Context: an optimization exercise on an open-source flow, tuned for small area. The choices shown serve that exercise and are no tape-out recipe.
Function was checked by simulation only, so behaviour that the tests miss may differ from the original.
Not every run is shown, and edits may drop behaviour that the tests do not exercise.

--- flow/constraint.sdc ---
create_clock -name core_clock -period 5.0 [get_ports {clk}]
set_input_delay 1.0000 -clock core_clock [delete_from_list [all_inputs] [get_ports {clk}]]
set_output_delay 1.0000 -clock core_clock [all_outputs]
set_load 0.01 [all_outputs]
--- flow/run.sh ---
#!/bin/bash
# synth_recipe.tcl (not shown) runs the flow's synth.tcl, then flattens the netlist and writes it again
# the make line also repeats each setting of config.mk as NAME=value (left out here)
make -C /OpenROAD-flow-scripts/flow DESIGN_CONFIG=/design/flow/config.mk WORK_HOME=/design/flow/orfs CLKGATE_MAP_FILE= SYNTH_SCRIPT=/design/flow/synth_recipe.tcl finish
--- flow/config.mk ---
export PLATFORM = sky130hd
export DESIGN_NAME = conway_life
export DESIGN_NICKNAME = conway_life
export VERILOG_FILES = /design/flow/design.v
export SDC_FILE = /design/flow/constraint.sdc
export NUM_CORES = 4
export LEC_CHECK = 0
export CAP_MARGIN = 20
export CORE_MARGIN = 2
export CORE_UTILIZATION = 40
export SLEW_MARGIN = 20
--- flow/design.v ---
module conway_life #(
	parameter ROW = 16,
	parameter COL = 16
) (
	input clk,
	input rst,
	input load,
	input [255:0] data,
	output [255:0] q
); 
	reg [255:0] q_reg, q_next;
	assign q = q_reg;
	generate
		genvar i,j;
		for (i=0;i<16;i=i+1) begin: gen_row
			for (j=0;j<16;j=j+1) begin: gen_clm
				wire [9:1] t;
				assign t[1] = q_reg[((i+15)%16)*16+((j+15)%16)];
				assign t[2] = q_reg[((i+15)%16)*16+((j+0)%16)];
				assign t[3] = q_reg[((i+15)%16)*16+((j+1)%16)];
				assign t[4] = q_reg[i*16+((j+15)%16)];
				assign t[5] = q_reg[i*16+j];
				assign t[6] = q_reg[i*16+((j+1)%16)];
				assign t[7] = q_reg[((i+1)%16)*16+((j+15)%16)];
				assign t[8] = q_reg[((i+1)%16)*16+((j+0)%16)];
				assign t[9] = q_reg[((i+1)%16)*16+((j+1)%16)];
				wire [3:0] sum = t[1]+t[2]+t[3]+t[4]+t[6]+t[7]+t[8]+t[9];
				always @(*) begin
					case (sum) 
						0: begin
							q_next[i*16+j] = 1'b0;
						end 
						1: begin
							q_next[i*16+j] = 1'b0;
						end 
						2: begin
							q_next[i*16+j] = q_reg[i*16+j];
						end 
						3: begin
							q_next[i*16+j] = 1'b1;
						end
						default:
							q_next[i*16+j] = 1'b0;
					endcase
				end
			end
		end
	endgenerate
	always @(posedge clk) begin
		if (load) begin
			q_reg <= data;
		end else begin
			q_reg <= q_next;
		end
	end
endmodule
**Run 1: floorplan with the power grid**

Drawn at 1 px/um. Pins as bars on the die edge. Tap cells in gray.
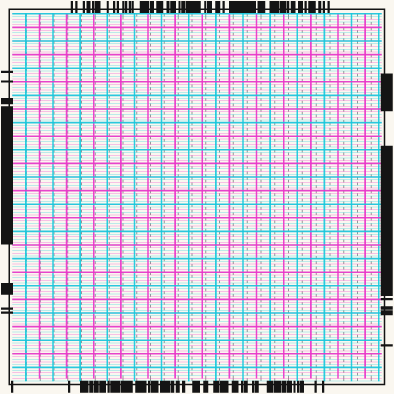
| net | color |
|---|---|
| VDD | magenta |
| VSS | cyan |
met5 straps: 27
signal pins: 515
rows: 135

**Run 1: signal metal coverage by tile**

Drawn at 1 px/um. 37 x 37 tiles, from white (low) to dark blue (high), scaled to the fullest tile. Values are wire area over tile area, all layers added.
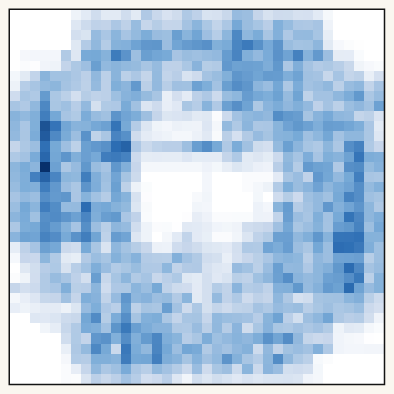
fullest tile: 0.56
tiles over half the peak: 18%
nearly empty tiles: 10%
emptiest ninth of the die: center

**Run 1: wires after detailed routing**

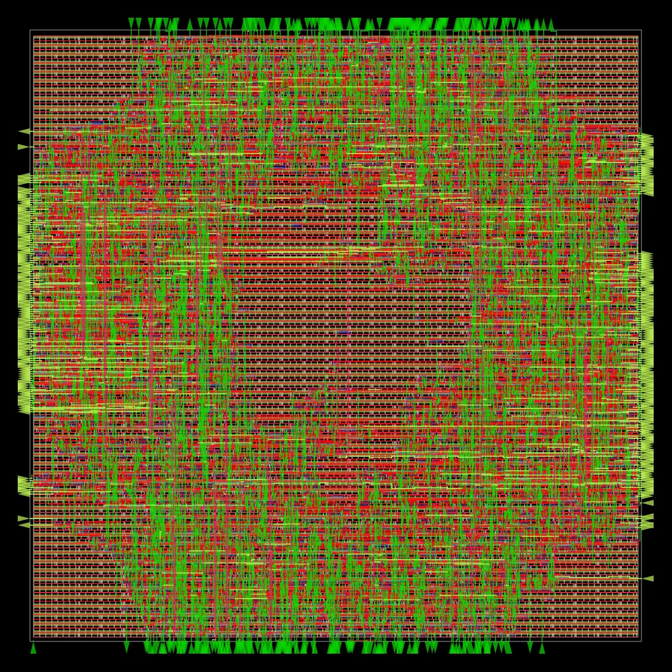
met2 wire length: 73000 um
Routed wire per std cell: 19.9 um
max layer used: met4
final wirelength: 155000 um

==> impl_metrics.ini, run 1 <==
[status]
status = finished clean

[cells_and_area]
clock_buffers = 57
comb.multi_input.count = 3835
nonClockInverterCount = 1279
layout_commonest_cell = inv_1
largest_class = multi-input gates
n_all_buffers = 558
mostFrequentLayoutCells = inv_1 (1279), fa_1 (1023), ha_1 (768)
fillers = 12800
largest_reg_flops = 256
fin_nets = 8024
seq_share = 0.122
design.seq.count = 256
layout.nonclk_buf_frac = 0.0877
multi_input_area_share = 0.659
num_antenna_cells = 3

[sta]
drv_slew = 0
worstMarginPinSlew_ps = 834
skew_ps = 18.0
rsz0062_at_grt = no
hold_violations = 0
slew_headroom = 0.443
setup_viol = 0
period_share = 0.847
finalSetupTns_ps = 0
max_freq_ghz = 0.236

[setup_path]
r2r-start = q_reg[38]$_DFFE_PP_
worst-path-stages = 10
slowest_stage = or4b_2
arrival_ps = 4600
critPathCaptureType = register
crit_chain = inv_1 > fa_1 > fa_1 > fa_1 > inv_1 > ha_1 > fa_1 > nor2_1 > a21oi_1 > or4b_2
required_ps = 5370
cpMostUsedCell = fa_1
path_class = reg2reg
start_kind = register
cp_num_buf_inv = 2
startpoint = q_reg[38]$_DFFE_PP_
slowest_delay_ps = 610

[routing]
post_drt_via_cell_ratio = 5.12
ant_nets = 0
drc = 0
drtPass1Iterations = 5

[yosys]
synth_top_family_by_area = adder cells
synth-compound-area-share = 0.0823
synth_area_leader_cell = fa_1
ys_ff_latch = 256
synth-simple-area-share = 0.129
netlist_instances = 5454
synth_top_area_share = 0.375
synth-xor-area-share = 0
synth_area_leaders = fa_1 (37%), ha_1 (18%), edfxtp_1 (14%)
avgSynthCellArea_um2 = 10.0
synth_fp_nets = 7504
synth-seq-area-share = 0.141

[place]
preCtsSetupSlack_ps = 743
port_buffers = 513
gp_congestion = 0.866
dp_hpwl_um = 131000

[cts]
clk_latency_ps = 630
cts-root-buf = clkbuf_16
numCtsBuffers = 44
cts_tree = built
postCtsSetupBuffers = 0
h-tree-depth = 2
cts_max_path_buffers = 3
clk_pin_slew_ps = 60
hold_buffers = 0

[worst_hold_path]
hp-start = q_reg[43]$_DFFE_PP_
hold_end = q_reg[58]$_DFFE_PP_
hold_depth = 2

[floorplanning]
fp.dieH_um = 374
die-area_um2 = 140000
core_area_um2 = 136000
die_w_um = 374
tap_cells = 1781
ios = 515
initial_core_util = 0.403

[global_route]
antenna_found_initial = 8
grt_max_degree = 125

[flow_run]
max-cap-violations = 0
run 1: metal layers:
layer  track usage  vias to the layer above  wire length, um
met3        0.0346                      216             9060
li1              -                    18700                -
met4        0.0776                        0             6000
met5             0                        -                0
met1         0.305                    20100            67300
met2         0.379                      875            73000
run 1: cells in the mapped netlist (all sizes together):
cell type	n
inv	1279
fa	1023
ha	768
nand2	507
a21oi	504
edfxtp	256
and2	252
nor2	252
or4b	252
o31ai	251
buf	79
clkbuf	5
nand3b	5
o21ai	5
a21o	4
a32o	4
nor2b	4
or2	4
run 1: worst min-delay path, stage by stage, from the launching register on:
cell      delay, ps
edfxtp_1        370
ha_1            160
or4b_1          110
run 1: through the flow:
stage	std cells	hold slack (ps)	area, um2	utilization
2_1_floorplan	5454	776	54700	-
3_3_place_gp	7709	740	61900	0.456
3_5_place_dp	7709	748	61900	0.456
4_1_cts	7791	773	63200	0.466
5_1_grt	7792	809	63200	0.466
6_report	7794	767	63200	0.466
--- run 2 (diff from run 1) ---
==> flow/design.v (replaced) <==
module conway_life #(
	parameter ROW = 16,
	parameter COL = 16
) (
	input clk,
	input rst,
	input load,
	input [255:0] data,
	output [255:0] q
);
	reg [255:0] q_reg;
	assign q = q_reg;
	wire [255:0] hs, hk, nxt;
	genvar i, j;
	generate
		for (i = 0; i < 16; i = i + 1) begin : g_r
			for (j = 0; j < 16; j = j + 1) begin : g_c
				wire a = q_reg[i*16+(j+15)%16], b = q_reg[i*16+j], c = q_reg[i*16+(j+1)%16];
				assign hs[i*16+j] = a ^ b ^ c;
				assign hk[i*16+j] = (a & b) | (a & c) | (b & c);
			end
		end
		for (i = 0; i < 16; i = i + 1) begin : g_r2
			for (j = 0; j < 16; j = j + 1) begin : g_c2
				wire sa = hs[((i+15)%16)*16+j], sb = hs[i*16+j], sc = hs[((i+1)%16)*16+j];
				wire ka = hk[((i+15)%16)*16+j], kb = hk[i*16+j], kc = hk[((i+1)%16)*16+j];
				wire S0 = sa ^ sb ^ sc, S1 = (sa & sb) | (sa & sc) | (sb & sc);
				wire K0 = ka ^ kb ^ kc, K1 = (ka & kb) | (ka & kc) | (kb & kc);
				assign nxt[i*16+j] = S0 ? (~K1 & (S1 ^ K0)) : (q_reg[i*16+j] & ((~S1 & ~K0 & K1) | (S1 & K0 & ~K1)));
			end
		end
	endgenerate
	always @(posedge clk) begin
		if (load)
			q_reg <= data;
		else
			q_reg <= nxt;
	end
endmodule
--- a/flow/config.mk
+++ b/flow/config.mk
@@ -6,4 +6,5 @@
 export NUM_CORES = 4
 export LEC_CHECK = 0
+export ABC_AREA = 1
 export CAP_MARGIN = 20
 export CORE_MARGIN = 2
**Run 2: signal metal coverage by tile**

Drawn at 1 px/um. 35 x 35 tiles, from white (low) to dark blue (high), scaled to the fullest tile. Values are wire area over tile area, all layers added.
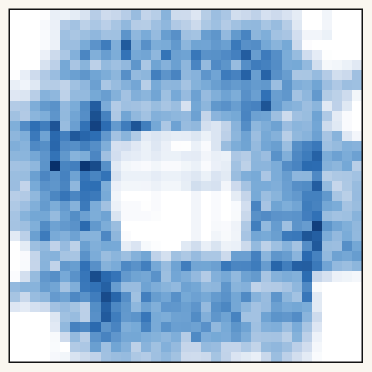
mean over tiles: 0.18
fullest tile: 0.49
nearly empty tiles: 12%
emptiest ninth of the die: center
tiles over half the peak: 33%

**Run 2: cell classes on the final placement**

Drawn at 1.5 px/um. Fill, decap, tap and diode cells in gray.
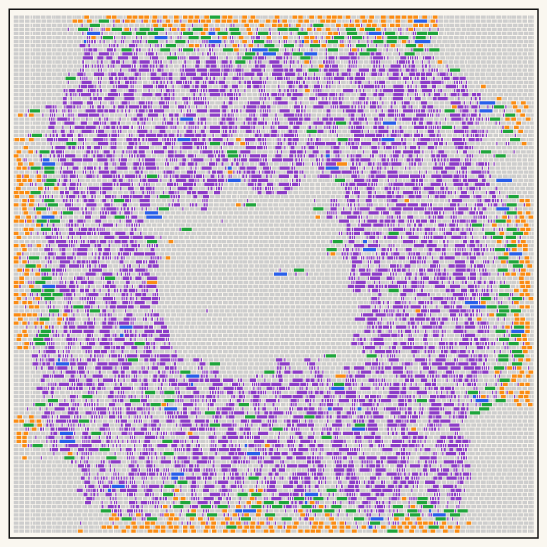
| class | color | cells |
|---|---|---|
| flops | green | 256 |
| clock drivers and dummy loads | blue | 68 |
| all other logic | purple | 5882 |
| other buffers and delay cells | orange | 518 |

==> impl_metrics.ini, run 2 <==
[setup_path]
slowest_delay_ps = 780
cpLargestDelayFamily = flip-flops
path_class = reg2out
startpoint = q_reg[245]$_DFF_P_
worst-path-stages = 1
slowest_stage = dfxtp_1
arrival_ps = 2080
r2r_end = q_reg[18]$_DFF_P_
crit_chain = clkdlybuf4s50_1
start_kind = register
cp_num_buf_inv = 1
r2r-start = q_reg[33]$_DFF_P_
critPathCaptureType = output pin
required_ps = 4000

[routing]
drt-total-wl_um = 143000
post_drt_wl_per_cell_um = 17.1
drc = 0
ant_nets = 0
drtPass1Iterations = 5
post_drt_via_cell_ratio = 4.76

[cells_and_area]
layout_commonest_cell = nand2_1
final_cells = 8338
mostFrequentLayoutCells = nand2_1 (1394), inv_1 (1382), ha_1 (768)
largest_reg_flops = 256
fin_nets = 8236
area_delta_synth_final_pct = 12.8
final_util = 0.455
fillers = 11900
design_area_um2 = 54500

[sta]
period_share = 0.616
hold_ws_ps = 573
slew_headroom = 0.300
max_freq_ghz = 0.325
hold_violations = 0
finalSetupTns_ps = 0
worstMarginPinSlew_ps = 1050
rsz0062_at_grt = no
setup_viol = 0
skew_ps = 16.4
drv_slew = 0

[place]
port_buffers = 513
place_area_um2 = 53100
preCtsSetupSlack_ps = 2060
gp_congestion = 0.931
dp_cells = 8268
dp_hpwl_um = 124000

[cts]
clk_pin_slew_ps = 70
hold_buffers = 0
postCtsSetupBuffers = 0
numCtsBuffers = 37
cts-resized-gates = 0
h-tree-depth = 2
cts_max_path_buffers = 3
cts-root-buf = clkbuf_16
clk_latency_ps = 610
cts_tree = built

[yosys]
yosys_most_used_dff = dfxtp_1
synthTopCellsByCount = nand2_1 (1394), inv_1 (1382), ha_1 (768), fa_1 (514), nand3_1 (501)
synth_top_family_by_area = adder cells
synth_async_sr_flop_share = 0
synth-simple-area-share = 0.218
synth_most_common_cell = nand2_1
synth_top_area_share = 0.213
ys_ff_latch = 256
synth_edf_count = 0
netlist_instances = 6465
synth-compound-area-share = 0.0273
synth_area_leaders = fa_1 (21%), ha_1 (20%), nand2_1 (11%)
synth_area_leader_cell = fa_1
synth_fp_nets = 8006
synth-seq-area-share = 0.106
avgSynthCellArea_um2 = 7.47

[global_route]
grt_pass1_vias = 39800
grt_max_degree = 147
antenna_found_initial = 0
grt.total_usage = 0.231

[floorplanning]
initial_core_util = 0.403
die-area_um2 = 124000
die_w_um = 352
core_area_um2 = 120000
fp.dieH_um = 352

[worst_hold_path]
hold_end = q_reg[57]$_DFF_P_
hp-start = q_reg[57]$_DFF_P_
hold_depth = 4

[flow_run]
max-cap-violations = 0

[status]
status = finished clean
## run 2: cell count changes in the layout (fill, tap and decap cells not counted), moves of 256 or more
cell | previous run | this run
nand2_1 | 507 | 1394
fa_1 | 1023 | 514
nand3_1 | 0 | 501
a21oi_1 | 504 | 28
dfxtp_1 | 0 | 256
edfxtp_1 | 256 | 0
## run 2: layer usage
metal	part of all wire	global-route usage	vias up
met5	0	0	-
met4	0.030	0.0663	0
li1	-	-	19900
met1	0.45	0.304	18800
met2	0.47	0.393	834
met3	0.050	0.0311	163
## run 2: final cells by class
type	instances	area share
Clock inverter	23	0.00588
Timing Repair Buffer	518	0.0957
Inverter	1384	0.0955
Antenna cell	2	0.0000918
Clock buffer	45	0.0191
Multi-Input combinational cell	4498	0.653
Tap cell	1612	0.0370
Sequential cell	256	0.0941
## run 2: logic make-up after synthesis
logic type	Yosys count
simple gates	2523
flops	256
compound gates	257
buf+inv	1711
fa+ha+maj	1282
xor+xnor	436
## Run 3: files that changed since run 2, shown whole
removed: flow/run.sh
==> flow/flow/run.sh <==
#!/bin/bash
# Own layout flow: the standard synthesis (for the register names), then a hand-structured
# netlist of the same registers (flow/gen_net.py) in place of Yosys's logic, then the standard
# ORFS layout with 1x port buffers. Each tool's output goes to a log file in this folder.
set -euo pipefail
W=$(pwd)
R=$W/orfs/results/$FLOW_PLATFORM/conway_life/base
bash standard.sh synth > "$W/log_1_standard_synth.txt" 2>&1
python3 flow/gen_net.py > "$W/own_netlist.v" 2> "$W/log_2_gen_net.txt"
python3 flow/check_regs.py "$R/1_2_yosys.v" "$W/own_netlist.v" > "$W/log_3_check_regs.txt" 2>&1
cp "$R/1_2_yosys.v" "$W/standard_1_2_yosys.v"
cp "$W/own_netlist.v" "$R/1_2_yosys.v"
rm -f "$R/1_synth.odb" "$R/1_synth.sdc"
touch "$R/1_2_yosys.v"
BUFFER_PORTS_ARGS="-buffer_cell sky130_fd_sc_hd__buf_1" bash standard.sh finish > "$W/log_4_layout.txt" 2>&1
==> flow/flow/check_regs.py <==
# Check that the generated netlist has exactly the standard synthesis's registers (name and cell type).
import re, sys
def regs(path):
    t = open(path).read()
    return sorted(re.findall(r'^\s*(sky130_fd_sc_hd__(?:dfxtp|dfxbp|edfxtp|dfrtp|sdfxtp)\w*)\s+(\\\S+|\S+)\s*\(', t, re.M))
a, b = regs(sys.argv[1]), regs(sys.argv[2])
norm = lambda l: sorted((re.sub(r'_\d+$', '', t), n) for t, n in l)
print(len(a), 'registers in the standard synthesis,', len(b), 'in the generated netlist')
if norm(a) != norm(b):
    print('MISMATCH'); print(set(norm(a)) ^ set(norm(b))); sys.exit(1)
print('registers match')
==> flow/flow/gen_net.py <==
# Structural netlist for conway_life, architecture A:
#  per cell: FA for the horizontal 3-sum (s,k); FA over the three s of rows r-1..r+1 (S0,S1);
#  FA over the three k (K0,K1); rule+load logic; dfxtp flop.
import sys
P = 'sky130_fd_sc_hd__'
L = []
def cell(t, name, **pins):
    L.append(f'  {P}{t} {name} (' + ', '.join(f'.{p}({n})' for p, n in pins.items()) + ');')
def idx(i, j): return (i % 16) * 16 + (j % 16)
def q(i, j): return f'q[{idx(i, j)}]'
wires = []
def w(n): wires.append(n); return n
for i in range(16):
    for j in range(16):
        cell('fa_1', f'h_{i}_{j}', A=q(i, j - 1), B=q(i, j), CIN=q(i, j + 1), COUT=w(f'hk_{i}_{j}'), SUM=w(f'hs_{i}_{j}'))
for i in range(16):
    for j in range(16):
        c = f'{i}_{j}'
        r0, r2 = (i - 1) % 16, (i + 1) % 16
        cell('fa_1', f'vs_{c}', A=f'hs_{r0}_{j}', B=f'hs_{i}_{j}', CIN=f'hs_{r2}_{j}', COUT=w(f'S1_{c}'), SUM=w(f'S0_{c}'))
        cell('fa_1', f'vk_{c}', A=f'hk_{r0}_{j}', B=f'hk_{i}_{j}', CIN=f'hk_{r2}_{j}', COUT=w(f'K1_{c}'), SUM=w(f'K0_{c}'))
        S0, S1, K0, K1, me, d = f'S0_{c}', f'S1_{c}', f'K0_{c}', f'K1_{c}', q(i, j), f'data[{idx(i, j)}]'
        cell('inv_1', f'r0_{c}', A=d, Y=w(f'dn_{c}'))
        cell('or2_1', f'r1_{c}', A=S1, B=K0, X=w(f'n10_{c}'))
        cell('nand2_1', f'r2_{c}', A=f'n10_{c}', B=K1, Y=w(f'n11_{c}'))
        cell('a21oi_1', f'r3_{c}', A1=S1, A2=K0, B1=K1, Y=w(f'n12_{c}'))
        cell('nor2_1', f'r4_{c}', A=S0, B=f'n12_{c}', Y=w(f'n13_{c}'))
        cell('nand3_1', f'r5_{c}', A=f'n11_{c}', B=f'n13_{c}', C=me, Y=w(f'n14_{c}'))
        cell('a31oi_1', f'r6_{c}', A1=f'n10_{c}', A2=f'n12_{c}', A3=S0, B1='load', Y=w(f'n15_{c}'))
        cell('a22oi_1', f'r7_{c}', A1='load', A2=f'dn_{c}', B1=f'n14_{c}', B2=f'n15_{c}', Y=w(f'nx_{c}'))
        cell('dfxtp_1', f'\\q_reg[{idx(i, j)}]$_DFF_P_ ', CLK='clk', D=f'nx_{c}', Q=q(i, j))
print('module conway_life (clk, rst, load, data, q);')
print('  input clk;\n  input rst;\n  input load;\n  input [255:0] data;\n  output [255:0] q;')
for n in wires: print(f'  wire {n};')
print('\n'.join(L))
print('endmodule')
==> flow/standard.sh <==
#!/bin/bash
# synth_recipe.tcl (not shown) runs the flow's synth.tcl, then flattens the netlist and writes it again
# the make line also repeats each setting of config.mk as NAME=value (left out here)
make -C /OpenROAD-flow-scripts/flow DESIGN_CONFIG=/design/flow/config.mk WORK_HOME=/design/flow/orfs CLKGATE_MAP_FILE= SYNTH_SCRIPT=/design/flow/synth_recipe.tcl "${@:-finish}"
==> flow/config.mk <==
export PLATFORM = sky130hd
export DESIGN_NAME = conway_life
export DESIGN_NICKNAME = conway_life
export VERILOG_FILES = /design/flow/design.v
export SDC_FILE = /design/flow/constraint.sdc
export NUM_CORES = 4
export LEC_CHECK = 0
export CAP_MARGIN = 20
export CORE_MARGIN = 2
export CORE_UTILIZATION = 50
export CTS_BUF_LIST = sky130_fd_sc_hd__clkbuf_4 sky130_fd_sc_hd__clkbuf_8
export SLEW_MARGIN = 20
==> impl_metrics.ini, run 3 <==
[sta]
setup_viol = 0
slew_headroom = 0.443
hold_violations = 0
worstMarginPinSlew_ps = 836
hold_ws_ps = 552
skew_ps = 16.8
rsz0062_at_grt = no
max_freq_ghz = 0.392
finalSetupTns_ps = 0
drv_slew = 0

[cells_and_area]
area_delta_synth_final_pct = 13.6
mostFrequentLayoutCells = fa_1 (768), buf_1 (512)
design_area_um2 = 35300
fillers = 5521
final_util = 0.573
fin_nets = 4676
layout_commonest_cell = fa_1

[cts]
clk_pin_slew_ps = 60
postCtsSetupBuffers = 0
h-tree-depth = 2
cts_max_path_buffers = 3
cts_tree = built
cts-resized-gates = 0
clk_latency_ps = 680

[setup_path]
required_ps = 4000
slowest_delay_ps = 580
critPathCaptureType = output pin
start_kind = register
r2r-start = q_reg[118]$_DFF_P_
slowest_stage = dfxtp_1
cp_num_buf_inv = 1
arrival_ps = 1550
r2r_end = q_reg[134]$_DFF_P_

[yosys]
netlist_instances = 3072
avgSynthCellArea_um2 = 10.1
yosys_warnings = 1
synth_fp_nets = 4099

[place]
preCtsSetupSlack_ps = 2300
port_buffers = 513
place_area_um2 = 34100
gp_congestion = 0.977
dp_hpwl_um = 86700

[routing]
drt-total-wl_um = 102000
ant_nets = 0
post_drt_wl_per_cell_um = 22.5
drtPass1Iterations = 5

[flow_run]
max-cap-violations = 0

[worst_hold_path]
hold_depth = 3
hold_end = q_reg[149]$_DFF_P_

[floorplanning]
core_area_um2 = 61600
initial_core_util = 0.504
die-area_um2 = 64200

[status]
status = finished clean

[global_route]
grt.total_usage = 0.326
grt_pass1_vias = 28100
grt_max_degree = 167
## run 3: worst max path at each step
stage,slack [ps],depth (start not counted),end,start
detailed placement,2300,3,q_reg[153]$_DFF_P_,load
finish,2450,1,q[254],q_reg[254]$_DFF_P_
CTS,2380,1,q[254],q_reg[254]$_DFF_P_
global placement,2320,4,q_reg[121]$_DFF_P_,load
floorplan,2980,5,q_reg[0]$_DFF_P_,q_reg[241]$_DFF_P_
global route,2380,1,q[250],q_reg[250]$_DFF_P_
## run 3: layer usage
metal	track usage	share of wire	vias to the layer above
met2	0.536	0.48	961
met4	0.125	0.040	18
li1	-	-	11900
met1	0.424	0.40	13600
met5	0	0.0011	-
met3	0.0728	0.079	238
## run 3: layout make-up
| cell class | count | area [um2] | area share |
|---|---|---|---|
| Antenna cell | 3 | 7.51 | 0.000213 |
| Clock buffer | 100 | 1170 | 0.0331 |
| Clock inverter | 1 | 5.00 | 0.000142 |
| Inverter | 256 | 961 | 0.0272 |
| Multi-Input combinational cell | 2560 | 25000 | 0.708 |
| Sequential cell | 256 | 5120 | 0.145 |
| Tap cell | 837 | 1050 | 0.0297 |
| Timing Repair Buffer | 518 | 2000 | 0.0568 |
**Run 3: pin map**

Drawn at 2 px/um. Pins as bars across the die edge, other pins in gray.
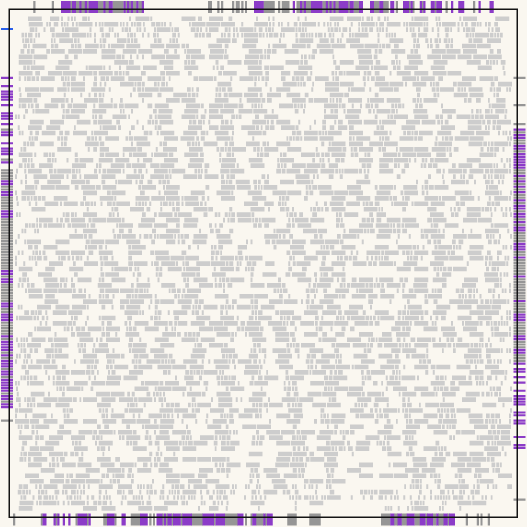
| port | color | pins | direction | edge |
|---|---|---|---|---|
| q | purple | 256 | output | 77 bottom, 72 top, 54 left, 53 right |
| clk | blue | 1 | input | left |
all pins by edge: 152 bottom, 146 top, 110 left, 107 right

**Run 3: floorplan with the power grid**

Drawn at 2 px/um. Pins as bars on the die edge. Tap cells in gray.
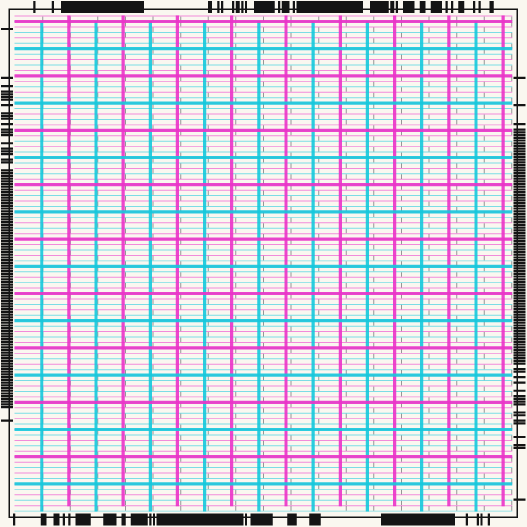
| net | color |
|---|---|
| VDD | magenta |
| VSS | cyan |
tap cells: 837
rows: 91
met1 rails: 92
met5 straps: 18
signal pins: 515

--- run 4 (diff from run 3) ---
--- a/flow/flow/run.sh
+++ b/flow/flow/run.sh
@@ -13,3 +13,6 @@
 rm -f "$R/1_synth.odb" "$R/1_synth.sdc"
 touch "$R/1_2_yosys.v"
-BUFFER_PORTS_ARGS="-buffer_cell sky130_fd_sc_hd__buf_1" bash standard.sh finish > "$W/log_4_layout.txt" 2>&1
+export BUFFER_PORTS_ARGS="-buffer_cell sky130_fd_sc_hd__buf_1"
+# fewer, larger sink clusters and no dummy loads: the clock tree only has to reach 256 flops
+export CTS_ARGS="-sink_clustering_enable -repair_clock_nets -dont_use_dummy_load -sink_clustering_size 20 -sink_clustering_max_diameter 60 -buf_list {sky130_fd_sc_hd__clkbuf_4 sky130_fd_sc_hd__clkbuf_8}"
+bash standard.sh finish > "$W/log_4_layout.txt" 2>&1
==> flow/flow/gen_net.py (replaced) <==
P = 'sky130_fd_sc_hd__'
L, wires = [], []
def cell(t, name, **pins):
    L.append(f'  {P}{t} {name} (' + ', '.join(f'.{p}({n})' for p, n in pins.items()) + ');')
def w(n): wires.append(n); return n
def idx(i, j): return (i % 16) * 16 + (j % 16)
def q(i, j): return f'q[{idx(i, j)}]'

# rule for one cell: inputs o t f (pair sum), s k (the other row's 3-sum), m (cell), d (data)
RULE = [
    ('nor2_1',    dict(A='d', B='nload', Y='#16')),
    ('o21ai_0',   dict(A1='t', A2='k', B1='f', Y='#17')),
    ('a21o_1',    dict(A1='t', A2='k', B1='f', X='#19')),
    ('nor2_1',    dict(A='o', B='s', Y='#20')),
    ('nand4_1',   dict(A='#19', B='m', C='#17', D='#20', Y='#21')),
    ('nand2_1',   dict(A='o', B='s', Y='#22')),
    ('nor2_1',    dict(A='t', B='k', Y='#23')),
    ('nor3_1',    dict(A='#23', B='#20', C='#19', Y='#24')),
    ('o21ai_0',   dict(A1='m', A2='#22', B1='#24', Y='#25')),
    ('a31oi_1',   dict(A1='#25', A2='nload', A3='#21', B1='#16', Y='n')),
]
def rule(tag, nets):
    for g, (t, pins) in enumerate(RULE):
        pm = {}
        for p, n in pins.items():
            if n.startswith('#'):
                nn = f'x{n[1:]}_{tag}'
                if p in ('Y', 'X'): w(nn)
                pm[p] = nn
            else:
                pm[p] = nets.get(n, n)
        cell(t, f'g{g}_{tag}', **pm)

cell('inv_1', 'g_nload', A='load', Y=w('nload'))
for i in range(16):
    for j in range(16):
        cell('fa_1', f'h_{i}_{j}', A=q(i, j - 1), B=q(i, j), CIN=q(i, j + 1), COUT=w(f'hk_{i}_{j}'), SUM=w(f'hs_{i}_{j}'))
for i in range(0, 16, 2):
    for j in range(16):
        p = f'{i}_{j}'
        cell('ha_1', f'u_po_{p}', A=f'hs_{i}_{j}', B=f'hs_{i+1}_{j}', COUT=w(f'pc_{p}'), SUM=w(f'po_{p}'))
        cell('fa_1', f'u_pt_{p}', A=f'hk_{i}_{j}', B=f'hk_{i+1}_{j}', CIN=f'pc_{p}', COUT=w(f'pf_{p}'), SUM=w(f'pt_{p}'))
        for r, other in ((i, (i - 1) % 16), (i + 1, (i + 2) % 16)):
            c = f'{r}_{j}'
            rule(c, dict(o=f'po_{p}', t=f'pt_{p}', f=f'pf_{p}', s=f'hs_{other}_{j}', k=f'hk_{other}_{j}',
                         m=q(r, j), d=f'data[{idx(r, j)}]', n=w(f'nx_{c}')))
            cell('dfxtp_1', f'\\q_reg[{idx(r, j)}]$_DFF_P_ ', CLK='clk', D=f'nx_{c}', Q=q(r, j))
print('module conway_life (clk, rst, load, data, q);')
print('  input clk;\n  input rst;\n  input load;\n  input [255:0] data;\n  output [255:0] q;')
for n in wires: print(f'  wire {n};')
print('\n'.join(L))
print('endmodule')
**Run 4: floorplan with the power grid**

Drawn at 2 px/um. Pins as bars on the die edge. Tap cells in gray.
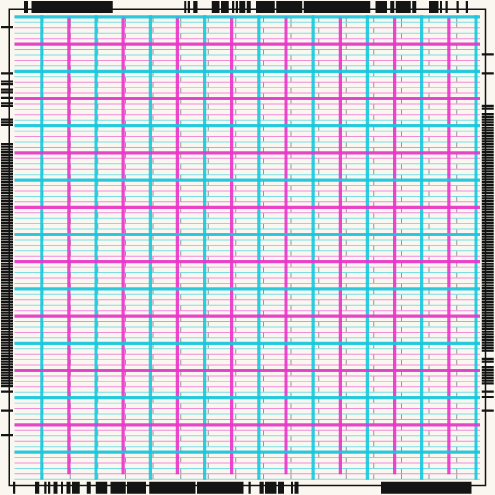
| net | color |
|---|---|
| VSS | cyan |
| VDD | magenta |
tap cells: 696
met4 straps: 17
signal pins: 515
rows: 85

==> impl_metrics.ini, run 4 <==
[sta]
setup_viol = 0
hold_violations = 0
rsz0062_at_grt = no
worstMarginPinSlew_ps = 883
slew_headroom = 0.410
max_freq_ghz = 0.365
drv_slew = 0

[floorplanning]
core_area_um2 = 53800
die-area_um2 = 56300
initial_core_util = 0.506
tap_cells = 696
ios = 515

[setup_path]
start_kind = register
slowest_stage = dfxtp_1
arrival_ps = 3290
cp_num_buf_inv = 0
critPathCaptureType = register
required_ps = 5550

[cells_and_area]
nonClockInverterCount = 1
multi_input_area_share = 0.718
layout_commonest_cell = nor2_1
fin_nets = 4669
clock_area_frac = 0.0197
layout.nonclk_buf_frac = 0.0666
multi_input_area_um2 = 22100
area_delta_synth_final_pct = 13.0
mostFrequentLayoutCells = nor2_1 (768), buf_1 (513), o21ai_0 (512)
num_antenna_cells = 9
final_util = 0.572
seq_share = 0.166
design.seq.count = 256
n_all_buffers = 523
comb.multi_input.count = 3072
clock_buffers = 44
seqCellArea_um2 = 5120

[routing]
drt-total-wl_um = 102000
drtPass1Iterations = 8
ant_nets = 0
post_drt_wl_per_cell_um = 22.2

[yosys]
yosys_warnings = 1
netlist_instances = 3329
synth_fp_nets = 4100
avgSynthCellArea_um2 = 8.18

[global_route]
grt_pass1_vias = 28100
grt_max_degree = 132

[cts]
h-tree-depth = 2
postCtsSetupBuffers = 0
cts_tree = built
clk_pin_slew_ps = 80
cts-resized-gates = 0
cts_max_path_buffers = 3

[place]
dp_hpwl_um = 82600
port_buffers = 513
gp_congestion = 0.935

[flow_run]
max-cap-violations = 0

[status]
status = finished clean
**Run 4: pin map**

Drawn at 2 px/um. Pins as bars across the die edge, other pins in gray.
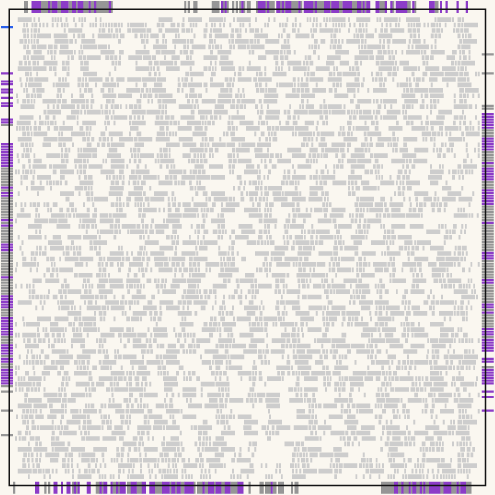
| port | color | pins | direction | edge |
|---|---|---|---|---|
| q | purple | 256 | output | 77 top, 76 bottom, 52 left, 51 right |
| clk | blue | 1 | input | left |
all pins by edge: 154 bottom, 152 top, 105 left, 104 right

[run 4: routing by layer]
metal | global-route usage | wire length, um
met1 | 0.462 | 41700
met2 | 0.560 | 46500
met3 | 0.0747 | 9430
met4 | 0.161 | 4540
met5 | 0 | 126
[run 4: stage by stage]
stage	instance area, um2	setup WS, ps	instances	setup TNS [ps]	hold slack (ps)
finish	30800	2260	4601	0	585
global route	30800	2150	4600	0	584
CTS	30800	2320	4592	0	548
detailed placement	30200	2130	4548	0	639
global placement	30200	2180	4548	0	623
floorplan	27200	-1170	3329	-298970	620
[run 4: path summary, 6_finish.rpt]
path	start	to	slack (ps)	cells after the start
max	q_reg[254]$_DFF_P_	q_reg[253]$_DFF_P_	2260	7
max reg2reg	q_reg[254]$_DFF_P_	q_reg[253]$_DFF_P_	2260	7
min	data[148]	q_reg[148]$_DFF_P_	580	3
min reg2reg	q_reg[173]$_DFF_P_	q_reg[173]$_DFF_P_	650	2
**Run 4: signal metal coverage by tile**

Drawn at 1.5 px/um. 24 x 24 tiles, from white (low) to dark blue (high), scaled to the fullest tile. Values are wire area over tile area, all layers added.
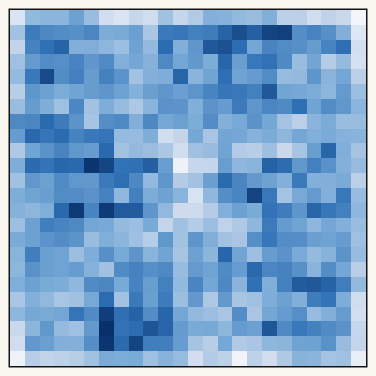

--- run 5 (diff from run 4) ---
--- a/flow/flow/run.sh
+++ b/flow/flow/run.sh
@@ -15,4 +15,4 @@
 export BUFFER_PORTS_ARGS="-buffer_cell sky130_fd_sc_hd__buf_1"
 # fewer, larger sink clusters and no dummy loads: the clock tree only has to reach 256 flops
-export CTS_ARGS="-sink_clustering_enable -repair_clock_nets -dont_use_dummy_load -sink_clustering_size 20 -sink_clustering_max_diameter 60 -buf_list {sky130_fd_sc_hd__clkbuf_4 sky130_fd_sc_hd__clkbuf_8}"
+export CTS_ARGS="-sink_clustering_enable -repair_clock_nets -dont_use_dummy_load -sink_clustering_size 14 -sink_clustering_max_diameter 70 -buf_list {sky130_fd_sc_hd__clkbuf_8}"
 bash standard.sh finish > "$W/log_4_layout.txt" 2>&1
--- a/flow/config.mk
+++ b/flow/config.mk
@@ -8,5 +8,4 @@
 export CAP_MARGIN = 20
 export CORE_MARGIN = 2
-export CORE_UTILIZATION = 50
-export CTS_BUF_LIST = sky130_fd_sc_hd__clkbuf_4 sky130_fd_sc_hd__clkbuf_8
+export CORE_UTILIZATION = 65
 export SLEW_MARGIN = 20
**Run 5: signal metal coverage by tile**

Drawn at 2 px/um. 21 x 21 tiles, from white (low) to dark blue (high), scaled to the fullest tile. Values are wire area over tile area, all layers added.
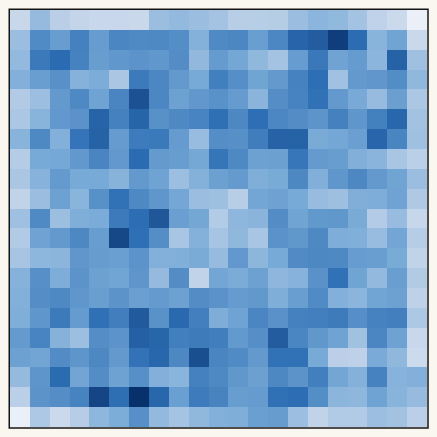
tiles over half the peak: 63%
fullest tile: 0.76
mean over tiles: 0.41

==> impl_metrics.ini, run 5 <==
[status]
status = finished clean

[place]
place_area_um2 = 29900
preCtsSetupSlack_ps = 2140
dp_hpwl_um = 79600
dp_cells = 4380
gp_congestion = 1.00
port_buffers = 513

[yosys]
yosys_warnings = 1
netlist_instances = 3329
avgSynthCellArea_um2 = 8.18
syn-cell-area_um2 = 27200
synth_fp_nets = 4100

[floorplanning]
rows = 74
initial_core_util = 0.662
ios = 515
die-area_um2 = 43500
fp.dieH_um = 209
core_area_um2 = 41100

[worst_hold_path]
min_path_type = in2reg

[sta]
drv_slew = 0
slew_headroom = 0.499
hold_violations = 0
period_share = 0.563
finalSetupTns_ps = 0
hold_ws_ps = 604
max_freq_ghz = 0.355
skew_ps = 64.2
worstMarginPinSlew_ps = 751
setup_ws_ps = 2190
rsz0062_at_grt = no
setup_viol = 0

[cts]
clock-sinks = 256
cts_tree = built
cts_max_path_buffers = 3
cts-resized-gates = 0
cts-root-buf = clkbuf_8
clk_pin_slew_ps = 90
postCtsSetupBuffers = 0
h-tree-depth = 2
clk_latency_ps = 650

[global_route]
use_met2 = 0.700
busiest_layer = met2
grtUsageMet3 = 0.105
grt_pass1_vias = 29700
antenna_found_initial = 13
grt_max_degree = 165
grt.total_usage = 0.446
globalRouteMet1Util = 0.563

[setup_path]
path_class = reg2reg
slowest_stage = dfxtp_1
arrival_ps = 3360
critPathCaptureType = register
cp_num_buf_inv = 0
required_ps = 5540
start_kind = register
crit_chain = fa_1 > ha_1 > fa_1 > a21o_1 > nor3_1 > o21ai_0 > a31oi_1

[cells_and_area]
area_delta_synth_final_pct = 11.7
fin_nets = 4656
final_util = 0.740
mostFrequentLayoutCells = nor2_1 (768), buf_1 (513), o21ai_0 (512)
layout_commonest_cell = nor2_1
final_cells = 4426
design_area_um2 = 30400
fillers = 3153
drive_gt1_frac = 0.0108

[flow_run]
max-cap-violations = 0

[routing]
ant_nets = 0
drt-total-wl_um = 100000
route.met2.wl_um = 45100
vias = 30900
wl_met1_um = 37000
drtIter0Drc = 4631
route.met3.wl_um = 11600
drc = 0
post_drt_wl_per_cell_um = 22.6
maxUsedRoutingLayer = met5
drtPass1Iterations = 10

[power]
**Run 5: floorplan with the power grid**

Drawn at 2 px/um. Pins as bars on the die edge. Tap cells in gray.
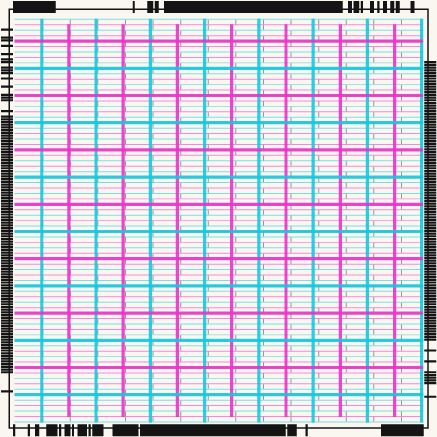
| net | color |
|---|---|
| VDD | magenta |
| VSS | cyan |
met1 rails: 75
met4 straps: 15
tap cells: 532

## run 5: layout make-up
class	instances	area, um2	share of cell area
well taps	532	666	0.0219
repair buffers	519	2000	0.0656
inverters	1	7.51	0.000247
multi-input cells	3072	22100	0.727
diodes	11	27.5	0.000905
flip-flops and latches	256	5120	0.169
clock buffers	35	482	0.0158
## run 5: worst register-to-register path, stage by stage (launching register included)
cell     delay (ps)
dfxtp_1         600
fa_1            540
ha_1            240
fa_1            530
a21o_1          210
nor3_1          240
o21ai_0         160
a31oi_1         200
## run 5: final timing paths
path / startpoint / endpoint / slack, ps / cells past startpoint
min reg2reg: q_reg[66]$_DFF_P_ / q_reg[66]$_DFF_P_ / 650 / 2
max: q_reg[6]$_DFF_P_ / q_reg[23]$_DFF_P_ / 2190 / 7
max reg2reg: q_reg[6]$_DFF_P_ / q_reg[23]$_DFF_P_ / 2190 / 7
min: data[91] / q_reg[91]$_DFF_P_ / 600 / 3
--- run 6 (diff from run 5) ---
--- a/flow/flow/run.sh
+++ b/flow/flow/run.sh
@@ -15,4 +15,4 @@
 export BUFFER_PORTS_ARGS="-buffer_cell sky130_fd_sc_hd__buf_1"
 # fewer, larger sink clusters and no dummy loads: the clock tree only has to reach 256 flops
-export CTS_ARGS="-sink_clustering_enable -repair_clock_nets -dont_use_dummy_load -sink_clustering_size 14 -sink_clustering_max_diameter 70 -buf_list {sky130_fd_sc_hd__clkbuf_8}"
+export CTS_ARGS="-sink_clustering_enable -repair_clock_nets -dont_use_dummy_load -sink_clustering_size 12 -sink_clustering_max_diameter 60 -buf_list {sky130_fd_sc_hd__clkbuf_8}"
 bash standard.sh finish > "$W/log_4_layout.txt" 2>&1
--- a/flow/config.mk
+++ b/flow/config.mk
@@ -8,4 +8,4 @@
 export CAP_MARGIN = 20
 export CORE_MARGIN = 2
-export CORE_UTILIZATION = 65
+export CORE_UTILIZATION = 50
 export SLEW_MARGIN = 20
**Run 6: wires after detailed routing**

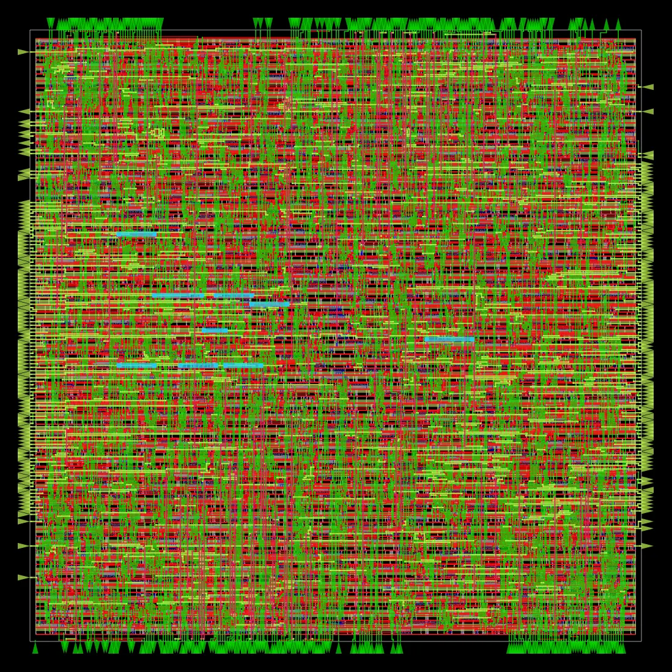
All-Layer GR Usage: 0.352
final wirelength: 103000 um
wire length on met1: 42000 um
max layer used: met5

==> impl_metrics.ini, run 6 <==
[routing]
vias = 29600
drtIter0Drc = 2723
drc = 0
drtPass1Iterations = 6
ant_nets = 0
post_drt_wl_per_cell_um = 22.3

[cells_and_area]
layout_commonest_cell = nor2_1
final_cells = 4601
multi_input_area_um2 = 22100
design_area_um2 = 30800
seqCellArea_um2 = 5120
fin_nets = 4669
mostFrequentLayoutCells = nor2_1 (768), buf_1 (513), o21ai_0 (512)
final_util = 0.572
fillers = 5140
largest_reg_flops = 256
area_delta_synth_final_pct = 13.0
drive_gt1_frac = 0.0141

[cts]
postCtsSetupBuffers = 0
cts-resized-gates = 0
h-tree-depth = 2
cts_tree = built
clk_latency_ps = 640
cts_max_path_buffers = 3
clk_pin_slew_ps = 80
clock-sinks = 256
cts-root-buf = clkbuf_8

[sta]
setup_viol = 0
slew_headroom = 0.399
hold_violations = 0
hold_ws_ps = 586
finalSetupTns_ps = 0
drv_slew = 0
rsz0062_at_grt = no
setup_ws_ps = 2250
max_freq_ghz = 0.363
period_share = 0.551
skew_ps = 30.8
worstMarginPinSlew_ps = 899

[floorplanning]
fp.dieH_um = 237
ios = 515
rows = 85
core_area_um2 = 53800
initial_core_util = 0.506
die-area_um2 = 56300

[flow_run]
max-cap-violations = 0

[setup_path]
start_kind = register
r2r-start = q_reg[254]$_DFF_P_
path_class = reg2reg
startpoint = q_reg[254]$_DFF_P_
arrival_ps = 3310
required_ps = 5560
crit_chain = fa_1 > ha_1 > fa_1 > a21o_1 > nor3_1 > o21ai_0 > a31oi_1
critPathCaptureType = register
slowest_stage = dfxtp_1
cpMostUsedCell = fa_1

[worst_hold_path]
hp-start = data[45]
min_path_type = in2reg

[yosys]
syn-cell-area_um2 = 27200
yosys_warnings = 1
synth_fp_nets = 4100
netlist_instances = 3329
avgSynthCellArea_um2 = 8.18

[place]
place_area_um2 = 30200
dp_cells = 4548
port_buffers = 513
dp_hpwl_um = 82600
preCtsSetupSlack_ps = 2130
gp_congestion = 0.935

[global_route]
antenna_found_initial = 18
grt_pass1_vias = 28100
grt_max_degree = 132

[status]
status = finished clean
**Run 6: signal metal coverage by tile**

Drawn at 1.5 px/um. 24 x 24 tiles, from white (low) to dark blue (high), scaled to the fullest tile. Values are wire area over tile area, all layers added.
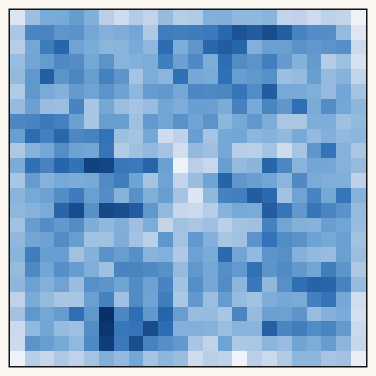
mean over tiles: 0.31
tiles over half the peak: 53%
emptiest ninth of the die: center
fullest tile: 0.61

[run 6: layout make-up]
cell class,count,share of cell area
clock buffer,44,0.0197
inverter,1,0.000244
tap,696,0.0283
sequential,256,0.166
antenna,9,0.000732
timing repair buffer,523,0.0666
multi-input combinational,3072,0.718
[run 6: worst paths after layout]
path,endpoint,slack [ps],depth (start not counted)
worst max-delay path,q_reg[253]$_DFF_P_,2250,7
worst min-delay path,q_reg[45]$_DFF_P_,590,3
worst max register to register,q_reg[253]$_DFF_P_,2250,7
worst min register to register,q_reg[173]$_DFF_P_,640,2
[run 6: per-layer routing]
layer,share of wire,GRT usage,up-vias
li1,-,-,13500
met1,0.41,0.462,14400
met2,0.46,0.561,1410
met3,0.091,0.0747,258
met4,0.043,0.161,18
met5,0.0012,0,-
[run 6: worst max-delay path, delay by kind of cell (launching register included)]
kind                       cells  cell delay, ps
adders and majority gates      3            1320
AOI/OAI and AO/OA              3             510
and+or+nand+nor                1             180
DFF                            1             650
--- run 7 (diff from run 6) ---
--- a/flow/flow/run.sh
+++ b/flow/flow/run.sh
@@ -15,4 +15,4 @@
 export BUFFER_PORTS_ARGS="-buffer_cell sky130_fd_sc_hd__buf_1"
 # fewer, larger sink clusters and no dummy loads: the clock tree only has to reach 256 flops
-export CTS_ARGS="-sink_clustering_enable -repair_clock_nets -dont_use_dummy_load -sink_clustering_size 12 -sink_clustering_max_diameter 60 -buf_list {sky130_fd_sc_hd__clkbuf_8}"
+export CTS_ARGS="-sink_clustering_enable -repair_clock_nets -dont_use_dummy_load -sink_clustering_size 6 -sink_clustering_max_diameter 50 -buf_list {sky130_fd_sc_hd__clkbuf_4}"
 bash standard.sh finish > "$W/log_4_layout.txt" 2>&1
--- a/flow/config.mk
+++ b/flow/config.mk
@@ -8,4 +8,4 @@
 export CAP_MARGIN = 20
 export CORE_MARGIN = 2
-export CORE_UTILIZATION = 50
+export CORE_UTILIZATION = 65
 export SLEW_MARGIN = 20
**Run 7: signal metal coverage by tile**

Drawn at 2 px/um. 21 x 21 tiles, from white (low) to dark blue (high), scaled to the fullest tile. Values are wire area over tile area, all layers added.
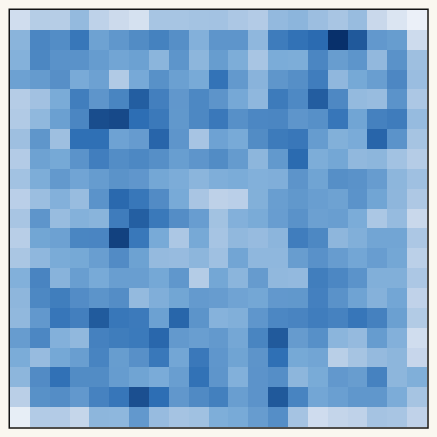
tiles over half the peak: 61%
fullest tile: 0.77
mean over tiles: 0.41

**Run 7: cell classes on the final placement**

Drawn at 2 px/um. Fill, decap, tap and diode cells in gray.
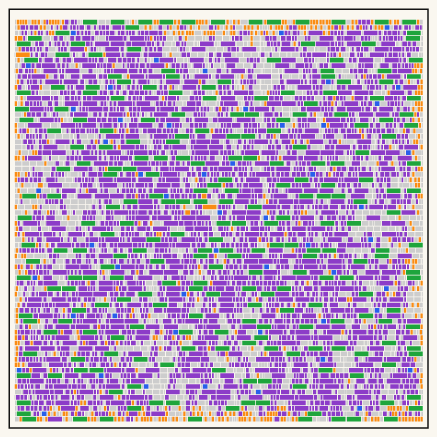
| class | color | cells |
|---|---|---|
| cells driving clock nets | blue | 52 |
| all other logic | purple | 3073 |
| flops | green | 256 |
| other buffers and delay cells | orange | 519 |

==> impl_metrics.ini, run 7 <==
[status]
status = finished clean

[cts]
cts-resized-gates = 0
clock-sinks = 256
h-tree-depth = 2
clk_latency_ps = 860
postCtsSetupBuffers = 0
cts-root-buf = clkbuf_4
clk_pin_slew_ps = 90
numCtsBuffers = 52
cts_max_path_buffers = 3
cts_tree = built

[worst_hold_path]
min_path_type = in2reg
hold_depth = 3
hold_end = q_reg[227]$_DFF_P_
hp-start = data[227]

[sta]
rsz0062_at_grt = no
max_freq_ghz = 0.352
fin_crit_ps = 2840
skew_ps = 59.4
worstMarginPinSlew_ps = 793
drv_slew = 0
hold_ws_ps = 371
period_share = 0.568
slew_headroom = 0.472
hold_violations = 0
setup_viol = 0

[cells_and_area]
drive_gt1_frac = 0.0151
fin_nets = 4673
final_util = 0.737
mostFrequentLayoutCells = nor2_1 (768), buf_1 (513), o21ai_0 (512)
largest_reg_flops = 256
area_delta_synth_final_pct = 11.3
layout_commonest_cell = nor2_1

[routing]
vias = 30900
wl_met1_um = 36600
drtIter0Drc = 4631
route.met3.wl_um = 11800
drtPass1Iterations = 10
post_drt_wl_per_cell_um = 22.5
post_drt_via_cell_ratio = 6.95
maxUsedRoutingLayer = met5
ant_nets = 0
drc = 0
route.met2.wl_um = 45200
drt-total-wl_um = 100000

[floorplanning]
initial_core_util = 0.662
die-area_um2 = 43500
fp.dieH_um = 209
ios = 515
core_area_um2 = 41100
rows = 74

[setup_path]
start_kind = register
startpoint = q_reg[174]$_DFF_P_
r2r-start = q_reg[174]$_DFF_P_
critPathCaptureType = register
r2r_end = q_reg[173]$_DFF_P_
ff2ff_path_depth = 7
arrival_ps = 3570
path_class = reg2reg
required_ps = 5730
r2r_setup_slack_ps = 2160
crit_end = q_reg[173]$_DFF_P_

[global_route]
grt.total_usage = 0.446
grt_pass1_vias = 29700
grt_pass1_wl_um = 154000
antenna_found_initial = 13
grt_max_degree = 165

[yosys]
yosys_warnings = 1
avgSynthCellArea_um2 = 8.18
synth_fp_nets = 4100
netlist_instances = 3329
syn-cell-area_um2 = 27200

[place]
port_buffers = 513
gp_congestion = 1.00
dp_hpwl_um = 79600

[flow_run]
max-cap-violations = 0
==> run 7: area by class of cell <==
class                      count  area (um2)
timing repair buffer         519        2000
antenna                       11        27.5
tap                          532         666
fill                        3185       10800
sequential                   256        5120
clock buffer                  52         390
inverter                       1        7.51
multi-input combinational   3072       22100
==> run 7: per-stage QoR <==
step / setup TNS, ps / instances / setup slack (ps) / cell area (um2)
finish: 0 / 4443 / 2160 / 30300
detailed placement: 0 / 4380 / 2140 / 29900
floorplan: -298970 / 3329 / -1170 / 27200
global route: 0 / 4441 / 2120 / 30300
global placement: 0 / 4380 / 2180 / 29900
CTS: 0 / 4432 / 2240 / 30300
==> run 7: critical path, stage by stage, from the launching register on <==
cell	delay, ps
dfxtp_1	650
fa_1	540
ha_1	240
fa_1	600
nor2_1	100
nor3_1	200
o21ai_0	160
a31oi_1	240
==> run 7: metal layers <==
layer  GRT usage  vias up
met4       0.267        8
met1       0.559    14500
met2       0.707     2342
li1            -    13600
met5           0        -
met3       0.105      443
--- run 8 (diff from run 7) ---
--- a/flow/flow/gen_net.py
+++ b/flow/flow/gen_net.py
@@ -7,16 +7,17 @@
 def q(i, j): return f'q[{idx(i, j)}]'
 
-# rule for one cell: inputs o t f (pair sum), s k (the other row's 3-sum), m (cell), d (data)
+# rule for one cell: inputs o t f (pair sum PH = o + 2t + 4f), G = t ^ f (per pair), s k (the other
+# row's 3-sum H = s + 2k), m (the cell), d (data). With U = t + k + 2f the count is (o + s) + 2U:
+# birth needs U == 1 and o + s == 1; survival (m) needs U == 1 and o + s == 2, or U == 2 and o + s == 0.
+# U == 1 is (t != k) & ~f; U == 2 is (t == k) & (t != f).
 RULE = [
-    ('nor2_1',    dict(A='d', B='nload', Y='#16')),
-    ('o21ai_0',   dict(A1='t', A2='k', B1='f', Y='#17')),
-    ('a21o_1',    dict(A1='t', A2='k', B1='f', X='#19')),
-    ('nor2_1',    dict(A='o', B='s', Y='#20')),
-    ('nand4_1',   dict(A='#19', B='m', C='#17', D='#20', Y='#21')),
-    ('nand2_1',   dict(A='o', B='s', Y='#22')),
-    ('nor2_1',    dict(A='t', B='k', Y='#23')),
-    ('nor3_1',    dict(A='#23', B='#20', C='#19', Y='#24')),
-    ('o21ai_0',   dict(A1='m', A2='#22', B1='#24', Y='#25')),
-    ('a31oi_1',   dict(A1='#25', A2='nload', A3='#21', B1='#16', Y='n')),
+    ('nor2_1',    dict(A='d', B='nload', Y='#dl')),          # d & load
+    ('xnor2_1',   dict(A='t', B='k', Y='#X')),               # t == k
+    ('nor2_1',    dict(A='o', B='s', Y='#z')),               # o + s == 0
+    ('nand4_1',   dict(A='#X', B='G', C='m', D='#z', Y='#a')),  # ~(m & U==2 & o+s==0)
+    ('nand2_1',   dict(A='o', B='s', Y='#b')),               # o + s < 2
+    ('nor3_1',    dict(A='#X', B='f', C='#z', Y='#c')),      # U==1 & o+s > 0
+    ('o21ai_0',   dict(A1='m', A2='#b', B1='#c', Y='#e')),   # ~(U==1 & (o+s==1 | m & o+s==2))
+    ('a31oi_1',   dict(A1='#e', A2='nload', A3='#a', B1='#dl', Y='n')),
 ]
 def rule(tag, nets):
@@ -41,7 +42,8 @@
         cell('ha_1', f'u_po_{p}', A=f'hs_{i}_{j}', B=f'hs_{i+1}_{j}', COUT=w(f'pc_{p}'), SUM=w(f'po_{p}'))
         cell('fa_1', f'u_pt_{p}', A=f'hk_{i}_{j}', B=f'hk_{i+1}_{j}', CIN=f'pc_{p}', COUT=w(f'pf_{p}'), SUM=w(f'pt_{p}'))
+        cell('xor2_1', f'u_pg_{p}', A=f'pt_{p}', B=f'pf_{p}', X=w(f'pg_{p}'))
         for r, other in ((i, (i - 1) % 16), (i + 1, (i + 2) % 16)):
             c = f'{r}_{j}'
-            rule(c, dict(o=f'po_{p}', t=f'pt_{p}', f=f'pf_{p}', s=f'hs_{other}_{j}', k=f'hk_{other}_{j}',
+            rule(c, dict(o=f'po_{p}', t=f'pt_{p}', f=f'pf_{p}', G=f'pg_{p}', s=f'hs_{other}_{j}', k=f'hk_{other}_{j}',
                          m=q(r, j), d=f'data[{idx(r, j)}]', n=w(f'nx_{c}')))
             cell('dfxtp_1', f'\\q_reg[{idx(r, j)}]$_DFF_P_ ', CLK='clk', D=f'nx_{c}', Q=q(r, j))
==> impl_metrics.ini, run 8 <==
[status]
status = finished clean

[cells_and_area]
design_area_um2 = 29500
layout.nonclk_buf_frac = 0.0671
num_antenna_cells = 17
largest_reg_flops = 256
fin_nets = 4287
clock_area_frac = 0.0132
clock_buffers = 52
multi_input_area_um2 = 21300
area_delta_synth_final_pct = 11.6
seqCellArea_um2 = 5120
layout_commonest_cell = buf_1
comb.multi_input.count = 2688
final_cells = 4056
nonClockInverterCount = 1
n_all_buffers = 517
multi_input_area_share = 0.722
drive_gt1_frac = 0.0162
mostFrequentLayoutCells = buf_1 (513), nor2_1 (512), fa_1 (384)

[routing]
post_drt_via_cell_ratio = 6.65
ant_nets = 0
post_drt_wl_per_cell_um = 22.4
drtIter0Drc = 3515
drc = 0
drtPass1Iterations = 7
vias = 27000
drt-total-wl_um = 90900

[flow_run]
max-cap-violations = 0

[floorplanning]
ios = 515
core_area_um2 = 39900
rows = 73
tap_cells = 525
initial_core_util = 0.662

[sta]
setup_ws_ps = 2230
slew_headroom = 0.292
drv_slew = 0
finalSetupTns_ps = 0
max_freq_ghz = 0.362
hold_ws_ps = 389
hold_violations = 0
rsz0062_at_grt = no
setup_viol = 0
skew_ps = 72.4
fin_crit_ps = 2770
period_share = 0.553

[cts]
cts_max_path_buffers = 3
clock-sinks = 256
numCtsBuffers = 52
cts-resized-gates = 0
h-tree-depth = 2
cts_tree = built
clk_latency_ps = 850
cts-root-buf = clkbuf_4

[global_route]
antenna_found_initial = 18
grt_max_degree = 208
grt_pass1_wl_um = 138000
grt.total_usage = 0.424
grt_pass1_vias = 26500

[place]
place_area_um2 = 29100
preCtsSetupSlack_ps = 2100
port_buffers = 513
dp_hpwl_um = 74200
gp_congestion = 0.968
dp_cells = 3987

[setup_path]
required_ps = 5700
slowest_stage = dfxtp_1
start_kind = register
path_class = reg2reg
crit_chain = fa_1 > ha_1 > fa_1 > xnor2_1 > nor3_1 > o21ai_0 > a31oi_1
slowest_delay_ps = 590
critPathCaptureType = register
cpMostUsedCell = fa_1

[worst_hold_path]
min_path_type = in2reg

[yosys]
syn-cell-area_um2 = 26400
yosys_warnings = 1
synth_fp_nets = 3716
avgSynthCellArea_um2 = 8.97
==> run 8: path summary, 6_finish.rpt <==
path | startpoint | end | slack (ps) | cells past startpoint
worst min-delay path | data[38] | q_reg[38]$_DFF_P_ | 390 | 3
worst max register to register | q_reg[75]$_DFF_P_ | q_reg[91]$_DFF_P_ | 2230 | 7
worst max-delay path | q_reg[75]$_DFF_P_ | q_reg[91]$_DFF_P_ | 2230 | 7
worst min register to register | q_reg[209]$_DFF_P_ | q_reg[209]$_DFF_P_ | 650 | 2
==> run 8: stage by stage <==
stage	utilization
2_1_floorplan	-
3_3_place_gp	0.728
3_5_place_dp	0.728
4_1_cts	0.738
5_1_grt	0.739
6_report	0.739
==> run 8: worst max-delay path, delay by kind of cell, from the launching register on <==
kind,cells,cell delay [ps]
AO/OA/AOI/OAI,2,320
XOR/XNOR,1,140
adder cells (fa/ha/maj),3,1400
flip-flops,1,590
AND/OR/NAND/NOR,1,190
==> run 8: routing by layer <==
metal,vias to the layer above,global-route usage,wire length (um)
met1,12900,0.538,34100
met2,1819,0.663,41300
met3,366,0.0955,9980
met5,-,0,48
li1,11900,-,-
met4,8,0.252,5500
**Run 8: pin map**

Drawn at 2 px/um. Pins as bars across the die edge, other pins in gray.
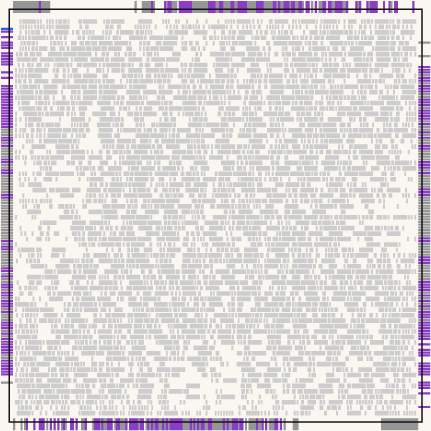
| port | color | pins | direction | edge |
|---|---|---|---|---|
| clk | blue | 1 | input | left |
| q | purple | 256 | output | 67 left, 63 right, 63 top, 63 bottom |

**Run 8: signal metal coverage by tile**

Drawn at 2 px/um. 21 x 21 tiles, from white (low) to dark blue (high), scaled to the fullest tile. Values are wire area over tile area, all layers added.
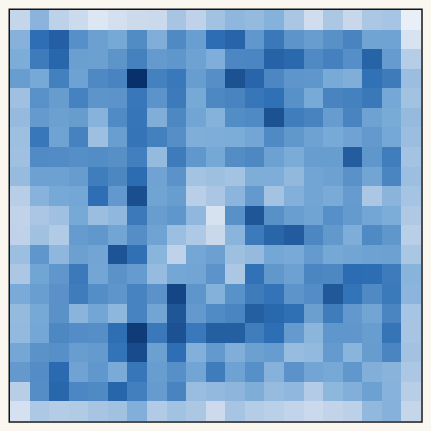
mean over tiles: 0.38
fullest tile: 0.70
tiles over half the peak: 66%

--- run 9 (diff from run 8) ---
--- a/flow/flow/run.sh
+++ b/flow/flow/run.sh
@@ -15,4 +15,4 @@
 export BUFFER_PORTS_ARGS="-buffer_cell sky130_fd_sc_hd__buf_1"
 # fewer, larger sink clusters and no dummy loads: the clock tree only has to reach 256 flops
-export CTS_ARGS="-sink_clustering_enable -repair_clock_nets -dont_use_dummy_load -sink_clustering_size 6 -sink_clustering_max_diameter 50 -buf_list {sky130_fd_sc_hd__clkbuf_4}"
+export CTS_ARGS="-sink_clustering_enable -repair_clock_nets -dont_use_dummy_load -sink_clustering_size 14 -sink_clustering_max_diameter 70 -buf_list {sky130_fd_sc_hd__clkbuf_8}"
 bash standard.sh finish > "$W/log_4_layout.txt" 2>&1
==> impl_metrics.ini, run 9 <==
[cells_and_area]
largest_reg_flops = 256
layout_commonest_cell = buf_1
seqCellArea_um2 = 5120
fin_nets = 4264
area_delta_synth_final_pct = 11.6
drive_gt1_frac = 0.00974

[cts]
numCtsBuffers = 29
h-tree-depth = 1
cts_tree = built
cts_max_path_buffers = 3

[status]
status = finished clean

[yosys]
avgSynthCellArea_um2 = 8.97
syn-cell-area_um2 = 26400
yosys_warnings = 1

[routing]
drtPass1Iterations = 8
post_drt_via_cell_ratio = 6.67
drtIter0Drc = 3313
post_drt_wl_per_cell_um = 22.5
drt-total-wl_um = 90800

[worst_hold_path]
hold_end = q_reg[34]$_DFF_P_
min_path_type = in2reg
hp-start = data[34]
hold_depth = 3

[global_route]
grt_max_degree = 208
grt_pass1_vias = 26400
grt.total_usage = 0.420
grt_pass1_wl_um = 138000

[sta]
setup_viol = 0
finalSetupTns_ps = 0
skew_ps = 39.6
hold_ws_ps = 584
rsz0062_at_grt = no
max_freq_ghz = 0.361
fin_crit_ps = 2770

[setup_path]
critPathCaptureType = register
r2r_setup_slack_ps = 2230
path_class = reg2reg
start_kind = register
r2r-start = q_reg[167]$_DFF_P_
ff2ff_path_depth = 7
r2r_end = q_reg[183]$_DFF_P_

[flow_run]
max-cap-violations = 0

[place]
place_area_um2 = 29100
gp_congestion = 0.968
dp_hpwl_um = 74200

[floorplanning]
initial_core_util = 0.662
core_area_um2 = 39900
run 9: metrics by stage:
stage	std cells	setup WS, ps
after global placement	3987	2150
after global routing	4024	2120
after CTS	4016	2310
final	4030	2230
after floorplan	2945	-1170
after detailed placement	3987	2100
run 9: area by class of cell:
cell class,count,area share
clock buffer,29,0.0135
inverter,1,0.000254
multi-input combinational,2688,0.722
sequential,256,0.174
antenna,14,0.00119
tap,525,0.0223
timing repair buffer,517,0.0671
run 9: metal layers:
metal | GRT usage | vias to the layer above | wire [um]
met4 | 0.251 | 10 | 5850
met3 | 0.0890 | 351 | 9810
met5 | 0 | - | 69
met2 | 0.662 | 1763 | 41200
li1 | - | 11800 | -
met1 | 0.534 | 13000 | 33800
run 9: critical path, stage by stage, from the launching register on:
cell and delay, ps:
dfxtp_1 610, fa_1 560, ha_1 250, fa_1 580, xnor2_1 150, nor3_1 280
o21ai_0 130, a31oi_1 140
**Run 9: signal metal coverage by tile**

Drawn at 2 px/um. 21 x 21 tiles, from white (low) to dark blue (high), scaled to the fullest tile. Values are wire area over tile area, all layers added.
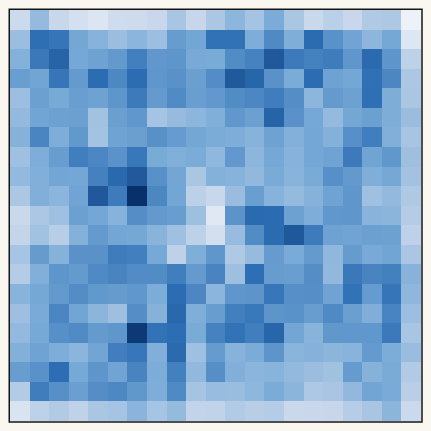
mean over tiles: 0.38
tiles over half the peak: 54%
fullest tile: 0.74

**Run 9: floorplan with the power grid**

Drawn at 2 px/um. Pins as bars on the die edge. Tap cells in gray.
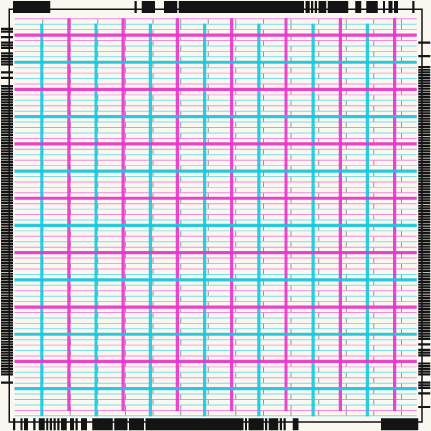
| net | color |
|---|---|
| VSS | cyan |
| VDD | magenta |
signal pins: 515
met5 straps: 14
tap cells: 525
met1 rails: 74


## Gallery

Wires after detailed routing.
image #1
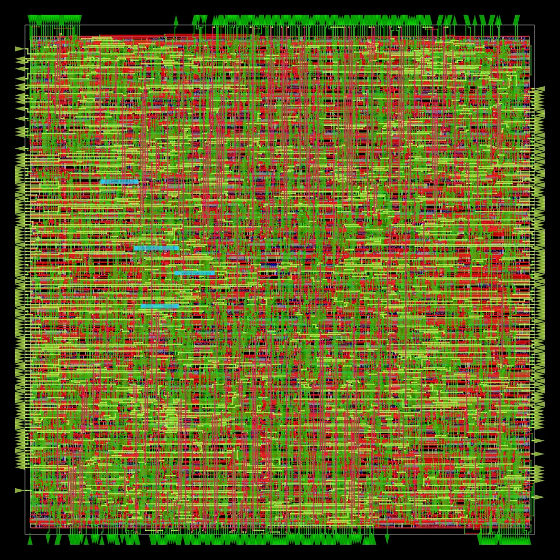
image #2
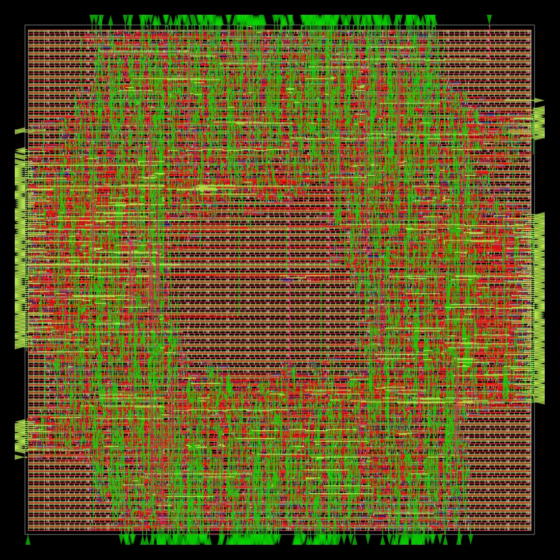
image #3
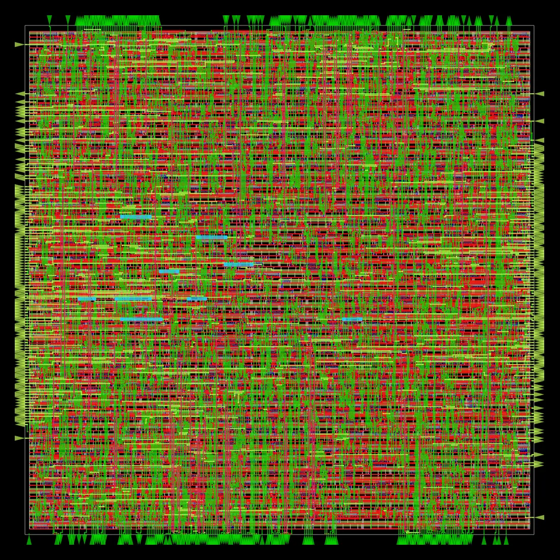
image #4
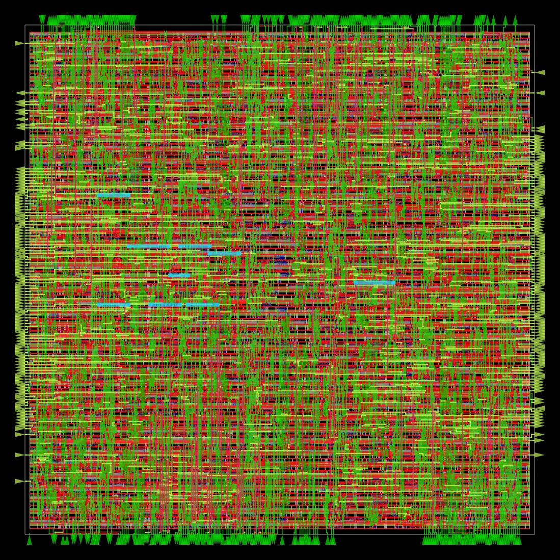
- least wire per cell: image #2
- highest track usage: image #1
- run 3 = image #3
- run 4 = image #4
- run 2 = image #2
- run 7 = image #1


==> notes/layouts.md <==
Pictures saved along the way, in no particular order.

Wires after detailed routing.
(a)
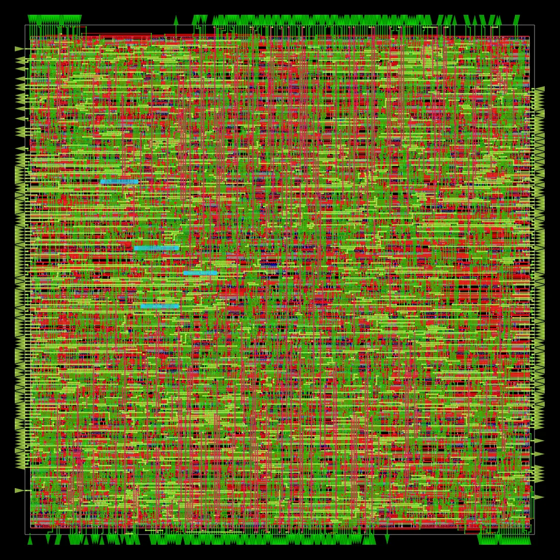
(b)
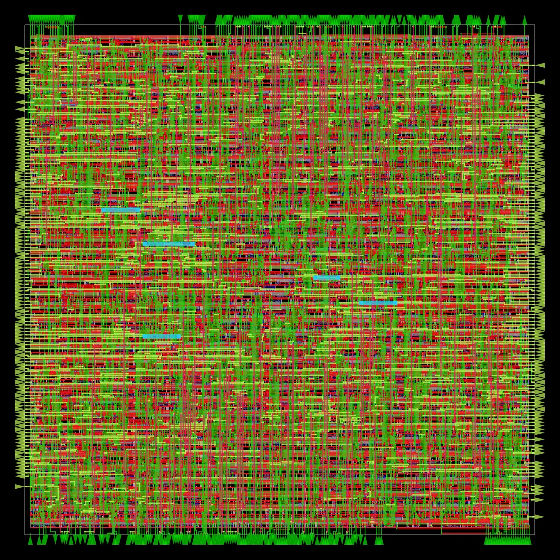
(a) -> run 5
(b) -> run 9

[port drivers added, routing unchanged]
In the flow no input, the clock included, has a driving cell. The finished layouts below were timed again as built, in two steps. Step 1 sets driving cells, clkbuf_16 on the clock port and buf_2 on the other inputs (assumed; they add their load-dependent delay and slew). Step 2 adds t to the input delays and takes it off the output delays; t is the mean of the earliest and latest rising clock arrival at the registers after step 1. Input paths then give back, and output paths get back, about the clock's delay inside the block. Slacks: ideal ports / drivers / drivers and shift; pairs: ideal ports / drivers.
run	t, ns	setup WS [ns]	worst data-port slew with drivers (ns)
run 1	0.694	0.767 / 0.767 / 0.767	0.18
run 2	0.678	1.920 / 1.844 / 2.010	0.08
run 3	0.733	2.450 / 2.387 / 2.206	0.13
run 4	0.695	2.262 / 2.262 / 2.049	0.12
run 5	0.669	2.185 / 2.185 / 2.055	0.11
run 6	0.694	2.247 / 2.247 / 1.984	0.12
run 7	0.891	2.161 / 2.161 / 2.058	0.12
run 8	0.870	2.234 / 2.232 / 1.971	0.11
run 9	0.691	2.229 / 2.229 / 1.957	0.12
After both steps setup and hold are still met in every run listed. The setup slack of run 9, which loses most, moves by 0.000 ns with the drivers and by -0.272 ns with both steps.
